This design comes from an exercise in tuning for small area and few clock cycles on the open sky130 flow, not from production work.
Only simulation tests tie the RTL to the original design; equivalence was not proved.
Not every run is shown, and edits may drop behaviour that the tests do not exercise.
Power is estimated from default activity; no workload was simulated.

==> flow/design.v <==
module apb_slave (
    input               psel,
    input               pwrite,
    input  logic [31:0] paddr,
    output logic [31:0] prdata,
    output logic        pready,
    output logic        pslverr,
    output logic        wr_tx,
    output logic        wr_cfg,
    output logic        wr_ctrl,
    output logic [2:0]  rsel,
    input  logic [31:0] rdata
);
    logic       aligned;
    logic [2:0] a;
    assign aligned = ~|paddr[31:5] & ~|paddr[1:0];
    assign a       = paddr[4:2];
    logic wvalid, rvalid;
    assign wvalid = aligned & ~a[2] & (a[1] | ~a[0]);
    assign rvalid = aligned & (~a[2] | (a[1:0] == 2'b00));
    assign pready  = 1'b1;
    assign pslverr = pwrite ? ~wvalid : ~rvalid;
    assign wr_tx   = psel & pwrite & aligned & (a == 3'd0);
    assign wr_cfg  = psel & pwrite & aligned & (a == 3'd2);
    assign wr_ctrl = psel & pwrite & aligned & (a == 3'd3);
    assign rsel   = a;
    assign prdata = rdata;
endmodule
module register_block (
    input               clk,
    input               reset,
    input  logic [31:0] wdata,
    input  logic        wr_tx,
    input  logic        wr_cfg,
    input  logic        wr_ctrl,
    input  logic [2:0]  rsel,
    output logic [31:0] rdata,
    output logic [31:0] tx_data,
    output logic        ctrl_cpol,
    output logic        ctrl_cpha,
    output logic        ctrl_order,
    output logic [3:0]  ctrl_slave_en,
    output logic        ctrl_rd,
    output logic [1:0]  ctrl_scks,
    output logic        start_op,
    input  logic [31:0] rx_data,
    input               busy
);
    logic [9:0] cfg_data;
    logic       ctrl_data;
    assign ctrl_cpol     = cfg_data[0];
    assign ctrl_cpha     = cfg_data[1];
    assign ctrl_order    = cfg_data[2];
    assign ctrl_slave_en = cfg_data[6:3];
    assign ctrl_rd       = cfg_data[7];
    assign ctrl_scks     = cfg_data[9:8];
    assign start_op      = ctrl_data;
    always_ff @(posedge clk or negedge reset) begin
        if (!reset) begin
            tx_data   <= 32'd0;
            cfg_data  <= 10'd0;
            ctrl_data <= 1'b0;
        end else begin
            if (wr_tx)   tx_data   <= wdata;
            if (wr_cfg)  cfg_data  <= wdata[9:0];
            if (wr_ctrl) ctrl_data <= wdata[0];
        end
    end
    logic sel_tx, sel_rx, sel_cfg, sel_ctrl, sel_stt;
    assign sel_tx   = ~rsel[2] & ~rsel[1] & ~rsel[0];
    assign sel_rx   = ~rsel[2] & ~rsel[1] &  rsel[0];
    assign sel_cfg  = ~rsel[2] &  rsel[1] & ~rsel[0];
    assign sel_ctrl = ~rsel[2] &  rsel[1] &  rsel[0];
    assign sel_stt  =  rsel[2];
    assign rdata = ({32{sel_tx}}   & tx_data)
                 | ({32{sel_rx}}   & rx_data)
                 | ({32{sel_cfg}}  & {22'd0, cfg_data})
                 | ({32{sel_ctrl}} & {31'd0, ctrl_data})
                 | ({32{sel_stt}}  & {31'd0, busy});
endmodule
module apb_register_top (
    input          clk,           
    input          rst,           
    input          psel,          
    input          penable,       
    input          pwrite,        
    input  logic [31:0] paddr,    
    input  logic [31:0] pwdata,   
    output logic [31:0] prdata,   
    output logic        pready,    
    output logic        pslverr,   
    output logic [31:0] tx_data,           
    output logic        ctrl_cpol,         
    output logic        ctrl_cpha,         
    output logic        ctrl_order,        
    output logic [3:0]  ctrl_slave_en,     
    output logic        ctrl_rd,           
    output logic [1:0]  ctrl_scks,         
    output logic        start_op,          
    input  logic [31:0] rx_data,           
    input  logic        busy               
);
    logic [31:0] rdata;
    logic [2:0]  rsel;
    logic        wr_tx, wr_cfg, wr_ctrl;
    apb_slave u_apb_slave (
        .psel, .pwrite, .paddr,
        .prdata, .pready, .pslverr,
        .wr_tx, .wr_cfg, .wr_ctrl, .rsel, .rdata
    );
    register_block u_register_block (
        .clk, .reset(rst), .wdata(pwdata),
        .wr_tx, .wr_cfg, .wr_ctrl, .rsel, .rdata,
        .tx_data, .ctrl_cpol, .ctrl_cpha, .ctrl_order,
        .ctrl_slave_en, .ctrl_rd, .ctrl_scks, .start_op,
        .rx_data, .busy
    );
endmodule
==> flow/run.sh <==
#!/bin/bash
# synth_recipe.tcl (not shown) runs the flow's synth.tcl, then flattens the netlist and writes it again
# the make line also repeats each setting of config.mk as NAME=value (left out here)
make -C /OpenROAD-flow-scripts/flow DESIGN_CONFIG=/design/flow/config.mk WORK_HOME=/design/flow/orfs CLKGATE_MAP_FILE= SYNTH_SCRIPT=/design/flow/synth_recipe.tcl finish
==> flow/config.mk <==
export PLATFORM = sky130hd
export DESIGN_NAME = apb_register_top
export DESIGN_NICKNAME = apb_register_top
export VERILOG_FILES = /design/flow/design.v
export SDC_FILE = /design/flow/constraint.sdc
export NUM_CORES = 4
export LEC_CHECK = 0
export CAP_MARGIN = 20
export CORE_MARGIN = 2
export CORE_UTILIZATION = 40
export PLACE_DENSITY = 0.6
export SLEW_MARGIN = 20
==> flow/constraint.sdc <==
create_clock -name core_clock -period 5.0 [get_ports {clk}]
set_input_delay 1.0000 -clock core_clock [delete_from_list [all_inputs] [get_ports {clk}]]
set_output_delay 1.0000 -clock core_clock [all_outputs]
set_load 0.01 [all_outputs]
### The metal 2 layer, run 1

(6 px per um) Cells faint in the background.
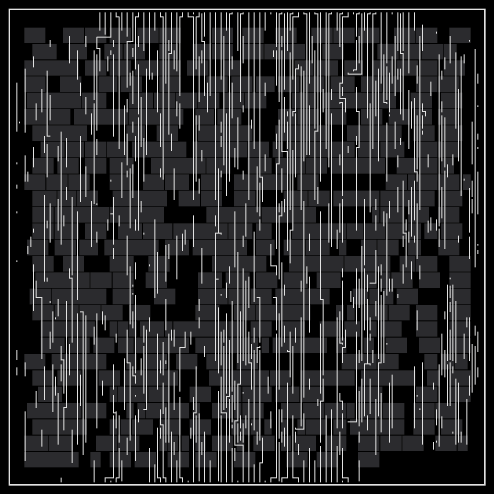
434 nets have wire on it. The wires run mostly vertical. The layer carries 3920 um of wire. The layer holds 53% of the routed length. The longest straight run is 36.2 um.
GRT met2 Usage: 43.9%
routed wire length: 7340 um
total vias in the final route: 2267

### Gate families picked out, run 1

(8 px per um)
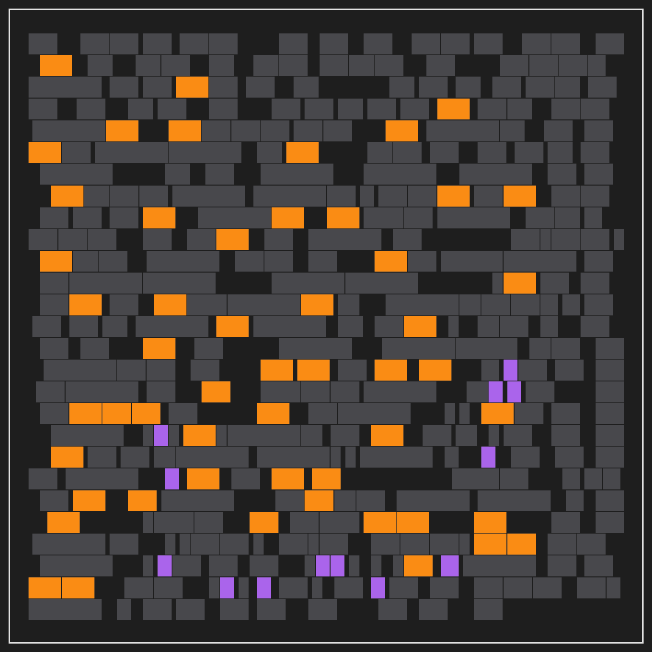
Key: inverting AOI/OAI gates = purple [cells 13]; multiplexers = orange [cells 53, where widely spread]

### Clock wiring as the flow saved it, run 1

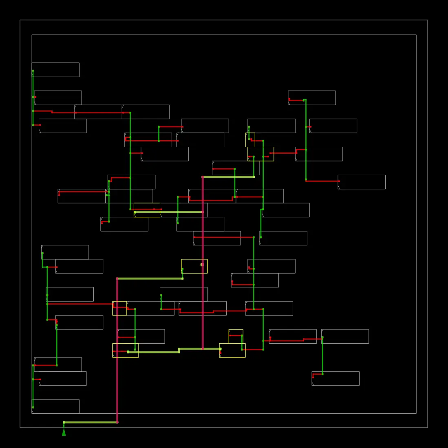
total clock sinks: 43
final sequential cell count: 43
number of buffers added by the clock tree synthesis step: 5
clock latency on the worst-skew pair: 300 ps

==> summary.md, run 1 <==
In this run the standard cell core region covers 0.00547 mm2. The number of global-route vias before repair is 2321, and the clock tree buffer depth is 2. The clock period minus worst slack was 4300 ps; the maximum frequency from static timing analysis was 0.233 GHz. For this run the aggregate overflow at the end of global routing stands at 0. Detailed placement ended at an HPWL of 5650 um. The standard cell area after detailed placement was 0.00408 mm2.

The arrival time of data at the critical path endpoint came out at 3300 ps. The logs give 703 ps for the smallest setup slack after layout and 0.00225 mm2 for the area of the mapped netlist. The most critical setup path has its endpoint at prdata[4]. The run gives 37.3% as the relative slew slack. The detailed router finished its first iteration with 60 violations.

In this run the critical register-to-register path is launched from u_register_block.tx_data[22]$_DFFE_PN0P_. Dividing the detail-routed via count by the number of cells gives 5.18. Dividing the detail-routed wire length by the instance count gives 16.8 um. The count of input and output buffers works out to 176. The clock tree root driver cell was sky130_fd_sc_hd__clkbuf_8.

In this run the critical register-to-register path is captured at u_register_block.tx_data[22]$_DFFE_PN0P_. Dividing total power by cell area gives a power density of 168 mW/mm2. The run finished with no timing, DRC or antenna violations. At the pin with the least slew margin, the transition time is 940 ps.

Hold repair after CTS inserted 0 buffers. Highest-delay cell along the critical path: sky130_fd_sc_hd__clkdlybuf4s50_1. The area growth from synthesis to layout is 85.2%. The worst setup path category was in2out. The number of cell instances on the worst register-to-register path came out at 1. Share of total power consumed by net switching: 23.6%. The floorplan step defined a die boundary enclosing 0.00624 mm2.

Of the synthesized area, sequential elements account for 47.8%. The worst-case IR drop observed on VDD is 0.156 mV. The logs give 179 for the boundary pin count and 0.765 for the global placer's final weighted congestion.

After detailed routing, the number of remaining DRC violations is 0. The all-layer global routing usage was 23.4%. The post-synthesis sequential element count is 43.

The endpoint class of the critical path was a primary output. The multi-input combinational cells in the finished layout cover a total of 0.00111 mm2. The count of warnings emitted by yosys was 1.

Entering global routing, the biggest net connects 44 pins. Starting density of the core: 41.1%. Setup repair after global routing left no endpoint under its margin. For the final routed database, the setup TNS stands at 0 ps. The first TritonRoute pass finished after 4 iterations.

The leakage power figure was 0.00178 uW. The unique cell type count in the Yosys netlist is 25. The detail route stage leaves a number of antenna-violating nets equal to 0. The sequential cells in the finished layout cover a total of 0.00108 mm2.

In the synthesized netlist the dominant register cell turns out to be sky130_fd_sc_hd__dfrtp_1. The count of standard-cell rows is 27. The async set-or-reset flop fraction in the synthesized netlist was 100%. The pre-CTS worst setup slack came out at 690 ps.

The tools report the number of max-slew violations in the final report as 0. Yosys mapped a number of flops with a built-in enable equal to 0. Tracing the worst setup path back leads to its startpoint at paddr[3]. The largest driver fanout on the critical path came out at 12. With fillers left out, the area of the finished cells amounts to 0.00417 mm2.

The clock network burns 31.1% of the power. Registers are responsible for 49.5% of the overall power. The maximum cell stage delay along the critical path was 730 ps. The count of max-cap constraint violations was 0; the required time reported for the critical path endpoint was 4000 ps.

The worst hold path begins at u_register_block.tx_data[28]$_DFFE_PN0P_. For the count of inserted antenna diode cells, the log shows 0. The clock input transition at the sequential cells of the worst setup and hold paths was 80 ps; the global-route wire length before repair was 11400 um. Once the clock tree was built, the setup fixing pass inserted 0 buffers. The net switching power came out at 166 uW. Walking the worst path, the cells encountered are clkdlybuf4s50_1 > buf_4 > nor2_1 > a21oi_1 > nor2_1 > clkdlybuf4s50_1. The worst clock skew was 0 ps; the number of H-tree levels was 2. The count of final setup violators was 0. After technology mapping, the gate count stands at 189. The share of cells above drive strength 1 was 16.9%.

The classification of the worst-slack hold path was reg2reg. The logs give 701 uW for the total power draw and 4200 ps for the flop-to-flop setup slack. The count of final hold-check violations is 0. The die height is 79.0 um.

The worst path uses 85.9% of the clock period. The number of gates given a new drive strength after cts was 0. The logs give 0 for the number of antenna violations at the first check in global routing and 467 for the count of nets after finishing. The width of the chip was 79.0 um.

TritonCTS built the clock tree. The worst setup path is launched from an input pin. Cell internal power was estimated by the tool at 536 uW.
Testbench counts for the RTL of run 1, summed over its fixed seeds: cycles 48,000.
[run 1: metrics by stage]
| step | instances | utilization [%] |
|---|---|---|
| detailed placement | 430 | 74.5 |
| global placement | 430 | 74.5 |
| floorplan | 189 | - |
| CTS | 438 | 76.2 |
| finish | 438 | 76.2 |
| global route | 438 | 76.2 |
[run 1: final cells by class]
cell class	instances	area share, %
timing repair buffer	181	43.1
multi-input combinational	131	26.6
sequential	43	25.8
tap	72	2.16
clock buffer	5	1.65
clock inverter	3	0.480
inverter	3	0.270
[run 1: worst min-delay path by stage]
stage / to / slack, ps / cells after the start
after global placement: u_register_block.tx_data[28]$_DFFE_PN0P_ / 510 / 1
after detailed placement: u_register_block.tx_data[28]$_DFFE_PN0P_ / 510 / 1
after CTS: u_register_block.tx_data[28]$_DFFE_PN0P_ / 530 / 1
final: u_register_block.tx_data[28]$_DFFE_PN0P_ / 530 / 1
after global routing: u_register_block.tx_data[28]$_DFFE_PN0P_ / 550 / 1
after floorplan: u_register_block.tx_data[28]$_DFFE_PN0P_ / 550 / 1
[run 1: layer usage]
| layer | track usage (%) | vias to the layer above | part of all wire [%] |
|---|---|---|---|
| li1 | - | 1052 | - |
| met1 | 25.2 | 1113 | 37 |
| met2 | 43.9 | 96 | 53 |
| met3 | 7.73 | 6 | 8.9 |
| met4 | 5.34 | 0 | 0.83 |
| met5 | 0 | - | 0 |
[run 1: synth_stat cells, drive strengths merged (2+ instances only)]
library cell | instances | share of area, %
a22o | 22 | 8.6
dfrtp | 43 | 48
mux2i | 9 | 4.0
nand2 | 2 | 0.33
nor2 | 20 | 3.3
buf | 5 | 1.8
inv | 3 | 0.50
nand4 | 3 | 0.83
nor3 | 3 | 0.89
clkbuf | 7 | 1.2
a21oi | 11 | 2.4
nor4 | 9 | 3.8
mux2 | 44 | 22
[run 1: power by group through the flow]
| stage | clock network, uW | logic [uW] | registers [uW] |
|---|---|---|---|
| after floorplan | 0 | 29.4 | 354 |
| after global placement | 0 | 134 | 354 |
| after detailed placement | 0 | 137 | 354 |
| after CTS | 224 | 137 | 347 |
| after global routing | 239 | 146 | 347 |
| final | 218 | 136 | 347 |
[run 1: layout by cell type (no fill, tap or decap), types with 2 or more instances in the layout]
cell type	n
sky130_fd_sc_hd__clkdlybuf4s50_1	175
sky130_fd_sc_hd__mux2_2	43
sky130_fd_sc_hd__dfrtp_1	43
sky130_fd_sc_hd__a22o_1	22
sky130_fd_sc_hd__nor2_1	20
sky130_fd_sc_hd__a21oi_1	11
sky130_fd_sc_hd__mux2i_1	9
sky130_fd_sc_hd__nor4_1	7
sky130_fd_sc_hd__clkbuf_8	5
sky130_fd_sc_hd__buf_4	5
sky130_fd_sc_hd__inv_1	3
sky130_fd_sc_hd__nand4_1	3
sky130_fd_sc_hd__nand2_1	2
sky130_fd_sc_hd__nor4_4	2
sky130_fd_sc_hd__clkinvlp_4	2
[run 1: cells by family after synthesis]
kind of cell           after synthesis  share of synthesized area [%]
flip-flops                          43                           47.8
buffers and inverters               15                           3.50
other                                1                          0.167
AND/OR/NAND/NOR                     41                           10.6
AO/OA/AOI/OAI                       36                           12.0
multiplexers                        53                           26.0
[run 1: state kept, by name (all words and copies together), names as in the netlist]
name and cells:
u_register_block.tx_data 32, u_register_block.cfg_data 10, u_register_block.ctrl_data 1
[run 1: critical path: cells and delay by family]
family | cells | cell delay [ps]
buf+inv | 3 | 1650
compound gates | 1 | 130
simple gates | 2 | 510
==> run 1 -> run 2 <==
--- a/flow/config.mk
+++ b/flow/config.mk
@@ -6,4 +6,5 @@
 export NUM_CORES = 4
 export LEC_CHECK = 0
+export ABC_AREA = 1
 export CAP_MARGIN = 20
 export CORE_MARGIN = 2
### Gate families picked out, run 2

(8 px per um)
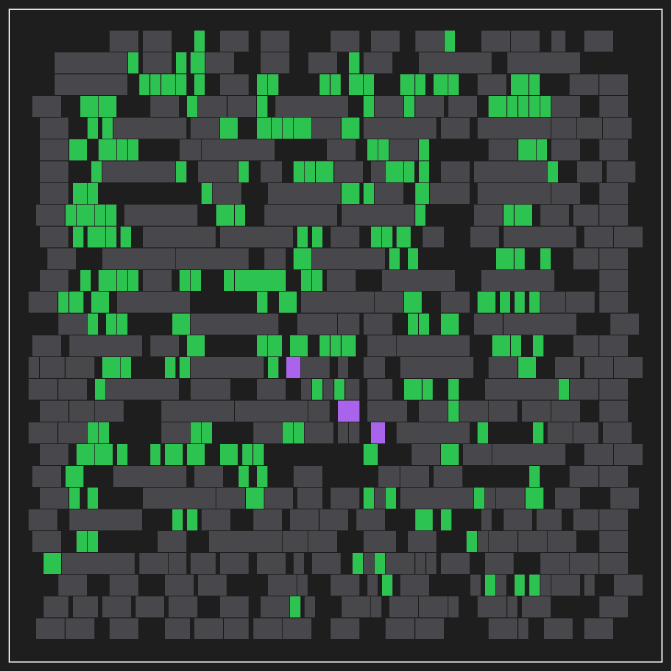
Key: NAND gates = green [cells 187, where widely spread]; inverting AOI/OAI gates = purple [cells 3]
post-layout instance count excluding filler cells: 551
most common cell after layout, fill and taps aside: sky130_fd_sc_hd__clkdlybuf4s50_1
multi-input logic portion of the cell area: 27.0%

### M1 wires, run 2

(8 px per um) Supply wires on this layer in gray. Cells faint in the background.
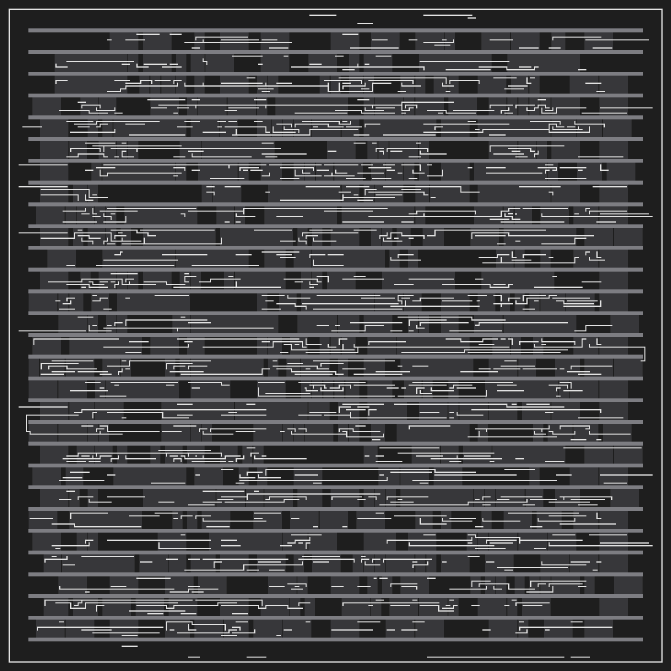
The wires run mostly horizontal. The layer holds 41% of the routed length. 487 nets have wire on it.
fraction of met1 tracks used by global routing: 33.2%
routed wire length: 8280 um
total vias in the final route: 2775

==> summary.md, run 2 <==
The flow ran to the end and the layout has no timing, DRC or antenna violations. The number of buffers inserted to repair setup after CTS is 0, and the power density over the cells is 178 mW/mm2. The first global-routing pass estimated 13200 um of wire. Along the worst path, the maximum fanout reaches 20. The total grt overflow came out at 0. For the worst setup path, the data required time is 4000 ps. Once layout is done, the placed cells without fillers occupy 0.00428 mm2. The run gives 0.00663 mm2 as the total die area. The tools report the number of sinks driven by the clock tree as 43.

The number of gates given a new drive strength after cts is 0. The critical path is of the in2out type. Dividing the synthesized area by the synthesized cell count gives 7.76 um2. For the pin with the worst max-slew slack, the measured transition is 937 ps. Detailed-route vias per instance: 5.04. Sorting the synthesized cells by how often they occur yields 130 x sky130_fd_sc_hd__nand2_1, 43 x sky130_fd_sc_hd__dfrtp_1, 43 x sky130_fd_sc_hd__nand4_1, 22 x sky130_fd_sc_hd__a22o_1, 18 x sky130_fd_sc_hd__nor2_1. The congestion estimate from routability-driven global placement came to 0.795. TritonCTS created 5 clock buffers. The initial utilization of the core area, before any placement, comes to 41.0%.

In this run the critical register-to-register path is captured at u_register_block.tx_data[19]$_DFFE_PN0P_. STA classifies the critical path startpoint as an input pin. The logs give 2623 for the number of global-route vias before repair and 309 for the synthesized netlist cell count. The logs give 2 for the clock tree buffer depth and 0 for the remaining number of nets flagged by the antenna check after routing.

At the worst endpoint, the arrival time is 3170 ps. The run gives 4 as the detailed-routing iteration count for the pre-antenna-repair pass. For this design, the CTS-stage hold fixing added 0 buffers. Compared with the post-synthesis result, the final layout area differs by 78.3%. In the post-route analysis, the smallest setup slack over all paths is 826 ps. The routed design could run at a clock period as short as 4170 ps. For the pin count of the biggest net entering global routing, the log shows 47.

The run gives 0 as the number of antenna violations at the first check in global routing. The run gives 0 as the count of inserted antenna diode cells. The run gives 0 as the count of max-cap constraint violations. The number of enable-type register cells in the synthesized netlist came out at 0. The worst-case IR drop observed on VDD is 0.157 mV. Maximum frequency from static timing analysis: 0.240 GHz. The tools report the count of final hold-check violations as 0.

The most used flip-flop cell after synthesis is sky130_fd_sc_hd__dfrtp_1. The count of nets after finishing came out at 577. The portion of synthesized cell area occupied by the leading cell type was 44.9%. In this run, synthesis produced a sequential element count of 43. STA classifies the critical path endpoint as a primary output. Setup repair after global routing left no endpoint under its margin.

The start of the worst register-to-register path is u_register_block.tx_data[19]$_DFFE_PN0P_. Of the cells placed in the final design, the portion with a size suffix greater than 1 is 4.62%. The die height was 81.4 um; the boundary pin count was 179.

The leakage power figure was 0.00195 uW. The floorplan has 28 rows. The number of max-slew violations in the final report is 0. The async set-or-reset flop fraction in the synthesized netlist was 100%.

The detailed router finished its first iteration with 93 violations. The clock input transition at the sequential cells of the worst setup and hold paths is 80 ps, and the unique cell type count in the Yosys netlist is 21. The path with the worst hold slack has its endpoint at u_register_block.tx_data[16]$_DFFE_PN0P_. After detailed placement, the design holds a cell count of 543. After layout, the worst path uses 83.5% of the clock period. The total power draw is 761 uW. Global routing consumed, over all layers together, 25.7% of the routing resources.

The most instantiated library cell after synthesis is sky130_fd_sc_hd__nand2_1. In the layout the commonest cells are 175 x sky130_fd_sc_hd__clkdlybuf4s50_1, 130 x sky130_fd_sc_hd__nand2_1, 43 x sky130_fd_sc_hd__nand4_1, 43 x sky130_fd_sc_hd__dfrtp_1, 22 x sky130_fd_sc_hd__a22o_1. The tools report the area of the mapped netlist as 0.00240 mm2. TritonCTS built the clock tree. The register with the most flip-flops in the layout has 32 of them. The core region is 0.00585 mm2. The number of H-tree levels was 2. The startpoint identified for the worst hold timing path is u_register_block.tx_data[16]$_DFFE_PN0P_. CTS placed an instance of sky130_fd_sc_hd__clkbuf_8 at the clock tree root.

The run gives 37.6% as the relative slew slack. Counting cells, the worst reg-to-reg path comes to 2. Register containing the most flip-flops in the final layout: u_register_block.tx_data. Counting instances, the worst hold path has a depth of 2. Ranked by total cell area, the synthesized netlist is headed by sky130_fd_sc_hd__dfrtp_1 45%, sky130_fd_sc_hd__nand2_1 20%, sky130_fd_sc_hd__nand4_1 11%. Setup violations remaining at the end of the flow were counted as 0. OpenSTA, run right after detailed placement, puts the worst setup slack at 829 ps. Summed over all nets, the half-perimeter wirelength after detailed placement is 6160 um.

For the worst-skew pair, the clock arrives at the later sink with an insertion delay of 300 ps. For the count of warnings emitted by yosys, the log shows 1. Across the routed clock network, the largest skew measured is 0 ps. Buffers placed on the I/O ports in this run total 176. From left edge to right edge, the die measures 81.4 um.

The cell taking the most area after synthesis was sky130_fd_sc_hd__dfrtp_1. Once placement finished, the instance area stood at 0.00416 mm2. The total negative slack for setup checks was 0 ps. The tools report the DRC violation count after routing as 0. After detailed routing, the average wire length per cell comes to 15.0 um.

In the final layout, the registers with the most flip-flops are u_register_block.tx_data (32), u_register_block.cfg_data (10), u_register_block.ctrl_data (1). The setup check on the worst reg-to-reg path leaves a slack of 4340 ps. The tightest min-delay check is of the reg2reg type. The sequential cell area fraction in the yosys report came out at 44.9%.
[run 2: cell types whose count changed after synthesis, sizes merged, moves of 3 or more]
cell and delta:
mux2 -44, inv +3, nor4 -9, nand3 +13, nand4 +40, buf +13, mux2i -9, nand2 +128
a21oi -10
[run 2: per-stage QoR]
| step | util (%) | hold WS [ps] |
|---|---|---|
| global route | 73.1 | 532 |
| CTS | 73.1 | 508 |
| floorplan | - | 522 |
| finish | 73.1 | 505 |
| global placement | 71.2 | 480 |
| detailed placement | 71.2 | 487 |
[run 2: logic make-up after synthesis]
logic type	count (synthesis)	synth area share [%]
AOI/OAI and AO/OA	25	8.77
and+or+nand+nor	209	39.0
buffers and inverters	31	7.20
DFF	43	44.9
other	1	0.156
[run 2: critical path, cell delays in order]
cell and delay, ps:
sky130_fd_sc_hd__clkdlybuf4s50_1 520, sky130_fd_sc_hd__nor2_1 190, sky130_fd_sc_hd__nand2_1 60, sky130_fd_sc_hd__inv_1 340, sky130_fd_sc_hd__buf_4 330, sky130_fd_sc_hd__nand2_1 70, sky130_fd_sc_hd__nand3_1 100, sky130_fd_sc_hd__clkdlybuf4s50_1 560
[run 2: area by class of cell]
| cell class | instances | area, um2 |
|---|---|---|
| Fill cell | 484 | 1580 |
| Inverter | 6 | 22.5 |
| Tap cell | 75 | 93.8 |
| Timing Repair Buffer | 184 | 1820 |
| Multi-Input combinational cell | 235 | 1150 |
| Sequential cell | 43 | 1080 |
| Clock inverter | 3 | 43.8 |
| Clock buffer | 5 | 68.8 |
[run 2: metal layers]
layer | global-route usage (%) | vias up | wire length (um)
met5 | 0 | - | 0
met4 | 7.46 | 0 | 182
met3 | 5.71 | 15 | 614
met2 | 43.3 | 109 | 4110
met1 | 33.2 | 1263 | 3370
li1 | - | 1388 | -
[run 2: worst max path at each step]
stage | start | to | slack, ps
CTS | paddr[4] | prdata[17] | 820
floorplan | paddr[7] | pslverr | 2120
global route | paddr[4] | prdata[17] | 650
global placement | paddr[4] | prdata[17] | 850
finish | paddr[4] | prdata[8] | 830
detailed placement | paddr[4] | prdata[17] | 830
[run 2: power by group]
part	internal, uW	switching (uW)
sequential	347	0.00000128
clock	149	126
combinational	89.2	49.8
==> run 2 -> run 3 <==
==> flow/flow/run.sh (new file) <==
#!/bin/bash
# Standard layout, but with the smallest buffer on every input and output port.
set -euo pipefail
cd "$(dirname "$0")/.."
bash standard.sh "BUFFER_PORTS_ARGS=-buffer_cell sky130_fd_sc_hd__buf_1" finish > make_finish.log 2>&1
==> flow/standard.sh (new file) <==
#!/bin/bash
# synth_recipe.tcl (not shown) runs the flow's synth.tcl, then flattens the netlist and writes it again
# the make line also repeats each setting of config.mk as NAME=value (left out here)
make -C /OpenROAD-flow-scripts/flow DESIGN_CONFIG=/design/flow/config.mk WORK_HOME=/design/flow/orfs CLKGATE_MAP_FILE= SYNTH_SCRIPT=/design/flow/synth_recipe.tcl "${@:-finish}"
--- a/flow/config.mk
+++ b/flow/config.mk
@@ -6,5 +6,4 @@
 export NUM_CORES = 4
 export LEC_CHECK = 0
-export ABC_AREA = 1
 export CAP_MARGIN = 20
 export CORE_MARGIN = 2
removed: flow/run.sh
### The metal 2 layer, run 3

(6 px per um) Cells faint in the background.
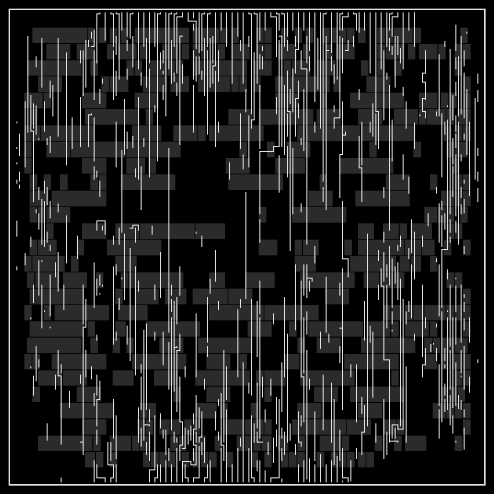
total vias in the final route: 2219
routed wire length: 6430 um
GRT met2 Usage: 34.5%

### Gate families picked out, run 3

(8 px per um)
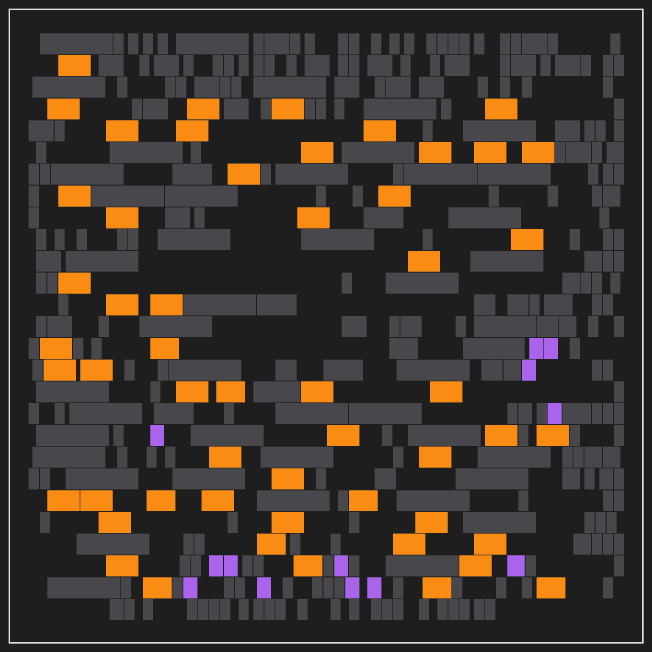
Key: multiplexers = orange [cells 53, where widely spread]; inverting AOI/OAI gates = purple [cells 13]

==> summary.md, run 3 <==
The run finished with no timing, DRC or antenna violations. Fraction of power consumed by the clock network: 31.7%. The H-tree was split into 2 levels. STA puts the critical path data required time at 4000 ps. Of the cells placed in the final design, the portion with a size suffix greater than 1 is 16.2%. The smallest setup slack after layout is 1170 ps, and the leakage power figure is 0.00134 uW. The total overflow left after global routing is 0. Counting every sink on the clock net gives 43. The synthesized netlist devotes 12.0% of its cell area to compound gates. The logs give 0 for the number of antenna violations at the first check in global routing and 473 uW for the cell internal power dissipation. After global routing, the most crowded layer is met2. Count of warnings emitted by yosys: 1. In the finished design, the share of the clock period the worst path needs comes to 76.5%. 179 I/O pins were placed. The count of input and output buffers was 176; the unique cell type count in the Yosys netlist was 25.

Summed over all instances, the cell type with the most area after synthesis is sky130_fd_sc_hd__dfrtp_1. Share of total power consumed by net switching: 23.8%. The count of nets after finishing was 467. In this run, synthesis produced a sequential element count of 43. For the total die area, the log shows 0.00624 mm2.

Along the worst path, the maximum fanout reaches 14. The logs give 0 for the count of max-cap constraint violations and 0 for the number of gates given a new drive strength after cts. The routed design could run at a clock period as short as 3830 ps. The endpoint class of the critical path is a primary output.

Headroom to the max-slew limit came out at 36.9%. The number of flip-flops under the largest register name works out to 32. The largest registers in the layout are u_register_block.tx_data (32), u_register_block.cfg_data (10), u_register_block.ctrl_data (1). At the later pin of the worst-skew pair, clock insertion delay measures 280 ps. The count of final hold-check violations was 0. The nature of the critical path startpoint is an input pin. Setup repair after global routing left no endpoint under its margin. For the estimated wirelength of the detail-placed design, the log shows 4810 um. Synthesis produced 189 cells. After synthesis, the share of cell area in mux cells is 26.0%.

After the first detailed-routing iteration, the DRC count stood at 70. The die is 79.0 um wide. The starting density of the core came out at 41.1%. The number of buffers created by CTS was 5. The net switching power was 148 uW. In this run the clock root is driven by a sky130_fd_sc_hd__clkbuf_8. Of all flip-flops after synthesis, the portion carrying an async set or reset was 100%. The number of buffers inserted to repair setup after CTS was 0. The classification of the worst-slack hold path was reg2reg. The post-synthesis area per instance was 11.9 um2. IR analysis of the VDD net gives a maximum drop of 0.163 mV. The tools report the routing usage on met1 as 25.5%.
## run 3: worst max-delay path, stage by stage
cell                      delay, ps
sky130_fd_sc_hd__buf_1          600
sky130_fd_sc_hd__inv_1          270
sky130_fd_sc_hd__nor2_1         520
sky130_fd_sc_hd__a21oi_1        150
sky130_fd_sc_hd__nor2_1         110
sky130_fd_sc_hd__buf_1          170
## run 3: power by group through the flow
| stage | Combinational, uW | Clock, uW | Sequential (uW) |
|---|---|---|---|
| floorplan | 29.4 | 0 | 354 |
| global placement | 75.4 | 0 | 354 |
| detailed placement | 76.8 | 0 | 354 |
| CTS | 77.3 | 206 | 347 |
| global route | 85.8 | 224 | 347 |
| finish | 76.4 | 197 | 348 |
## run 3: cell families after synthesis
group                  after synthesis
AO/OA/AOI/OAI                       36
other                                1
buffers and inverters               15
flip-flops                          43
AND/OR/NAND/NOR                     41
multiplexers                        53
## run 3: final timing paths
check | startpoint | endpoint | slack (ps) | depth (start not counted)
max | paddr[2] | prdata[2] | 1170 | 6
min | u_register_block.tx_data[28]$_DFFE_PN0P_ | u_register_block.tx_data[28]$_DFFE_PN0P_ | 530 | 1
max reg2reg | u_register_block.tx_data[10]$_DFFE_PN0P_ | u_register_block.tx_data[10]$_DFFE_PN0P_ | 4200 | 1
min reg2reg | u_register_block.tx_data[28]$_DFFE_PN0P_ | u_register_block.tx_data[28]$_DFFE_PN0P_ | 530 | 1
max in group asynchronous | rst | u_register_block.tx_data[1]$_DFFE_PN0P_ | 3560 | 1
min in group asynchronous | rst | u_register_block.tx_data[9]$_DFFE_PN0P_ | 860 | 1
## run 3: routing by layer
layer | wire, um | vias up
li1 | - | 1056
met1 | 2670 | 1068
met2 | 3230 | 93
met3 | 482 | 2
met4 | 41 | 0
met5 | 0 | -
## run 3: through the flow
| stage | hold slack, ps | area (um2) | power, uW | utilization (%) | instances |
|---|---|---|---|---|---|
| 6_report | 527 | 3060 | 621 | 55.9 | 436 |
| 3_5_place_dp | 511 | 2980 | 431 | 54.5 | 430 |
| 4_1_cts | 528 | 3060 | 630 | 55.9 | 436 |
| 3_3_place_gp | 507 | 2980 | 430 | 54.5 | 430 |
| 2_1_floorplan | 549 | 2250 | 384 | - | 189 |
| 5_1_grt | 557 | 3060 | 657 | 55.9 | 436 |
## run 3: layout make-up
cell class,count,share of cell area [%]
clock buffer,6,2.37
multi-input combinational,131,36.2
tap,72,2.95
sequential,43,35.2
timing repair buffer,181,22.9
inverter,3,0.368
==> run 3 -> run 4 <==
--- a/flow/config.mk
+++ b/flow/config.mk
@@ -9,4 +9,7 @@
 export CORE_MARGIN = 2
 export CORE_UTILIZATION = 40
+export CTS_BUF_LIST = sky130_fd_sc_hd__clkbuf_4
+export CTS_CLUSTER_DIAMETER = 200
+export CTS_CLUSTER_SIZE = 50
 export PLACE_DENSITY = 0.6
 export SLEW_MARGIN = 20
### M1 wires, run 4

(8 px per um) Supply wires on this layer in gray. Cells faint in the background.
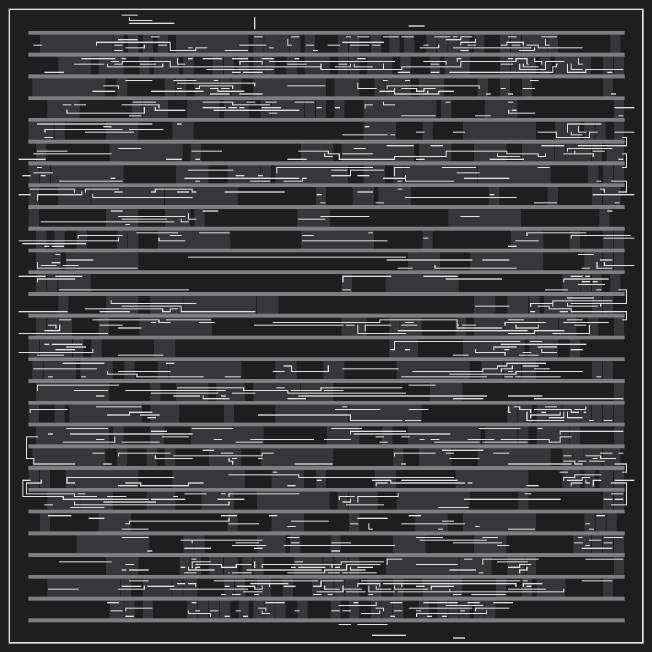
routed wire length: 6380 um
total vias in the final route: 2216
fraction of met1 tracks used by global routing: 24.5%

### Clock wiring as the flow saved it, run 4

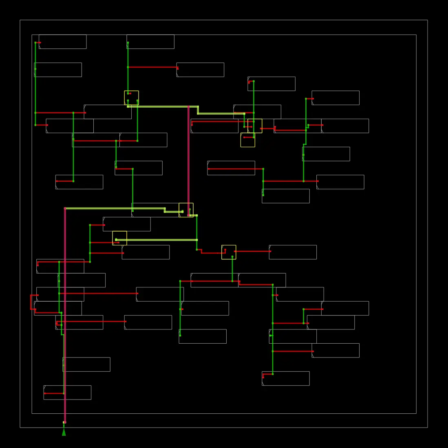
clock latency on the worst-skew pair: 330 ps
Clock Power: 156 uW

==> summary.md, run 4 <==
The area of the mapped netlist came out at 0.00225 mm2. STA puts the critical path data arrival time at 2830 ps. Internal power comes to 435 uW. The peak supply drop was 0.112 mV. The die height was 79.0 um; the synthesized netlist cell count was 189. The register containing the most flip-flops in the final layout is u_register_block.tx_data. The register with the most flip-flops in the layout has 32 of them. The die covers 0.00624 mm2.

The mean routed wirelength per cell came out at 14.6 um. Row generation in the floorplan step produced 27 rows. After layout, the worst path uses 76.6% of the clock period. The run gives 580 uW as the total power draw. The post-synthesis area per instance came out at 11.9 um2. Setup repair after global routing left no endpoint under its margin. Net switching is 24.9% of the power.

The count of final setup violators is 0, and the pin count of the biggest net entering global routing is 44. The first global-routing pass estimated 9700 um of wire. The first detailed-routing pass took 4 iterations.

The most used flip-flop cell after synthesis is sky130_fd_sc_hd__dfrtp_1. For the clock tree buffer depth, the log shows 2. Most common cell after layout, fill and taps aside: sky130_fd_sc_hd__buf_1. Width of the chip: 79.0 um. The leakage power figure was 0.00133 uW; the number of enable-type register cells in the synthesized netlist was 0. The run gives 0 as the count of max-cap constraint violations. CTS placed an instance of sky130_fd_sc_hd__clkbuf_4 at the clock tree root.

In the final timing run, aggregate negative setup slack is 0 ps. Global routing used 20.0% of the available tracks. The fraction of power consumed by the clock network was 26.9%. STA classifies the critical path startpoint as an input pin.

Cell taking the most area after synthesis: sky130_fd_sc_hd__dfrtp_1. The tree built by TritonCTS fans out to 43 sinks. The detailed-route vias per instance works out to 5.08.

Hold repair after CTS inserted 0 buffers. Summing the sequential cell areas from Yosys gives 47.8% of the chip area. Derived from the worst setup path, the maximum achievable clock frequency is 0.261 GHz.

The measured slew at the worst slew-check pin works out to 937 ps. The clock period minus worst slack was 3830 ps; the power density over the cells was 191 mW/mm2. The tools report the unique cell type count in the Yosys netlist as 25.

The tools report the number of global-route vias before repair as 2088. The flow ran to the end and the layout has no timing, DRC or antenna violations. The run gives 4810 um as the estimated wirelength of the detail-placed design. The worst setup path category is in2out. For the number of buffers inserted to repair setup after CTS, the log shows 0. The count of final hold-check violations is 0. For the boundary pin count, the log shows 179. The logs give 0 for the number of max-slew violations in the final report and 41.1% for the starting density of the core. For this run, asynchronously set or reset flops after synthesis account for 100%. The number of H-tree levels came out at 2. After synthesis, the most frequently instantiated cells are 43 x sky130_fd_sc_hd__dfrtp_1, 43 x sky130_fd_sc_hd__mux2_2, 22 x sky130_fd_sc_hd__a22o_1, 20 x sky130_fd_sc_hd__nor2_1, 11 x sky130_fd_sc_hd__a21oi_1.

Input and output buffers added on the ports amount to 176. The largest driver fanout on the critical path came out at 14. The net switching power is 145 uW, and the share of cells above drive strength 1 is 16.5%. At the end of the flow the core is filled with cells to 55.3%.

The number of gates resized after CTS was 0. The min-delay analysis places its worst path in the category reg2reg. TritonCTS built the clock tree.

The count of warnings emitted by yosys is 1, and the number of buffers created by CTS is 5. Clock-pin slew was measured on the worst setup and hold paths at 110 ps. The number of antenna diodes in the final layout is 0. Measured against its own limit, the worst slew margin works out to 37.6%. The required time reported for the critical path endpoint is 4000 ps, and the filler cell count in the final layout is 527.

The relative contribution of combinational cells to total power came out at 13.1%. STA classifies the critical path endpoint as a primary output. The growth of design area from synthesis to finish was 34.6%. Number of DRC markers after the initial detailed-route iteration: 69. The largest registers in the layout are u_register_block.tx_data (32), u_register_block.cfg_data (10), u_register_block.ctrl_data (1). In the layout the commonest cells are 175 x sky130_fd_sc_hd__buf_1, 43 x sky130_fd_sc_hd__mux2_2, 43 x sky130_fd_sc_hd__dfrtp_1.

The run gives 0 as the total grt overflow. The post-synthesis sequential element count was 43. Registers are responsible for 59.9% of the overall power.

Sorting the synthesized cells by area gives the leading types as sky130_fd_sc_hd__dfrtp_1 48%, sky130_fd_sc_hd__mux2_2 22%, sky130_fd_sc_hd__a22o_1 8.6%. The synthesized design devotes to its leading area cell type 47.8% of total area. The net count of the finished layout is 467.

The remaining number of nets flagged by the antenna check after routing was 0; the worst clock skew was 0 ps. Global placer's final weighted congestion: 0.709. The number of antenna violations at the first check in global routing was 0; the DRC violation count after routing was 0.

Area of the core: 0.00547 mm2.
[run 4: cell types whose count changed in the layout (fill, tap and decap cells not counted)]
cell                       before  now
sky130_fd_sc_hd__clkbuf_4       0    6
sky130_fd_sc_hd__clkbuf_8       5    0
sky130_fd_sc_hd__clkbuf_1       1    0
[run 4: layer usage]
| metal | vias up | wire [um] | track usage, % |
|---|---|---|---|
| li1 | 1056 | - | - |
| met1 | 1063 | 2620 | 24.5 |
| met2 | 93 | 3230 | 35.0 |
| met3 | 4 | 465 | 4.55 |
| met4 | 0 | 62 | 6.03 |
| met5 | - | 0 | 0 |
[run 4: worst paths after layout]
path	end	cells past startpoint	from	slack, ps
max in group asynchronous	u_register_block.tx_data[0]$_DFFE_PN0P_	1	rst	3630
max	prdata[2]	6	paddr[2]	1170
min	u_register_block.tx_data[28]$_DFFE_PN0P_	1	u_register_block.tx_data[28]$_DFFE_PN0P_	540
min reg2reg	u_register_block.tx_data[28]$_DFFE_PN0P_	1	u_register_block.tx_data[28]$_DFFE_PN0P_	540
min in group asynchronous	u_register_block.tx_data[9]$_DFFE_PN0P_	1	rst	790
max reg2reg	u_register_block.tx_data[10]$_DFFE_PN0P_	1	u_register_block.tx_data[10]$_DFFE_PN0P_	4200
[run 4: cells by family (layout without fill, tap and decap cells)]
family / count (synthesis) / count (layout) / share of synthesized area [%]
flip-flops: 43 / 43 / 47.8
AND/OR/NAND/NOR: 41 / 41 / 10.6
other: 1 / 1 / 0.167
multiplexers: 53 / 53 / 26.0
AO/OA/AOI/OAI: 36 / 36 / 12.0
buffers and inverters: 15 / 190 / 3.50
[run 4: worst max-delay path, stage by stage]
cell	delay, ps
sky130_fd_sc_hd__buf_1	600
sky130_fd_sc_hd__inv_1	270
sky130_fd_sc_hd__nor2_1	520
sky130_fd_sc_hd__a21oi_1	150
sky130_fd_sc_hd__nor2_1	110
sky130_fd_sc_hd__buf_1	170
[run 4: cell type report]
class,count,area (um2),share of cell area [%]
Sequential cell,43,1080,35.5
Clock buffer,6,45.0,1.49
Multi-Input combinational cell,131,1110,36.6
Tap cell,72,90.1,2.97
Inverter,3,11.3,0.372
Timing Repair Buffer,181,699,23.1
[run 4: through the flow]
stage          worst slack (ps)  cells  cell area, um2  hold WS (ps)
2_1_floorplan              1970    189            2250           549
3_3_place_gp               1180    430            2980           507
3_5_place_dp               1140    430            2980           511
4_1_cts                    1140    436            3030           537
5_1_grt                     966    436            3030           567
6_report                   1170    436            3030           537
[run 4: power groups by stage]
stage	combinational [uW]	sequential [uW]	clock, uW
after detailed placement	76.8	354	0
after global routing	85.6	348	180
after floorplan	29.4	354	0
after CTS	77.2	348	164
after global placement	75.4	354	0
final	76.2	348	156
==> run 4 -> run 5 <==
--- a/flow/design.v
+++ b/flow/design.v
@@ -69,7 +69,7 @@
     logic sel_tx, sel_rx, sel_cfg, sel_ctrl, sel_stt;
     assign sel_tx   = ~rsel[2] & ~rsel[1] & ~rsel[0];
-    assign sel_rx   = ~rsel[2] & ~rsel[1] &  rsel[0];
-    assign sel_cfg  = ~rsel[2] &  rsel[1] & ~rsel[0];
-    assign sel_ctrl = ~rsel[2] &  rsel[1] &  rsel[0];
+    assign sel_rx   = ~rsel[1] &  rsel[0];
+    assign sel_cfg  =  rsel[1] & ~rsel[0];
+    assign sel_ctrl =  rsel[1] &  rsel[0];
     assign sel_stt  =  rsel[2];
     assign rdata = ({32{sel_tx}}   & tx_data)
==> flow/flow/run.sh (replaced) <==
#!/bin/bash
# Standard layout, with these changes:
#  - synthesis maps the combinational logic with an area-oriented ABC script
#    (flow/abc_map.script); everything else in synthesis is the standard flow's own script;
#  - the smallest buffer on every input and output port;
#  - clock tree built from small buffers, without dummy loads.
set -euo pipefail
cd "$(dirname "$0")/.."
export MY_ABC_SCRIPT="$PWD/flow/abc_map.script"
bash standard.sh "SYNTH_SCRIPT=$PWD/flow/synth.tcl" \
  "BUFFER_PORTS_ARGS=-buffer_cell sky130_fd_sc_hd__buf_1" \
  "CTS_ARGS=-sink_clustering_enable -repair_clock_nets -buf_list sky130_fd_sc_hd__clkbuf_4 -dont_use_dummy_load" \
  finish > make_finish.log 2>&1
==> flow/flow/abc_map.script (new file) <==
&get -n
&st
&dch
&nf -R 1000
&put
==> flow/flow/synth.tcl (new file) <==
proc synth {args} { yosys synth -nofsm -noshare {*}$args }
# Map the combinational logic with the flow's own ABC script replaced by
# abc_map.script, kept beside this file.
proc abc {args} {
  set i [lsearch -exact $args -script]
  if {$i >= 0 && [info exists ::env(MY_ABC_SCRIPT)]} {
    lset args [expr {$i + 1}] $::env(MY_ABC_SCRIPT)
  }
  yosys abc {*}$args
}
source $::env(SCRIPTS_DIR)/synth.tcl
# left out here: clear keep_hierarchy, flatten, clean up, hide names made inside functions, write 1_2_yosys.v
--- a/flow/config.mk
+++ b/flow/config.mk
@@ -8,8 +8,5 @@
 export CAP_MARGIN = 20
 export CORE_MARGIN = 2
-export CORE_UTILIZATION = 40
-export CTS_BUF_LIST = sky130_fd_sc_hd__clkbuf_4
-export CTS_CLUSTER_DIAMETER = 200
-export CTS_CLUSTER_SIZE = 50
-export PLACE_DENSITY = 0.6
+export CORE_UTILIZATION = 70
+export PLACE_DENSITY = 0.8
 export SLEW_MARGIN = 20
==> summary.md, run 5 <==
By area the synthesized netlist is led by sky130_fd_sc_hd__dfrtp_1 53%, sky130_fd_sc_hd__mux2_1 24%, sky130_fd_sc_hd__a22o_1 9.4%. During I/O placement, the number of pins put on the boundary was 179. The most used flip-flop cell after synthesis is sky130_fd_sc_hd__dfrtp_1. In this run the tool buffered the top-level ports with 176 buffer cells.

The die is 58.0 um tall. The unique cell type count in the Yosys netlist was 15; the count of warnings emitted by yosys was 1. The flow did not finish.

The flow stopped in 3_3_place_gp. The synthesized design spends more area on one cell type than any other, namely sky130_fd_sc_hd__dfrtp_1. Summing the sequential cell areas from Yosys gives 52.7% of the chip area. The width of the chip is 58.0 um.

The average instance in the mapped netlist occupies 12.6 um2. Once the floorplan was initialized, standard cells occupied 74.1% of the core. The post-synthesis sequential element count is 43, and the count of standard-cell rows is 19. The run gives 162 as the synthesized netlist cell count. After synthesis, the largest area contributor takes up 52.7% of total cell area.

Sorting the synthesized cells by how often they occur yields 43 x sky130_fd_sc_hd__dfrtp_1, 43 x sky130_fd_sc_hd__mux2_1, 22 x sky130_fd_sc_hd__a22o_1, 20 x sky130_fd_sc_hd__nand2_1, 9 x sky130_fd_sc_hd__a22oi_1. The async set-or-reset flop fraction in the synthesized netlist was 100%. The tool reported: "[ERROR GPL-0301] Utilization 102.048 % exceeds 100%". The area of the mapped netlist was 0.00204 mm2; the number of enable-type register cells in the synthesized netlist was 0.
Testbench counts for the RTL of run 5, summed over its fixed seeds: cycles 48,000.
-- run 5: cells by family after synthesis --
group	count (synthesis)	synth area share, %
compound gates	34	13.7
flops	43	52.7
buf+inv	1	0.368
other cells	1	0.184
simple gates	40	9.37
mux	43	23.7
==> run 5 -> run 6 <==
--- a/flow/config.mk
+++ b/flow/config.mk
@@ -8,5 +8,5 @@
 export CAP_MARGIN = 20
 export CORE_MARGIN = 2
-export CORE_UTILIZATION = 70
+export CORE_UTILIZATION = 55
 export PLACE_DENSITY = 0.8
 export SLEW_MARGIN = 20
### Clock wiring as the flow saved it, run 6

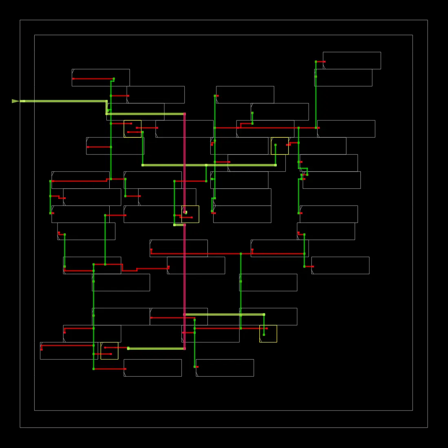
count of clock-net buffers in the final layout: 5
worst clock skew on the final layout: 0 ps
clock latency on the worst-skew pair: 340 ps

### The metal 2 layer, run 6

(8 px per um) Cells faint in the background.
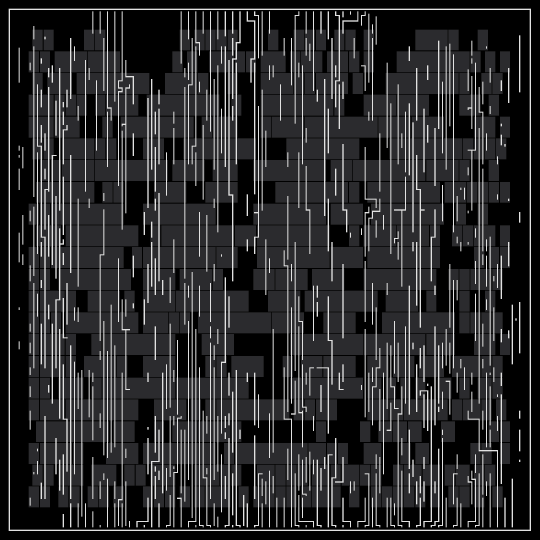
GRT met2 Usage: 49.0%
routed wire length: 6030 um

==> summary.md, run 6 <==
The run finished with no timing, DRC or antenna violations. After synthesis the cells add up to 0.00204 mm2. Once detailed placement completed, the half-perimeter wirelength came to 4710 um. The total area inside the core boundary comes to 0.00361 mm2. TritonCTS built the clock tree.

Ranked by instance count, the synthesized netlist is headed by 43 x sky130_fd_sc_hd__dfrtp_1, 43 x sky130_fd_sc_hd__mux2_1, 22 x sky130_fd_sc_hd__a22o_1, 20 x sky130_fd_sc_hd__nand2_1, 9 x sky130_fd_sc_hd__a22oi_1. The fraction of power consumed by the clock network is 25.2%, and the count of standard-cell rows is 22. Fill cells in the final layout number 264. The number of sinks driven by the clock tree was 43. The most common cell after layout, fill and taps aside is sky130_fd_sc_hd__buf_1. Global routing used 29.1% of the available tracks.

The post-synthesis sequential element count is 43, and the detailed-routing iteration count for the pre-antenna-repair pass is 4. For the net switching power, the log shows 140 uW. Per report_power, the combinational group accounts for 13.6% of the total. At the end of routability-driven placement, the weighted congestion stood at 0.758.

Summed over all instances, the cell type with the most area after synthesis is sky130_fd_sc_hd__dfrtp_1. After layout, the worst path uses 74.2% of the clock period. VDD sags by at most 0.176 mV. The detailed-route vias per instance was 5.38. The synthesized netlist cell count is 162, and the largest driver fanout on the critical path is 19.

The arrival time of data at the critical path endpoint was 2710 ps; the unique cell type count in the Yosys netlist was 15. Setup repair after global routing left no endpoint under its margin. The async set-or-reset flop fraction in the synthesized netlist works out to 100%. For the hold buffer count at CTS, the log shows 0. The clock tree buffer depth is 2. The number of buffers inserted to repair setup after CTS is 0, and the count of max-cap constraint violations is 0. Cells with a size suffix above 1 make up 3.76% of the layout.

The critical path is of the in2out type. For the sequential share of power, the log shows 61.2%. In the layout the commonest cells are 175 x sky130_fd_sc_hd__buf_1, 43 x sky130_fd_sc_hd__mux2_1, 43 x sky130_fd_sc_hd__dfrtp_1.

Prevailing post-synth register cell: sky130_fd_sc_hd__dfrtp_1. The share of total power consumed by net switching is 24.7%. u_register_block.tx_data holds more flip-flops than any other register. For this run the aggregate overflow at the end of global routing stands at 0. Cell internal power was estimated by the tool at 428 uW. In the final design database the tool counted 450 nets. The logs give 0 for the number of max-slew violations in the final report and 0.269 GHz for the maximum frequency from static timing analysis.

Ranked by total cell area, the synthesized netlist is headed by sky130_fd_sc_hd__dfrtp_1 53%, sky130_fd_sc_hd__mux2_1 24%, sky130_fd_sc_hd__a22o_1 9.4%. 179 I/O pins were placed. The tools report the required time reported for the critical path endpoint as 4000 ps.

The logs give 145 for the number of DRC markers after the initial detailed-route iteration and 0 for the number of gates given a new drive strength after cts. The number of enable-type register cells in the synthesized netlist works out to 0. The run gives 2120 as the via count. The tools report the total negative slack for setup checks as 0 ps. For the pin with the worst max-slew slack, the measured transition is 908 ps.

The total power draw was 568 uW; the DRC violation count after routing was 0. Width of the chip: 65.0 um. The die is 65.0 um tall. After synthesis, the largest area contributor takes up 52.7% of total cell area. Post-synthesis area per instance: 12.6 um2. Count of final hold-check violations: 0. In this run the tightest slew margin relative to its limit is 39.5%. The first global-routing pass estimated 9280 um of wire.

The count of nets left with antenna violations once routing finished came out at 0. Power density over the cells: 199 mW/mm2. In this run the number of H-tree levels came out at 2.

The number of antenna violations at the first check in global routing was 0; the starting density of the core was 56.7%. Setup violations remaining at the end of the flow were counted as 0. The mean routed wirelength per cell was 15.3 um. The count of inserted antenna diode cells came out at 0. In this run the static leakage power is 0.00131 uW. Entering global routing, the biggest net connects 44 pins. Count of input and output buffers: 176. Count of warnings emitted by yosys: 1. The number of global-route vias before repair was 1932; the clock period minus worst slack was 3710 ps. The sequential cell area fraction in the yosys report is 52.7%, and the growth of design area from synthesis to finish is 39.4%. The run gives 0.00422 mm2 as the total die area.

The tools report the number of buffers created by CTS as 5. The register with the most flip-flops in the layout has 32 of them. The endpoint class of the critical path was a primary output.
==> run 6: final timing paths <==
| kind | startpoint | to | slack, ps | cells after the start |
|---|---|---|---|---|
| setup / recovery | paddr[3] | prdata[25] | 1290 | 5 |
| hold / removal | u_register_block.tx_data[1]$_DFFE_PN0P_ | u_register_block.tx_data[1]$_DFFE_PN0P_ | 530 | 1 |
| setup reg to reg | u_register_block.tx_data[16]$_DFFE_PN0P_ | u_register_block.tx_data[16]$_DFFE_PN0P_ | 4160 | 1 |
| hold reg to reg | u_register_block.tx_data[1]$_DFFE_PN0P_ | u_register_block.tx_data[1]$_DFFE_PN0P_ | 530 | 1 |
| max in group asynchronous | rst | u_register_block.tx_data[11]$_DFFE_PN0P_ | 3650 | 1 |
| min in group asynchronous | rst | u_register_block.tx_data[5]$_DFFE_PN0P_ | 760 | 1 |
==> run 6: cells by family (layout without fill, tap and decap cells) <==
family                 after synthesis  count (layout)  synth area share, %
AOI/OAI and AO/OA                   34              34                 13.7
buffers and inverters                1             185                0.368
muxes                               43              43                 23.7
other                                1               1                0.184
DFF                                 43              43                 52.7
and+or+nand+nor                     40              40                 9.37
==> run 6: layout make-up <==
cell class / instances / area [um2] / area share [%]
clock buffer: 5 / 37.5 / 1.32
multi-input combinational: 118 / 982 / 34.5
sequential: 43 / 1080 / 37.8
tap: 48 / 60.1 / 2.11
timing repair buffer: 180 / 692 / 24.3
==> run 6: per-stage QoR <==
step	hold slack (ps)	std cells	setup slack, ps	util (%)	cell area [um2]
global route	546	394	1160	79.0	2850
floorplan	548	162	838	-	2050
detailed placement	500	389	1300	77.9	2810
global placement	494	389	1360	77.9	2810
CTS	529	394	1310	79.0	2850
finish	527	394	1290	79.0	2850
==> run 6: power by group through the flow <==
| stage | Combinational, uW | Clock, uW | Sequential (uW) |
|---|---|---|---|
| after floorplan | 26.6 | 0 | 354 |
| after global placement | 74.8 | 0 | 354 |
| after detailed placement | 76.7 | 0 | 354 |
| after CTS | 77.1 | 146 | 348 |
| after global routing | 85.3 | 161 | 348 |
| final | 77.0 | 143 | 348 |
==> run 6: worst max-delay path: stages <==
cell and delay (ps):
sky130_fd_sc_hd__buf_1 190, sky130_fd_sc_hd__nor3_2 780, sky130_fd_sc_hd__buf_4 380, sky130_fd_sc_hd__a22o_1 170
sky130_fd_sc_hd__buf_1 190
==> run 6: per-layer routing <==
layer | vias up | share of wire [%] | global-route usage (%)
met1 | 1016 | 41 | 36.6
met3 | 7 | 8.3 | 8.51
met5 | - | 0 | 0
met4 | 0 | 1.0 | 7.98
met2 | 100 | 50 | 49.0
li1 | 997 | - | -
==> run 6 -> run 7 <==
--- a/flow/config.mk
+++ b/flow/config.mk
@@ -8,5 +8,5 @@
 export CAP_MARGIN = 20
 export CORE_MARGIN = 2
-export CORE_UTILIZATION = 55
-export PLACE_DENSITY = 0.8
+export CORE_UTILIZATION = 30
+export PLACE_DENSITY = 0.5
 export SLEW_MARGIN = 20
### Routed metal, one color a layer, run 7

(6 px per um) Two of the layers only.
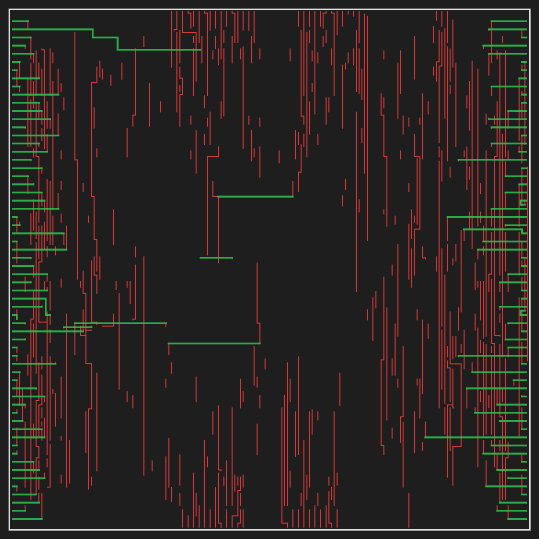
Key: met2 = red [wire length 3040 um]; met3 = green [wire length 582 um]

### Gate families picked out, run 7

(6 px per um)
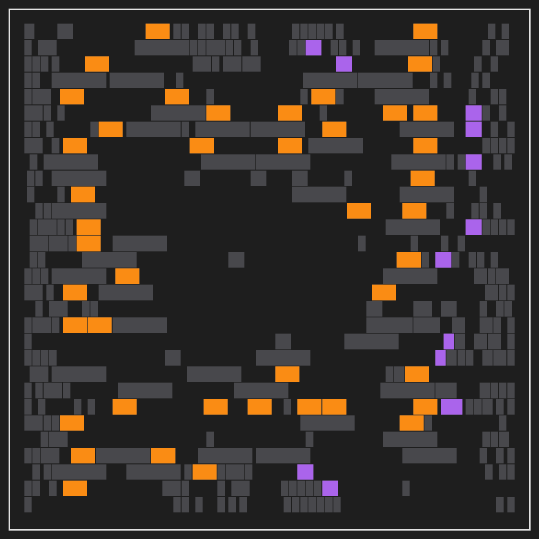
Key: inverting AOI/OAI gates = purple [cells 12]; multiplexers = orange [cells 43, where widely spread]
multi-input logic portion of the cell area: 34.1%
most common cell after layout, fill and taps aside: sky130_fd_sc_hd__buf_1
post-layout instance count excluding filler cells: 426

==> summary.md, run 7 <==
By area the synthesized netlist is led by sky130_fd_sc_hd__dfrtp_1 53%, sky130_fd_sc_hd__mux2_1 24%, sky130_fd_sc_hd__a22o_1 9.4%. CTS placed an instance of sky130_fd_sc_hd__clkbuf_4 at the clock tree root. The first global-routing pass estimated 9160 um of wire. For the number of max-slew violations in the final report, the log shows 0. The DRC violation count after routing is 0. After detailed routing, the average wire length per cell comes to 14.6 um. For the count of final hold-check violations, the log shows 0. The total grt overflow was 0. The prevailing post-synth register cell was sky130_fd_sc_hd__dfrtp_1. The count of input and output buffers is 176. The number of enable-type register cells in the synthesized netlist was 0; the filler cell count in the final layout was 668. The endpoint of the most critical setup path was prdata[14]. Dividing the final minimum period by the clock period gives 74.2%. The count of warnings emitted by yosys is 1. The first routing iteration left 53 violations. After Yosys synthesis, XOR and XNOR cells account for 0% of the synthesized area. Unique cell type count in the Yosys netlist: 15. Measured along the y axis, the die boundary spans 86.5 um.

For the relative slew slack, the log shows 41.3%. The endpoint class of the critical path was a primary output. The worst setup path is launched from an input pin. The clock period minus worst slack came out at 3710 ps.

For the total die area, the log shows 0.00749 mm2. Of the total power, the clock network draws 25.3%. Worst setup path category: in2out. The tools report the area of the mapped netlist as 0.00204 mm2. After synthesis, the share of flip-flops with an asynchronous set or reset is 100%. The required time reported for the critical path endpoint was 4000 ps; the post-synthesis area per instance was 12.6 um2.

The clock insertion delay at the later pin of the skew report came out at 320 ps. Once the floorplan was initialized, standard cells occupied 30.6% of the core. The commonest cells after synthesis are 43 x sky130_fd_sc_hd__dfrtp_1, 43 x sky130_fd_sc_hd__mux2_1, 22 x sky130_fd_sc_hd__a22o_1, 20 x sky130_fd_sc_hd__nand2_1, 9 x sky130_fd_sc_hd__a22oi_1.

The analysis attributes to net switching a power of 142 uW. The sequential cell area fraction in the yosys report is 52.7%, and the portion of synthesized cell area occupied by the leading cell type is 52.7%. The logs give 0 for the remaining number of nets flagged by the antenna check after routing and 4740 um for the estimated wirelength of the detail-placed design. The count of max-cap constraint violations was 0; the standard cell area after detailed placement was 0.00286 mm2. In this run, post-CTS hold repair placed 0 buffers. In this run, CTS created clock tree buffers numbering 5.

The share of cells above drive strength 1 was 4.05%; the width of the chip was 86.5 um. The via count is 2104, and the clock input transition at the sequential cells of the worst setup and hold paths is 110 ps. The first detailed-routing pass ran for 4 iterations. For the all-layer global routing usage, the log shows 15.9%. Compound-cell area share of the yosys netlist: 13.7%.

The critical path starts at paddr[3]. Summed over all instances, the cell type with the most area after synthesis is sky130_fd_sc_hd__dfrtp_1. Share of synthesized cell area in and, or, nand and nor gates: 9.37%. The number of gates given a new drive strength after cts is 0. The boundary pin count was 179; the power density over the cells was 197 mW/mm2. Setup repair after global routing left no endpoint under its margin. The run finished with no timing, DRC or antenna violations. The register containing the most flip-flops in the final layout was u_register_block.tx_data. VDD sags by at most 0.116 mV. Dominant combinational cell family by area after synthesis: multiplexers. The largest registers in the layout are u_register_block.tx_data (32), u_register_block.cfg_data (10), u_register_block.ctrl_data (1). After floorplanning, the core was divided into 30 placement rows. TritonCTS built the clock tree. The worst clock skew came out at 0 ps. Flop-to-flop setup slack: 4180 ps. Counting flops and latches in the post-synthesis netlist gives 43.
## run 7: cell counts after synthesis
No cell type changed its count.
## run 7: per-layer routing
layer / track usage (%) / up-vias / part of all wire (%)
li1: - / 993 / -
met1: 18.4 / 977 / 41
met4: 3.84 / 0 / 0.55
met2: 29.3 / 132 / 49
met3: 4.19 / 2 / 9.4
met5: 0 / - / 0
## run 7: worst min path at each step
stage | depth (start not counted) | endpoint | slack, ps | from
floorplan | 1 | u_register_block.tx_data[1]$_DFFE_PN0P_ | 550 | u_register_block.tx_data[1]$_DFFE_PN0P_
global placement | 1 | u_register_block.tx_data[10]$_DFFE_PN0P_ | 500 | u_register_block.tx_data[10]$_DFFE_PN0P_
detailed placement | 1 | u_register_block.cfg_data[9]$_DFFE_PN0P_ | 500 | u_register_block.cfg_data[9]$_DFFE_PN0P_
CTS | 1 | u_register_block.cfg_data[9]$_DFFE_PN0P_ | 530 | u_register_block.cfg_data[9]$_DFFE_PN0P_
global route | 1 | u_register_block.tx_data[16]$_DFFE_PN0P_ | 550 | u_register_block.tx_data[16]$_DFFE_PN0P_
finish | 1 | u_register_block.tx_data[10]$_DFFE_PN0P_ | 530 | u_register_block.tx_data[10]$_DFFE_PN0P_
## run 7: logic make-up (layout without fill, tap and decap cells)
family | Yosys count | in the layout
multiplexers | 43 | 43
flip-flops | 43 | 43
AND/OR/NAND/NOR | 40 | 40
AO/OA/AOI/OAI | 34 | 34
other | 1 | 1
buffers and inverters | 1 | 185
## run 7: power groups by stage
stage / clock, uW / sequential (uW) / combinational (uW)
after floorplan: 0 / 354 / 26.6
after global placement: 0 / 354 / 78.7
after detailed placement: 0 / 354 / 79.6
after CTS: 157 / 348 / 79.9
after global routing: 170 / 348 / 87.5
final: 144 / 348 / 78.4
## run 7: cell type report
| class | count | area, um2 | area share, % |
|---|---|---|---|
| well taps | 80 | 100 | 3.46 |
| multi-input cells | 118 | 987 | 34.1 |
| clock buffers | 5 | 37.5 | 1.30 |
| repair buffers | 180 | 692 | 23.9 |
| flip-flops and latches | 43 | 1080 | 37.2 |
## run 7: critical path: stages
cell and delay, ps:
sky130_fd_sc_hd__buf_1 190, sky130_fd_sc_hd__nor3_2 770, sky130_fd_sc_hd__buf_4 390, sky130_fd_sc_hd__a22o_1 190, sky130_fd_sc_hd__buf_1 160
## run 7: stage by stage
stage	utilization (%)	setup WS, ps	power (uW)	hold WS [ps]
floorplan	-	838	381	548
global placement	42.7	1220	433	495
detailed placement	42.7	1240	434	503
CTS	43.3	1230	585	527
global route	43.3	1100	605	553
finish	43.3	1290	570	528
==> run 7 -> run 8 <==
--- a/flow/config.mk
+++ b/flow/config.mk
@@ -8,5 +8,5 @@
 export CAP_MARGIN = 20
 export CORE_MARGIN = 2
-export CORE_UTILIZATION = 30
-export PLACE_DENSITY = 0.5
+export CORE_UTILIZATION = 40
+export PLACE_DENSITY = 0.6
 export SLEW_MARGIN = 20
### Gate families picked out, run 8

(8 px per um)
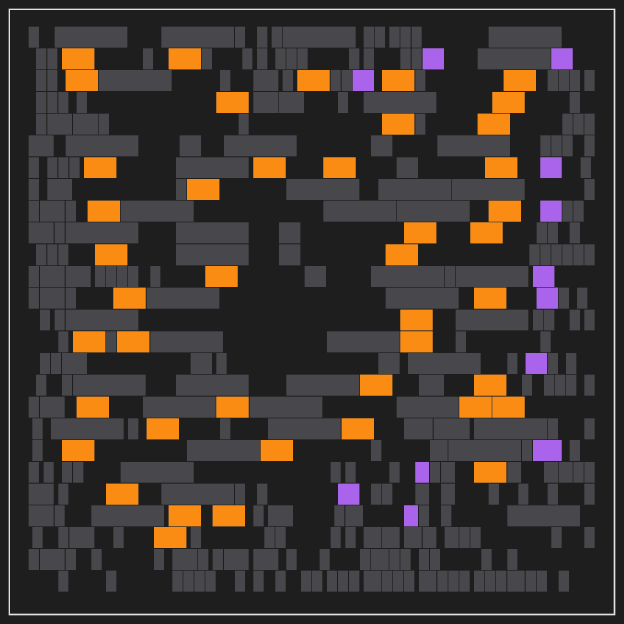
Key: inverting AOI/OAI gates = purple [cells 12]; multiplexers = orange [cells 43, where widely spread]
post-layout instance count excluding filler cells: 415
multi-input logic portion of the cell area: 34.4%

### M1 wires, run 8

(8 px per um) Supply wires on this layer in gray. Cells faint in the background.
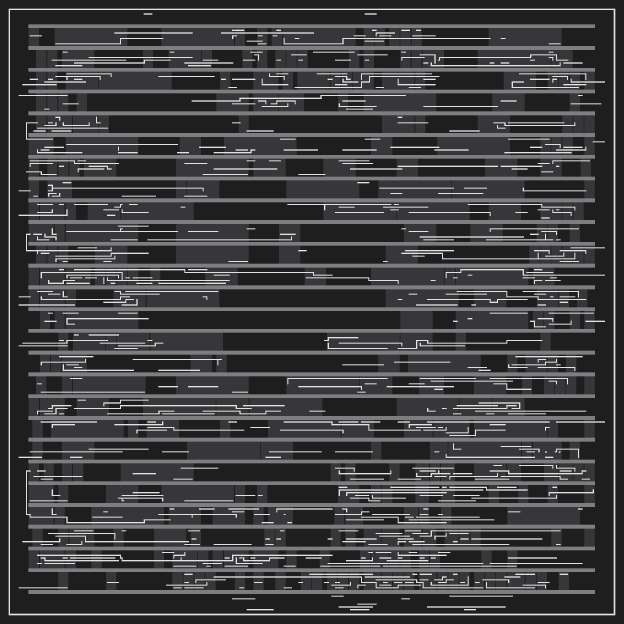
The layer holds 43% of the routed length. 361 nets have wire on it.

==> summary.md, run 8 <==
The slowest stage of the critical path belongs to the cell sky130_fd_sc_hd__nor3_2. Summing all non-filler instances in the final layout gives an area of 0.00287 mm2. After synthesis the cells add up to 0.00204 mm2. Setup repair after global routing left no endpoint under its margin.

After synthesis, the share of flip-flops with an asynchronous set or reset is 100%. Dividing the detail-routed wire length by the instance count gives 14.1 um. In this run, the combinational gates consume 13.5% of the power.

The standard cell area after detailed placement came out at 0.00284 mm2. The worst pin sits at a relative slew slack of 36.9%. Counting distinct cell types in the post-synthesis netlist gives 15.

For the combined area of the multi-input logic cells, the log shows 987 um2. The tools report the net switching power as 141 uW. 179 I/O pins were placed. The filler cells instantiated in the layout total 464. The worst setup path startpoint is paddr[3]. The clock input transition at the sequential cells of the worst setup and hold paths is 100 ps, and the largest driver fanout on the critical path is 20. The worst register-to-register path begins at u_register_block.tx_data[10]$_DFFE_PN0P_. In this run the biggest area consumer among cell types represents 52.7% of the synthesized area.

The cell that appears most often on the critical path is sky130_fd_sc_hd__buf_1. By area the synthesized netlist is led by sky130_fd_sc_hd__dfrtp_1 53%, sky130_fd_sc_hd__mux2_1 24%, sky130_fd_sc_hd__a22o_1 9.4%. For this block, the via count after detailed routing is 2101. The most used flip-flop cell after synthesis is sky130_fd_sc_hd__dfrtp_1.

In this run, flip-flops and latches consume 61.1% of the power. The share of total power consumed by net switching is 24.8%, and the hold buffer count at CTS is 0. The tools report the number of antenna violations at the first check in global routing as 0. In the final layout, the registers with the most flip-flops are u_register_block.tx_data (32), u_register_block.cfg_data (10), u_register_block.ctrl_data (1). Count of input and output buffers: 176.

After legalization and detailed placement, the total HPWL measured 4530 um. The area of the core was 0.00501 mm2; the number of max-slew violations in the final report was 0. The leakage power figure is 0.00131 uW. The sequential cells in the finished layout cover a total of 0.00108 mm2. Setup violations remaining at the end of the flow were counted as 0.

The number of DRC markers after the initial detailed-route iteration came out at 107. TritonCTS built the clock tree. For the pin with the worst max-slew slack, the measured transition is 947 ps. From synthesis to final layout, the design area changed by 40.6%.

Die height: 75.5 um. The flow ran to the end and the layout has no timing, DRC or antenna violations. Counting tap cells, the placed design contains a total of 410 instances. The number of cell instances on the worst register-to-register path works out to 1. In the layout the commonest cells are 175 x sky130_fd_sc_hd__buf_1, 43 x sky130_fd_sc_hd__mux2_1, 43 x sky130_fd_sc_hd__dfrtp_1. Once the floorplan was initialized, standard cells occupied 40.8% of the core. Required time reported for the critical path endpoint: 4000 ps.

The cell internal power dissipation was 428 uW. The all-layer global routing usage was 20.3%. Nature of the critical path startpoint: an input pin. The destination of the worst register-to-register timing path was u_register_block.tx_data[10]$_DFFE_PN0P_. More flip-flops sit in one register than any other, and that register is u_register_block.tx_data. The floorplan has 26 rows. The share of cells above drive strength 1 is 3.77%, and the count of max-cap constraint violations is 0. The power density over the cells came out at 198 mW/mm2. The tools report the maximum frequency from static timing analysis as 0.273 GHz.

Number of gates given a new drive strength after cts: 0. The total die area is 0.00570 mm2, and the wire length reported by the detailed router is 5870 um. The tools report the count of warnings emitted by yosys as 1. Counting instances in the post-synthesis netlist gives the leading cell types as 43 x sky130_fd_sc_hd__dfrtp_1, 43 x sky130_fd_sc_hd__mux2_1, 22 x sky130_fd_sc_hd__a22o_1, 20 x sky130_fd_sc_hd__nand2_1, 9 x sky130_fd_sc_hd__a22oi_1.
-- run 8: cell types whose count changed in the layout (fill, tap and decap cells not counted) --
cell,change
sky130_fd_sc_hd__buf_2,+1
sky130_fd_sc_hd__buf_4,-1
sky130_fd_sc_hd__clkbuf_2,-1
-- run 8: cell families after synthesis --
family | share of synthesized area (%)
compound gates | 13.7
simple gates | 9.37
flops | 52.7
mux | 23.7
other cells | 0.184
buf+inv | 0.368
-- run 8: worst min path at each step --
stage | start | end | depth (start not counted)
CTS | u_register_block.cfg_data[0]$_DFFE_PN0P_ | u_register_block.cfg_data[0]$_DFFE_PN0P_ | 1
global placement | u_register_block.tx_data[0]$_DFFE_PN0P_ | u_register_block.tx_data[0]$_DFFE_PN0P_ | 1
global route | u_register_block.tx_data[4]$_DFFE_PN0P_ | u_register_block.tx_data[4]$_DFFE_PN0P_ | 1
finish | u_register_block.cfg_data[0]$_DFFE_PN0P_ | u_register_block.cfg_data[0]$_DFFE_PN0P_ | 1
floorplan | u_register_block.tx_data[1]$_DFFE_PN0P_ | u_register_block.tx_data[1]$_DFFE_PN0P_ | 1
detailed placement | u_register_block.cfg_data[0]$_DFFE_PN0P_ | u_register_block.cfg_data[0]$_DFFE_PN0P_ | 1
-- run 8: layout make-up --
class	instances	share of cell area, %
repair buffers	179	23.8
multi-input cells	118	34.4
flip-flops and latches	43	37.5
clock buffers	5	1.31
well taps	70	3.05
-- run 8: per-layer routing --
layer  routed length [um]  GRT usage [%]  up-vias
met4                   24           4.68        0
met2                 2750           32.9      120
met1                 2550           27.2      981
met5                    0              0        -
li1                     -              -      998
met3                  543           5.95        2
-- run 8: power groups by stage --
| stage | Combinational [uW] | Clock [uW] | Sequential, uW |
|---|---|---|---|
| after floorplan | 26.6 | 0 | 354 |
| after detailed placement | 77.2 | 0 | 354 |
| after global placement | 76.5 | 0 | 354 |
| after CTS | 77.6 | 155 | 348 |
| final | 76.6 | 144 | 348 |
| after global routing | 86.3 | 170 | 348 |
-- run 8: per-stage QoR --
stage	hold WS, ps	total power (uW)
4_1_cts	524	581
3_5_place_dp	501	432
3_3_place_gp	496	431
2_1_floorplan	548	381
6_report	524	569
5_1_grt	544	604
-- run 8: critical path: cells and delay by family --
family,cells,cell delay (ps)
compound gates,1,180
buf+inv,3,720
simple gates,1,760
==> run 8 -> run 9 <==
--- a/flow/config.mk
+++ b/flow/config.mk
@@ -6,7 +6,7 @@
 export NUM_CORES = 4
 export LEC_CHECK = 0
-export CAP_MARGIN = 20
+export CAP_MARGIN = 0
 export CORE_MARGIN = 2
 export CORE_UTILIZATION = 40
 export PLACE_DENSITY = 0.6
-export SLEW_MARGIN = 20
+export SLEW_MARGIN = 0
### The metal 2 layer, run 9

(6 px per um) Cells faint in the background.
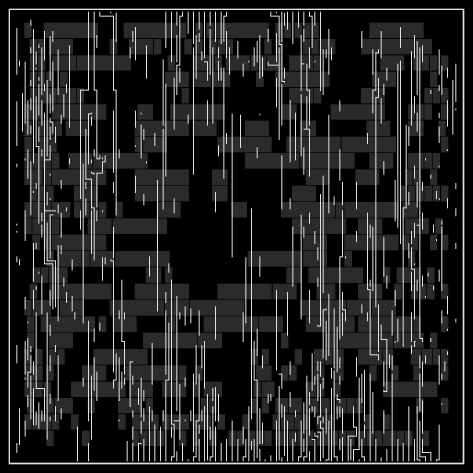
The longest straight run is 48.5 um. The wires run mostly vertical.

### M1 wires, run 9

(8 px per um) Supply wires on this layer in gray. Cells faint in the background.
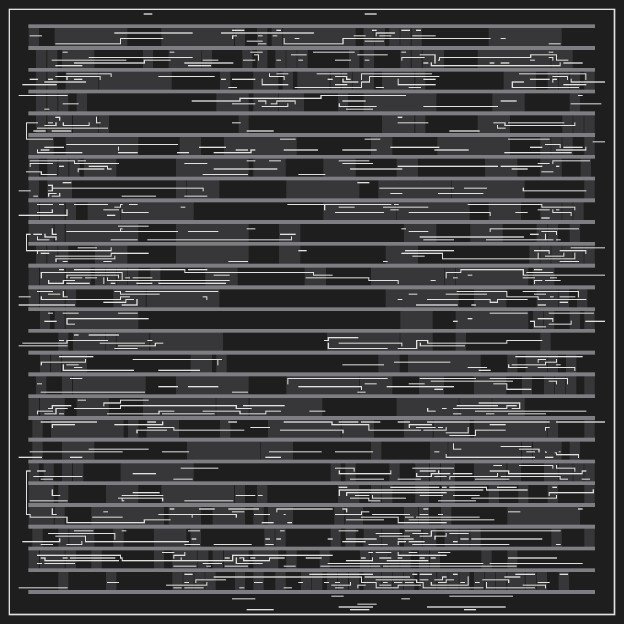
The layer carries 2540 um of wire. 360 nets have wire on it. The layer holds 43% of the routed length.

==> summary.md, run 9 <==
The flow ran to the end and the layout has no timing, DRC or antenna violations. The share of synthesized cell area in and, or, nand and nor gates is 9.37%, and the compound-cell area share of the yosys netlist is 13.7%. In the final layout, the share of cells above drive strength 1 is 3.77%.

The cell taking the most area after synthesis was sky130_fd_sc_hd__dfrtp_1. The part of the cycle the worst path needs was 73.4%; the count of warnings emitted by yosys was 1. The count of final setup violators came out at 0.

Total grt overflow: 0. Of all nets on the critical path, the largest fanout is 20. The run gives 0 as the count of final hold-check violations. Counting distinct cell types in the post-synthesis netlist gives 15.

The measured slew at the worst slew-check pin was 1050 ps. The repair_antennas step left the layout with diodes totalling 0. The number of max-slew violations in the final report was 0; the number of buffer and inverter stages on the critical path was 3. The largest registers in the layout are u_register_block.tx_data (32), u_register_block.cfg_data (10), u_register_block.ctrl_data (1). TritonCTS built the clock tree. The signal on the critical path passes through buf_1 > nor3_2 > buf_4 > a22o_1 > buf_1.

The logs give 2670 ps for the arrival time of data at the critical path endpoint and 107 for the number of DRC markers after the initial detailed-route iteration. In this run the static leakage power is 0.00131 uW. The share of the synthesized netlist area taken by xor and xnor gates works out to 0%. The commonest cells after synthesis are 43 x sky130_fd_sc_hd__dfrtp_1, 43 x sky130_fd_sc_hd__mux2_1, 22 x sky130_fd_sc_hd__a22o_1, 20 x sky130_fd_sc_hd__nand2_1, 9 x sky130_fd_sc_hd__a22oi_1. After synthesis, the largest family of logic cells by area is multiplexers. The worst register-to-register path begins at u_register_block.tx_data[10]$_DFFE_PN0P_. The total die area came out at 0.00570 mm2. The most common cell after layout, fill and taps aside was sky130_fd_sc_hd__buf_1. The maximum cell stage delay along the critical path was 760 ps; the mean routed wirelength per cell was 14.1 um. The synthesized design contains 43 register bits.

The run gives 0 as the number of buffers inserted to repair setup after CTS. The cell that appears most often on the critical path is sky130_fd_sc_hd__buf_1. Measured against its own limit, the worst slew margin works out to 29.7%.

Clock tree synthesis inserted a total of 5 buffers. The congestion estimate from routability-driven global placement came to 0.789.

The standard cell area after detailed placement came out at 0.00284 mm2. The sink of the worst hold path was u_register_block.cfg_data[0]$_DFFE_PN0P_. The detail route stage leaves a number of antenna-violating nets equal to 0.

The number of flip-flops under the largest register name came out at 32. u_register_block.tx_data holds more flip-flops than any other register. The cell sitting at the root of the clock tree is a sky130_fd_sc_hd__clkbuf_4. The multiplexer share of the synthesized area is 23.7%, and the worst clock skew is 0 ps. Prevailing post-synth register cell: sky130_fd_sc_hd__dfrtp_1. The hold buffer count at CTS is 0.

On the critical path the largest part of the delay comes from simple AND/OR/NAND/NOR gates. Highest-delay cell along the critical path: sky130_fd_sc_hd__nor3_2. The source of the worst hold timing path was u_register_block.cfg_data[0]$_DFFE_PN0P_. Sequential elements use 52.7% of the synthesized area. For this run, the detailed router's first-pass iteration total came to 4.

Setup repair after global routing left no endpoint under its margin. Of all flip-flops after synthesis, the portion carrying an async set or reset was 100%. The clock input transition at the sequential cells of the worst setup and hold paths works out to 100 ps.
run 9: kinds of logic (layout without fill, tap and decap cells):
kind of cell           count (synthesis)  in the layout
AOI/OAI and AO/OA                     34             34
other                                  1              1
muxes                                 43             43
DFF                                   43             43
buffers and inverters                  1            184
and+or+nand+nor                       40             40
run 9: final cells by class:
type                    count  area (um2)  share of cell area, %
flip-flops and latches     43        1080                   37.5
multi-input cells         118         987                   34.4
clock buffers               5        37.5                   1.31
well taps                  70        87.6                   3.05
repair buffers            179         684                   23.8
run 9: stage by stage:
step | cells | util, % | worst slack (ps)
after floorplan | 162 | - | 838
after global placement | 410 | 56.6 | 1300
after detailed placement | 410 | 56.6 | 1280
after CTS | 415 | 57.3 | 1280
after global routing | 415 | 57.3 | 1170
final | 415 | 57.3 | 1330
run 9: routing by layer:
layer | routed length [um] | vias up | track usage [%]
met5 | 0 | - | 0
met4 | 24 | 0 | 4.68
met3 | 544 | 2 | 5.95
met2 | 2750 | 120 | 32.9
met1 | 2540 | 981 | 27.2
li1 | - | 998 | -
run 9: worst max path at each step:
stage               slack (ps)                                       to  depth (start not counted)
global placement          1300                               prdata[11]                          5
detailed placement        1280                               prdata[11]                          5
CTS                       1280                               prdata[11]                          5
floorplan                  840  u_register_block.tx_data[0]$_DFFE_PN0P_                          6
finish                    1330                               prdata[11]                          5
global route              1170                                prdata[1]                          6
run 9: power breakdown:
part	switching (uW)	total [uW]	internal, uW
Combinational	43.5	76.5	33.0
Sequential	0.00000108	348	348
Clock	97.2	144	47.2
Total	141	569	428
==> run 9 -> run 10 <==
==> flow/flow/abc_map.script (replaced) <==
&get -n
&st
&dch
&nf -R 1000 -C 32 -F 10
&put
--- a/flow/config.mk
+++ b/flow/config.mk
@@ -6,7 +6,8 @@
 export NUM_CORES = 4
 export LEC_CHECK = 0
-export CAP_MARGIN = 0
+export CAP_MARGIN = 20
 export CORE_MARGIN = 2
 export CORE_UTILIZATION = 40
+export GPL_TIMING_DRIVEN = 0
 export PLACE_DENSITY = 0.6
-export SLEW_MARGIN = 0
+export SLEW_MARGIN = 20
### Clock wiring as the flow saved it, run 10

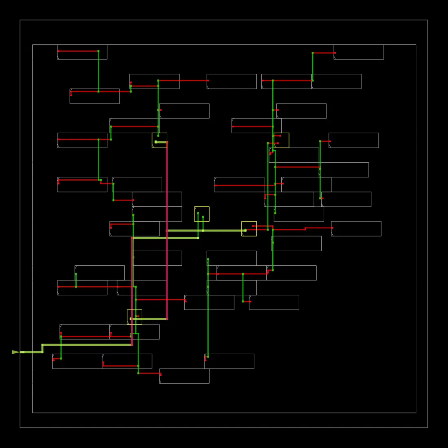
clock latency on the worst-skew pair: 310 ps
Clock Power: 143 uW

### Routed metal, one color a layer, run 10

(6 px per um) Two of the layers only.
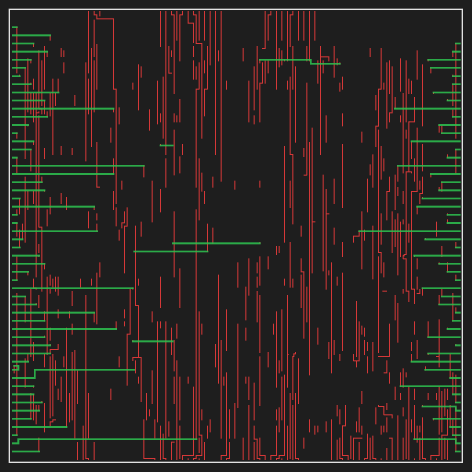
Key: met3 = green [wire length 590 um]; met2 = red [wire length 2660 um]

==> summary.md, run 10 <==
The flow ran to the end and the layout has no timing, DRC or antenna violations. The tools report the all-layer global routing usage as 19.7%. The logs give 5 for the number of buffers created by CTS and 0 for the remaining number of nets flagged by the antenna check after routing.

The post-route netlist has 5.28% of its cells at a drive strength greater than 1. For this configuration, the core starts out at a cell density of 42.2%. Yosys attributes the largest share of cell area to sky130_fd_sc_hd__dfrtp_1 53%, sky130_fd_sc_hd__mux2_1 24%, sky130_fd_sc_hd__a22o_1 9.5%.

For this run, the register share of the synthesized area comes to 53.0%. The number of flip-flops under the largest register name is 32. During placement, the flow inserted port buffers numbering 176. The run gives 4670 um as the estimated wirelength of the detail-placed design. The kind of cell adding the most delay to the critical path is simple AND/OR/NAND/NOR gates. Static timing analysis puts the maximum clock frequency at 0.284 GHz.

Dividing the final minimum period by the clock period gives 70.4%. The layout has 455 filler cells. The maximum cell stage delay along the critical path came out at 710 ps. Count of nets after finishing: 445. Yosys mapped the design onto 15 distinct sky130hd cell types.

TritonCTS built the clock tree. Setup repair after global routing left no endpoint under its margin. The logs give 569 uW for the total power draw and 49.3% for the relative slew slack.

The post-route core utilization was 60.8%. In the layout the commonest cells are 175 x sky130_fd_sc_hd__buf_1, 43 x sky130_fd_sc_hd__mux2_1, 43 x sky130_fd_sc_hd__dfrtp_1. Largest driver fanout on the critical path: 33. Standard cell area after detailed placement: 0.00289 mm2. The clock tree synthesis step divided the H-tree into 2 levels. The largest registers in the layout are u_register_block.tx_data (32), u_register_block.cfg_data (10), u_register_block.ctrl_data (1). The run gives 179 as the boundary pin count. The number of buffer and inverter stages on the critical path came out at 2. Leaving out fill and tap cells, the most frequent cell in the layout is sky130_fd_sc_hd__buf_1. The mean routed wirelength per cell is 14.3 um, and the count of inserted antenna diode cells is 0. For the number of global-route vias before repair, the log shows 1727.

The DRC violation count after routing is 0. The post-synthesis sequential element count works out to 43. The die is 75.3 um wide. The via count was 2091. Using the TritonRoute via totals, the vias-per-cell ratio works out to 5.13.

After floorplanning, the core was divided into 25 placement rows. Post-synthesis area per instance: 13.3 um2.
==> run 10: where the power goes <==
group	switching [uW]	internal, uW	total, uW
clock	95.9	47.2	143
sequential	0.00000109	348	348
combinational	43.1	35.8	78.9
==> run 10: final timing paths <==
| check | to | startpoint | slack (ps) | cells after the start |
|---|---|---|---|---|
| max | prdata[0] | paddr[2] | 1480 | 5 |
| min | u_register_block.tx_data[6]$_DFFE_PN0P_ | rst | 520 | 1 |
| min in group core_clock | u_register_block.tx_data[23]$_DFFE_PN0P_ | u_register_block.tx_data[23]$_DFFE_PN0P_ | 520 | 1 |
| max in group asynchronous | u_register_block.tx_data[23]$_DFFE_PN0P_ | rst | 3990 | 2 |
| max reg2reg | u_register_block.tx_data[28]$_DFFE_PN0P_ | u_register_block.tx_data[28]$_DFFE_PN0P_ | 4180 | 1 |
| min reg2reg | u_register_block.tx_data[23]$_DFFE_PN0P_ | u_register_block.tx_data[23]$_DFFE_PN0P_ | 520 | 1 |
==> run 10: final cells by class <==
type | instances | area [um2] | share of cell area [%]
plain buffers | 1 | 7.51 | 0.256
clock buffers | 5 | 37.5 | 1.28
inverters | 9 | 33.8 | 1.15
multi-input cells | 100 | 947 | 32.4
flip-flops and latches | 43 | 1080 | 36.8
well taps | 67 | 83.8 | 2.86
repair buffers | 183 | 742 | 25.3
==> run 10: cell families (layout without fill, tap and decap cells) <==
group / Yosys count / in the layout / synth area share [%]
AO/OA/AOI/OAI: 34 / 34 / 14.9
buffers and inverters: 10 / 198 / 2.03
flip-flops: 43 / 43 / 53.0
multiplexers: 43 / 43 / 23.8
other: 1 / 1 / 0.185
AND/OR/NAND/NOR: 22 / 22 / 6.10
==> run 10: metal layers <==
layer / vias to the layer above / global-route usage (%) / wire length [um]
li1: 988 / - / -
met1: 987 / 25.3 / 2520
met2: 111 / 31.8 / 2660
met3: 5 / 6.43 / 589
met4: 0 / 5.85 / 52
met5: - / 0 / 0
==> run 10: through the flow <==
step	setup TNS [ps]	instances	worst slack, ps
4_1_cts	0	408	1430
6_report	0	408	1480
2_1_floorplan	0	153	838
3_3_place_gp	-20810	396	-502
5_1_grt	0	408	1330
3_5_place_dp	0	403	1440
==> run 10 -> run 11 <==
--- a/flow/config.mk
+++ b/flow/config.mk
@@ -9,5 +9,4 @@
 export CORE_MARGIN = 2
 export CORE_UTILIZATION = 40
-export GPL_TIMING_DRIVEN = 0
 export PLACE_DENSITY = 0.6
 export SLEW_MARGIN = 20
### Clock wiring as the flow saved it, run 11

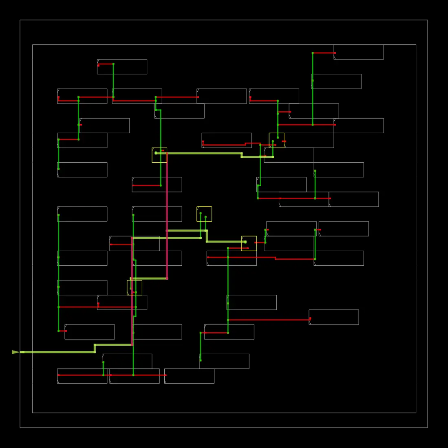
clock latency on the worst-skew pair: 320 ps
Clock Power: 142 uW

### M1 wires, run 11

(8 px per um) Supply wires on this layer in gray. Cells faint in the background.
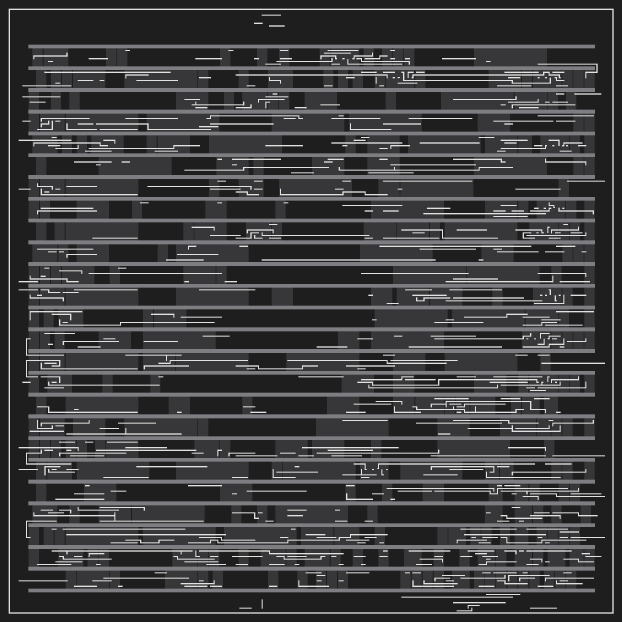
The wires run mostly horizontal. 337 nets have wire on it. The longest straight run is 21.6 um. The layer holds 41% of the routed length. The layer carries 2380 um of wire.
fraction of met1 tracks used by global routing: 24.7%
total vias in the final route: 2044
routed wire length: 5740 um

==> summary.md, run 11 <==
The flow ran to the end and the layout has no timing, DRC or antenna violations. The first routing iteration left 65 violations. Peak supply drop: 0.106 mV. Yosys mapped the design onto 15 distinct sky130hd cell types.

Clock input transition at the sequential cells of the worst setup and hold paths: 90 ps. The area of the core is 0.00482 mm2, and the required time reported for the critical path endpoint is 4000 ps. The compound-cell area share of the yosys netlist was 14.9%. Timing would allow up to 0.273 GHz.

The logs give 0 for the number of antenna violations at the first check in global routing and 0 for the number of gates given a new drive strength after cts. The leakage power figure is 0.00128 uW. Leaving out fill and tap cells, the most frequent cell in the layout is sky130_fd_sc_hd__buf_1.

The tools report the count of final hold-check violations as 0. The tools report the number of sinks driven by the clock tree as 43. A synthesized cell averages 13.3 um2. Setup repair after global routing left no endpoint under its margin. The detailed-route vias per instance came out at 5.06. The prevailing post-synth register cell was sky130_fd_sc_hd__dfrtp_1.

Multiplexer cells account for 23.8% of the synthesized area. The all-layer global routing usage was 19.4%. The library cells used most frequently in the layout, excluding fill and tap cells, are 175 x sky130_fd_sc_hd__buf_1, 43 x sky130_fd_sc_hd__mux2_1, 43 x sky130_fd_sc_hd__dfrtp_1. For the worst setup path, the data arrival time is 2660 ps.

The number of global-route vias before repair was 1744; the worst clock skew was 0 ps. The detail route stage leaves a number of antenna-violating nets equal to 0. The largest driver fanout on the critical path came out at 20. Register containing the most flip-flops in the final layout: u_register_block.tx_data. The number of cell instances on the worst register-to-register path is 1, and the flop-to-flop setup slack is 4180 ps. In the final layout, the registers with the most flip-flops are u_register_block.tx_data (32), u_register_block.cfg_data (10), u_register_block.ctrl_data (1). Count of warnings emitted by yosys: 1. The total grt overflow is 0, and the number of max-slew violations in the final report is 0. The die is 75.3 um tall. The power density over the cells works out to 198 mW/mm2. Once detailed placement completed, the half-perimeter wirelength came to 4370 um. The clock period minus worst slack was 3660 ps.

The floorplan step defined a die boundary enclosing 0.00567 mm2. STA classifies the critical path startpoint as an input pin. The run gives 644 um as the detailed-routed wire length on met3. Number of enable-type register cells in the synthesized netlist: 0. The share of synthesized area in the top cell type comes to 53.0%. The sink of the worst hold path is u_register_block.tx_data[23]$_DFFE_PN0P_.

The net count of the finished layout is 441. Endpoint class of the critical path: a primary output. In this run the post-CTS setup repair buffer count came out at 0. The post-synthesis sequential element count was 43.

The count of max-cap constraint violations is 0. The hold buffer count at CTS came out at 0. The mean routed wirelength per cell works out to 14.2 um. The register with the most flip-flops in the layout has 32 of them.

The pin count of the biggest net entering global routing is 44, and the global placer's final weighted congestion is 0.791. The run gives 179 as the boundary pin count. The count of final setup violators was 0.

In this run the critical register-to-register path is launched from u_register_block.tx_data[13]$_DFFE_PN0P_. The length of routed wiring on met1 came out at 2380 um. The tools report the destination of the worst register-to-register timing path as u_register_block.tx_data[13]$_DFFE_PN0P_. The pre-antenna-repair detailed-routing pass consisted of 4 iterations. After floorplanning, the core was divided into 25 placement rows.

The width of the chip came out at 75.3 um. In this run the worst hold path is classified as reg2reg. The share of synthesized cell area in and, or, nand and nor gates works out to 6.10%. In the final timing run, aggregate negative setup slack is 0 ps.

Once layout is complete, the utilization of the core stands at 59.5%. The number of H-tree levels is 2. In the post-synthesis netlist, the biggest area contributors are sky130_fd_sc_hd__dfrtp_1 53%, sky130_fd_sc_hd__mux2_1 24%, sky130_fd_sc_hd__a22o_1 9.5%. TritonCTS built the clock tree. The root buffer cell chosen for the clock tree is sky130_fd_sc_hd__clkbuf_4.

Of all flip-flops after synthesis, the portion carrying an async set or reset was 100%. The count of input and output buffers came out at 176.
run 11: changes by cell type in the layout (fill, tap and decap cells not counted):
cell,delta
sky130_fd_sc_hd__buf_12,-1
sky130_fd_sc_hd__buf_6,-2
sky130_fd_sc_hd__buf_8,-1
sky130_fd_sc_hd__nor2b_2,+1
sky130_fd_sc_hd__nor2b_4,-1
run 11: cells by family after synthesis:
group	Yosys count
muxes	43
AOI/OAI and AO/OA	34
DFF	43
and+or+nand+nor	22
other	1
buffers and inverters	10
run 11: where the power goes:
group | internal [uW] | switching [uW] | total [uW]
registers | 348 | 0.00000105 | 348
clock network | 47.2 | 94.9 | 142
logic | 33.9 | 42.8 | 76.7
total | 429 | 138 | 566
run 11: final cells by class:
type / instances / area [um2] / share of cell area (%)
Tap cell: 67 / 83.8 / 2.93
Timing Repair Buffer: 180 / 692 / 24.1
Clock buffer: 5 / 37.5 / 1.31
Inverter: 9 / 33.8 / 1.18
Sequential cell: 43 / 1080 / 37.6
Multi-Input combinational cell: 100 / 942 / 32.9
run 11: critical path, stage by stage:
cell                       delay (ps)
sky130_fd_sc_hd__buf_1            310
sky130_fd_sc_hd__nor2b_2          610
sky130_fd_sc_hd__buf_4            360
sky130_fd_sc_hd__a222oi_1         150
sky130_fd_sc_hd__clkinv_1          80
sky130_fd_sc_hd__buf_1            150
run 11: metrics by stage:
| stage | hold slack, ps | std cells | total power [uW] | area [um2] | setup slack, ps |
|---|---|---|---|---|---|
| 6_report | 519 | 404 | 566 | 2870 | 1340 |
| 5_1_grt | 543 | 404 | 602 | 2870 | 1220 |
| 4_1_cts | 523 | 404 | 576 | 2870 | 1340 |
| 3_5_place_dp | 501 | 399 | 432 | 2830 | 1340 |
| 3_3_place_gp | 493 | 399 | 431 | 2830 | 1360 |
| 2_1_floorplan | 549 | 153 | 382 | 2040 | 838 |
run 11: worst max-delay path by stage:
stage / start / to / slack [ps]
finish: paddr[2] / prdata[1] / 1340
global route: paddr[2] / pslverr / 1220
CTS: paddr[2] / prdata[1] / 1340
detailed placement: paddr[2] / prdata[1] / 1340
global placement: paddr[2] / prdata[1] / 1360
floorplan: paddr[22] / u_register_block.tx_data[0]$_DFFE_PN0P_ / 840
run 11: per-layer routing:
layer	track usage (%)	up-vias
met5	0	-
met4	4.09	0
met3	8.03	5
met2	31.2	113
met1	24.7	946
li1	-	980
==> run 11 -> run 12 <==
--- a/flow/flow/run.sh
+++ b/flow/flow/run.sh
@@ -4,5 +4,6 @@
 #    (flow/abc_map.script); everything else in synthesis is the standard flow's own script;
 #  - the smallest buffer on every input and output port;
-#  - clock tree built from small buffers, without dummy loads.
+#  - clock tree built from small buffers, without dummy loads;
+#  - no timing repair before placement, where it only sees wire-load estimates.
 set -euo pipefail
 cd "$(dirname "$0")/.."
@@ -11,3 +12,4 @@
   "BUFFER_PORTS_ARGS=-buffer_cell sky130_fd_sc_hd__buf_1" \
   "CTS_ARGS=-sink_clustering_enable -repair_clock_nets -buf_list sky130_fd_sc_hd__clkbuf_4 -dont_use_dummy_load" \
+  REMOVE_ABC_BUFFERS=1 \
   finish > make_finish.log 2>&1
### Clock wiring as the flow saved it, run 12

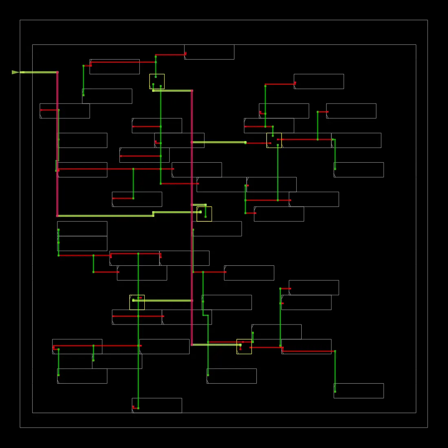
Clock Power: 147 uW
clock latency on the worst-skew pair: 330 ps

### Routed metal, one color a layer, run 12

(6 px per um) Two of the layers only.
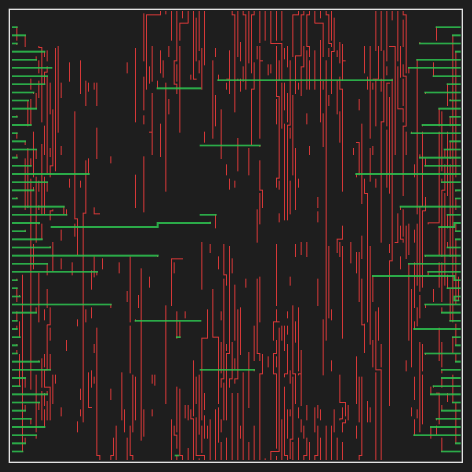
Key: met2 = red [wire length 3020 um]; met3 = green [wire length 544 um]

==> summary.md, run 12 <==
The number of setup buffers added after CTS is 0. For this run, the post-layout net count is 441. The count of warnings emitted by yosys is 1. Entering global routing, the biggest net connects 44 pins.

Among all flip-flop cells after synthesis, the most frequent one is sky130_fd_sc_hd__dfrtp_1. By area the synthesized netlist is led by sky130_fd_sc_hd__dfrtp_1 53%, sky130_fd_sc_hd__mux2_1 24%, sky130_fd_sc_hd__a22o_1 9.5%. Once the floorplan was initialized, standard cells occupied 42.2% of the core.

The first global-routing pass estimated 8450 um of wire. The number of enable-type register cells in the synthesized netlist is 0. Data on the critical path arrives at its endpoint at 2800 ps. The detailed-route vias per instance works out to 5.16. In the layout the commonest cells are 175 x sky130_fd_sc_hd__buf_1, 43 x sky130_fd_sc_hd__mux2_1, 43 x sky130_fd_sc_hd__dfrtp_1. The number of antenna violations at the first check in global routing was 0; the length of routed wiring on met1 was 2370 um. Count of final hold-check violations: 0. Overall power consumption after layout is estimated at 571 uW. Ranked by flip-flop count, first place goes to u_register_block.tx_data.

The source of the worst hold timing path was u_register_block.cfg_data[1]$_DFFE_PN0P_. The width of the chip works out to 75.3 um. The worst setup path is launched from an input pin. Wires add up to 6030 um. The tools report the maximum frequency from static timing analysis as 0.263 GHz. Gates resized during post-CTS repair numbered 0. The start of the worst register-to-register path is u_register_block.cfg_data[4]$_DFFE_PN0P_.

The run gives 0.00203 mm2 as the area of the mapped netlist. Topmost layer with routed signal wires: met4. The cell taking the most area after synthesis was sky130_fd_sc_hd__dfrtp_1. STA puts the critical path data required time at 4000 ps. The min-delay analysis places its worst path in the category reg2reg. The area of the core is 0.00482 mm2, and the growth of design area from synthesis to finish is 40.6%. The run gives 0.00286 mm2 as the post-route cell area. Setup repair after global routing left no endpoint under its margin. The commonest cells after synthesis are 43 x sky130_fd_sc_hd__dfrtp_1, 43 x sky130_fd_sc_hd__mux2_1, 22 x sky130_fd_sc_hd__a22o_1, 10 x sky130_fd_sc_hd__a222oi_1, 9 x sky130_fd_sc_hd__clkinv_1. After floorplanning, the core was divided into 25 placement rows.

For the total grt overflow, the log shows 0. In this run, the number of DRC markers left after iteration 0 of detailed routing was 87. The portion of synthesized cell area occupied by the leading cell type is 53.0%, and the DRC violation count after routing is 0. Of the available clock period, the critical path in the final layout requires 76.1%.

The register with the most flip-flops in the layout has 32 of them. The number of cell instances on the worst register-to-register path works out to 1. Worst setup path category: in2out. The run gives 43 as the number of sinks driven by the clock tree.

The largest registers in the layout are u_register_block.tx_data (32), u_register_block.cfg_data (10), u_register_block.ctrl_data (1). Along the worst path, the maximum fanout reaches 24. Max-cap violations in this run came to 0.

The detail route stage leaves a number of antenna-violating nets equal to 0. The worst hold path depth came out at 1. The endpoint identified for the worst register-to-register timing path is u_register_block.cfg_data[4]$_DFFE_PN0P_. The hold buffer count at CTS is 0, and the clock tree buffer depth is 2. The tools report the worst clock skew as 0 ps.

The total length of routed met2 wires was 3020 um; the detailed-routed wire length on met3 was 543 um. The count of input and output buffers came out at 176. The peak supply drop was 0.112 mV; the all-layer global routing usage was 20.1%.

Number of global-route vias before repair: 1797. Subtracting the final worst setup slack from the clock period gives 3800 ps. In this run the clock root is driven by a sky130_fd_sc_hd__clkbuf_4. For this run, the register share of the synthesized area comes to 53.0%.

The logs give 4560 um for the estimated wirelength of the detail-placed design and 2084 for the via count. The run gives 0.00567 mm2 as the total die area. The number of max-slew violations in the final report was 0; the count of final setup violators was 0.

For this design the top-level I/O count stands at 179. In the final routed layout, each cell accounts on average for 14.9 um. The synthesized netlist contains 15 unique library cells. From bottom edge to top edge, the die measures 75.3 um. For the leakage power figure, the log shows 0.00127 uW.

The run finished with no timing, DRC or antenna violations. The path with the worst hold slack has its endpoint at u_register_block.cfg_data[1]$_DFFE_PN0P_. For the pin with the worst max-slew slack, the measured transition is 1060 ps.

In this run the tightest slew margin relative to its limit is 29.2%. The tools report the number of buffers created by CTS as 5. TritonCTS built the clock tree. The flop-to-flop setup slack was 4180 ps; the power density over the cells was 200 mW/mm2. The congestion estimate from routability-driven global placement came to 0.750.

Post-synthesis sequential element count: 43. Cells with a size suffix above 1 make up 4.15% of the layout. For the count of inserted antenna diode cells, the log shows 0.

The post-synthesis area per instance came out at 13.3 um2. The run gives 0.00282 mm2 as the standard cell area after detailed placement. Setup total negative slack on the finished layout was measured at 0 ps. The worst setup path is captured at a primary output. The synthesized netlist cell count is 153.

The clock input transition at the sequential cells of the worst setup and hold paths is 100 ps. After filler insertion, the fill cell instance count of the layout stands at 445. The pre-antenna-repair detailed-routing pass consisted of 6 iterations. The H-tree was split into 2 levels. Async set-or-reset flop fraction in the synthesized netlist: 100%.

The most common cell after layout, fill and taps aside is sky130_fd_sc_hd__buf_1.
==> run 12: area by class of cell <==
class / count / area (um2) / area share, %
clock buffers: 5 / 37.5 / 1.31
inverters: 9 / 33.8 / 1.18
multi-input cells: 100 / 933 / 32.7
flip-flops and latches: 43 / 1080 / 37.7
well taps: 67 / 83.8 / 2.93
repair buffers: 180 / 692 / 24.2
==> run 12: logic make-up after synthesis <==
| kind of cell | after synthesis | synth area share [%] |
|---|---|---|
| multiplexers | 43 | 23.8 |
| AO/OA/AOI/OAI | 34 | 14.9 |
| AND/OR/NAND/NOR | 22 | 6.10 |
| flip-flops | 43 | 53.0 |
| other | 1 | 0.185 |
| buffers and inverters | 10 | 2.03 |
==> run 12: per-stage QoR <==
stage / utilization [%] / cells / hold slack (ps) / worst slack (ps)
6_report: 59.3 / 404 / 525 / 1200
4_1_cts: 59.3 / 404 / 528 / 1170
3_5_place_dp: 58.5 / 399 / 500 / 1180
2_1_floorplan: - / 152 / 549 / -510
5_1_grt: 59.3 / 404 / 546 / 1020
3_3_place_gp: 58.5 / 399 / 492 / 1190
==> run 12: per-layer routing <==
metal  up-vias  global-route usage, %
met5         -                      0
met4         0                   8.77
met3         9                   5.09
met2       118                   34.9
met1       972                   23.5
li1        985                      -
==> run 12: worst max path at each step <==
stage,startpoint,end,slack [ps],cells after the start
after floorplan,paddr[22],u_register_block.tx_data[0]$_DFFE_PN0P_,-510,6
after global placement,paddr[2],prdata[0],1190,5
after detailed placement,paddr[2],prdata[0],1180,5
after CTS,paddr[2],prdata[0],1170,5
after global routing,paddr[2],prdata[0],1020,5
final,paddr[2],prdata[31],1200,5
==> run 12: power by group <==
group,internal [uW],total (uW),switching [uW]
registers,348,348,0.00000108
logic,33.5,77.2,43.7
clock network,47.1,147,99.6
==> run 12: critical path, stage by stage <==
cell and delay (ps):
sky130_fd_sc_hd__buf_1 240, sky130_fd_sc_hd__nor2b_2 910, sky130_fd_sc_hd__buf_4 330, sky130_fd_sc_hd__a22o_1 150, sky130_fd_sc_hd__buf_1 160

separate check: timing with driven ports:
The flow's constraints put no driver on any port. The routed layouts listed below were extracted and timed again, unchanged, in two steps.
Step 1 sets driving cells, clkbuf_16 on the clock port and buf_2 on the other inputs (assumed; they add their load-dependent delay and slew).
Step 2 adds t to the input delays and takes it off the output delays; t is the mean of the earliest and latest rising clock arrival at the registers after step 1. Input paths then give back, and output paths get back, about the clock's delay inside the block.
a / b / c = ideal ports / drivers / drivers and shift; a / b = the first two.
| run | shift t [ns] | setup slack, ns | latest minus earliest clock arrival (ns) | pins driven straight from the clock port |
|---|---|---|---|---|
| run 1 | 0.319 | 0.703 / 0.673 / 0.673 | 0.006 / 0.007 | 1 |
| run 2 | 0.328 | 0.826 / 0.783 / 0.783 | 0.007 / 0.007 | 1 |
| run 3 | 0.312 | 1.174 / 1.141 / 1.141 | 0.008 / 0.008 | 1 |
| run 4 | 0.359 | 1.170 / 1.137 / 1.137 | 0.005 / 0.006 | 1 |
| run 6 | 0.366 | 1.289 / 1.265 / 1.265 | 0.024 / 0.025 | 1 |
| run 7 | 0.349 | 1.292 / 1.266 / 1.266 | 0.015 / 0.015 | 1 |
| run 8 | 0.353 | 1.332 / 1.307 / 1.307 | 0.021 / 0.021 | 1 |
| run 9 | 0.353 | 1.332 / 1.307 / 1.307 | 0.021 / 0.021 | 1 |
| run 10 | 0.350 | 1.478 / 1.453 / 1.453 | 0.028 / 0.027 | 1 |
| run 11 | 0.355 | 1.338 / 1.313 / 1.313 | 0.023 / 0.023 | 1 |
| run 12 | 0.367 | 1.196 / 1.167 / 1.167 | 0.020 / 0.021 | 1 |
After both steps every run listed still meets setup and hold. The setup slack of run 2, which loses most, moves by -0.043 ns with the drivers and by -0.043 ns with both steps.
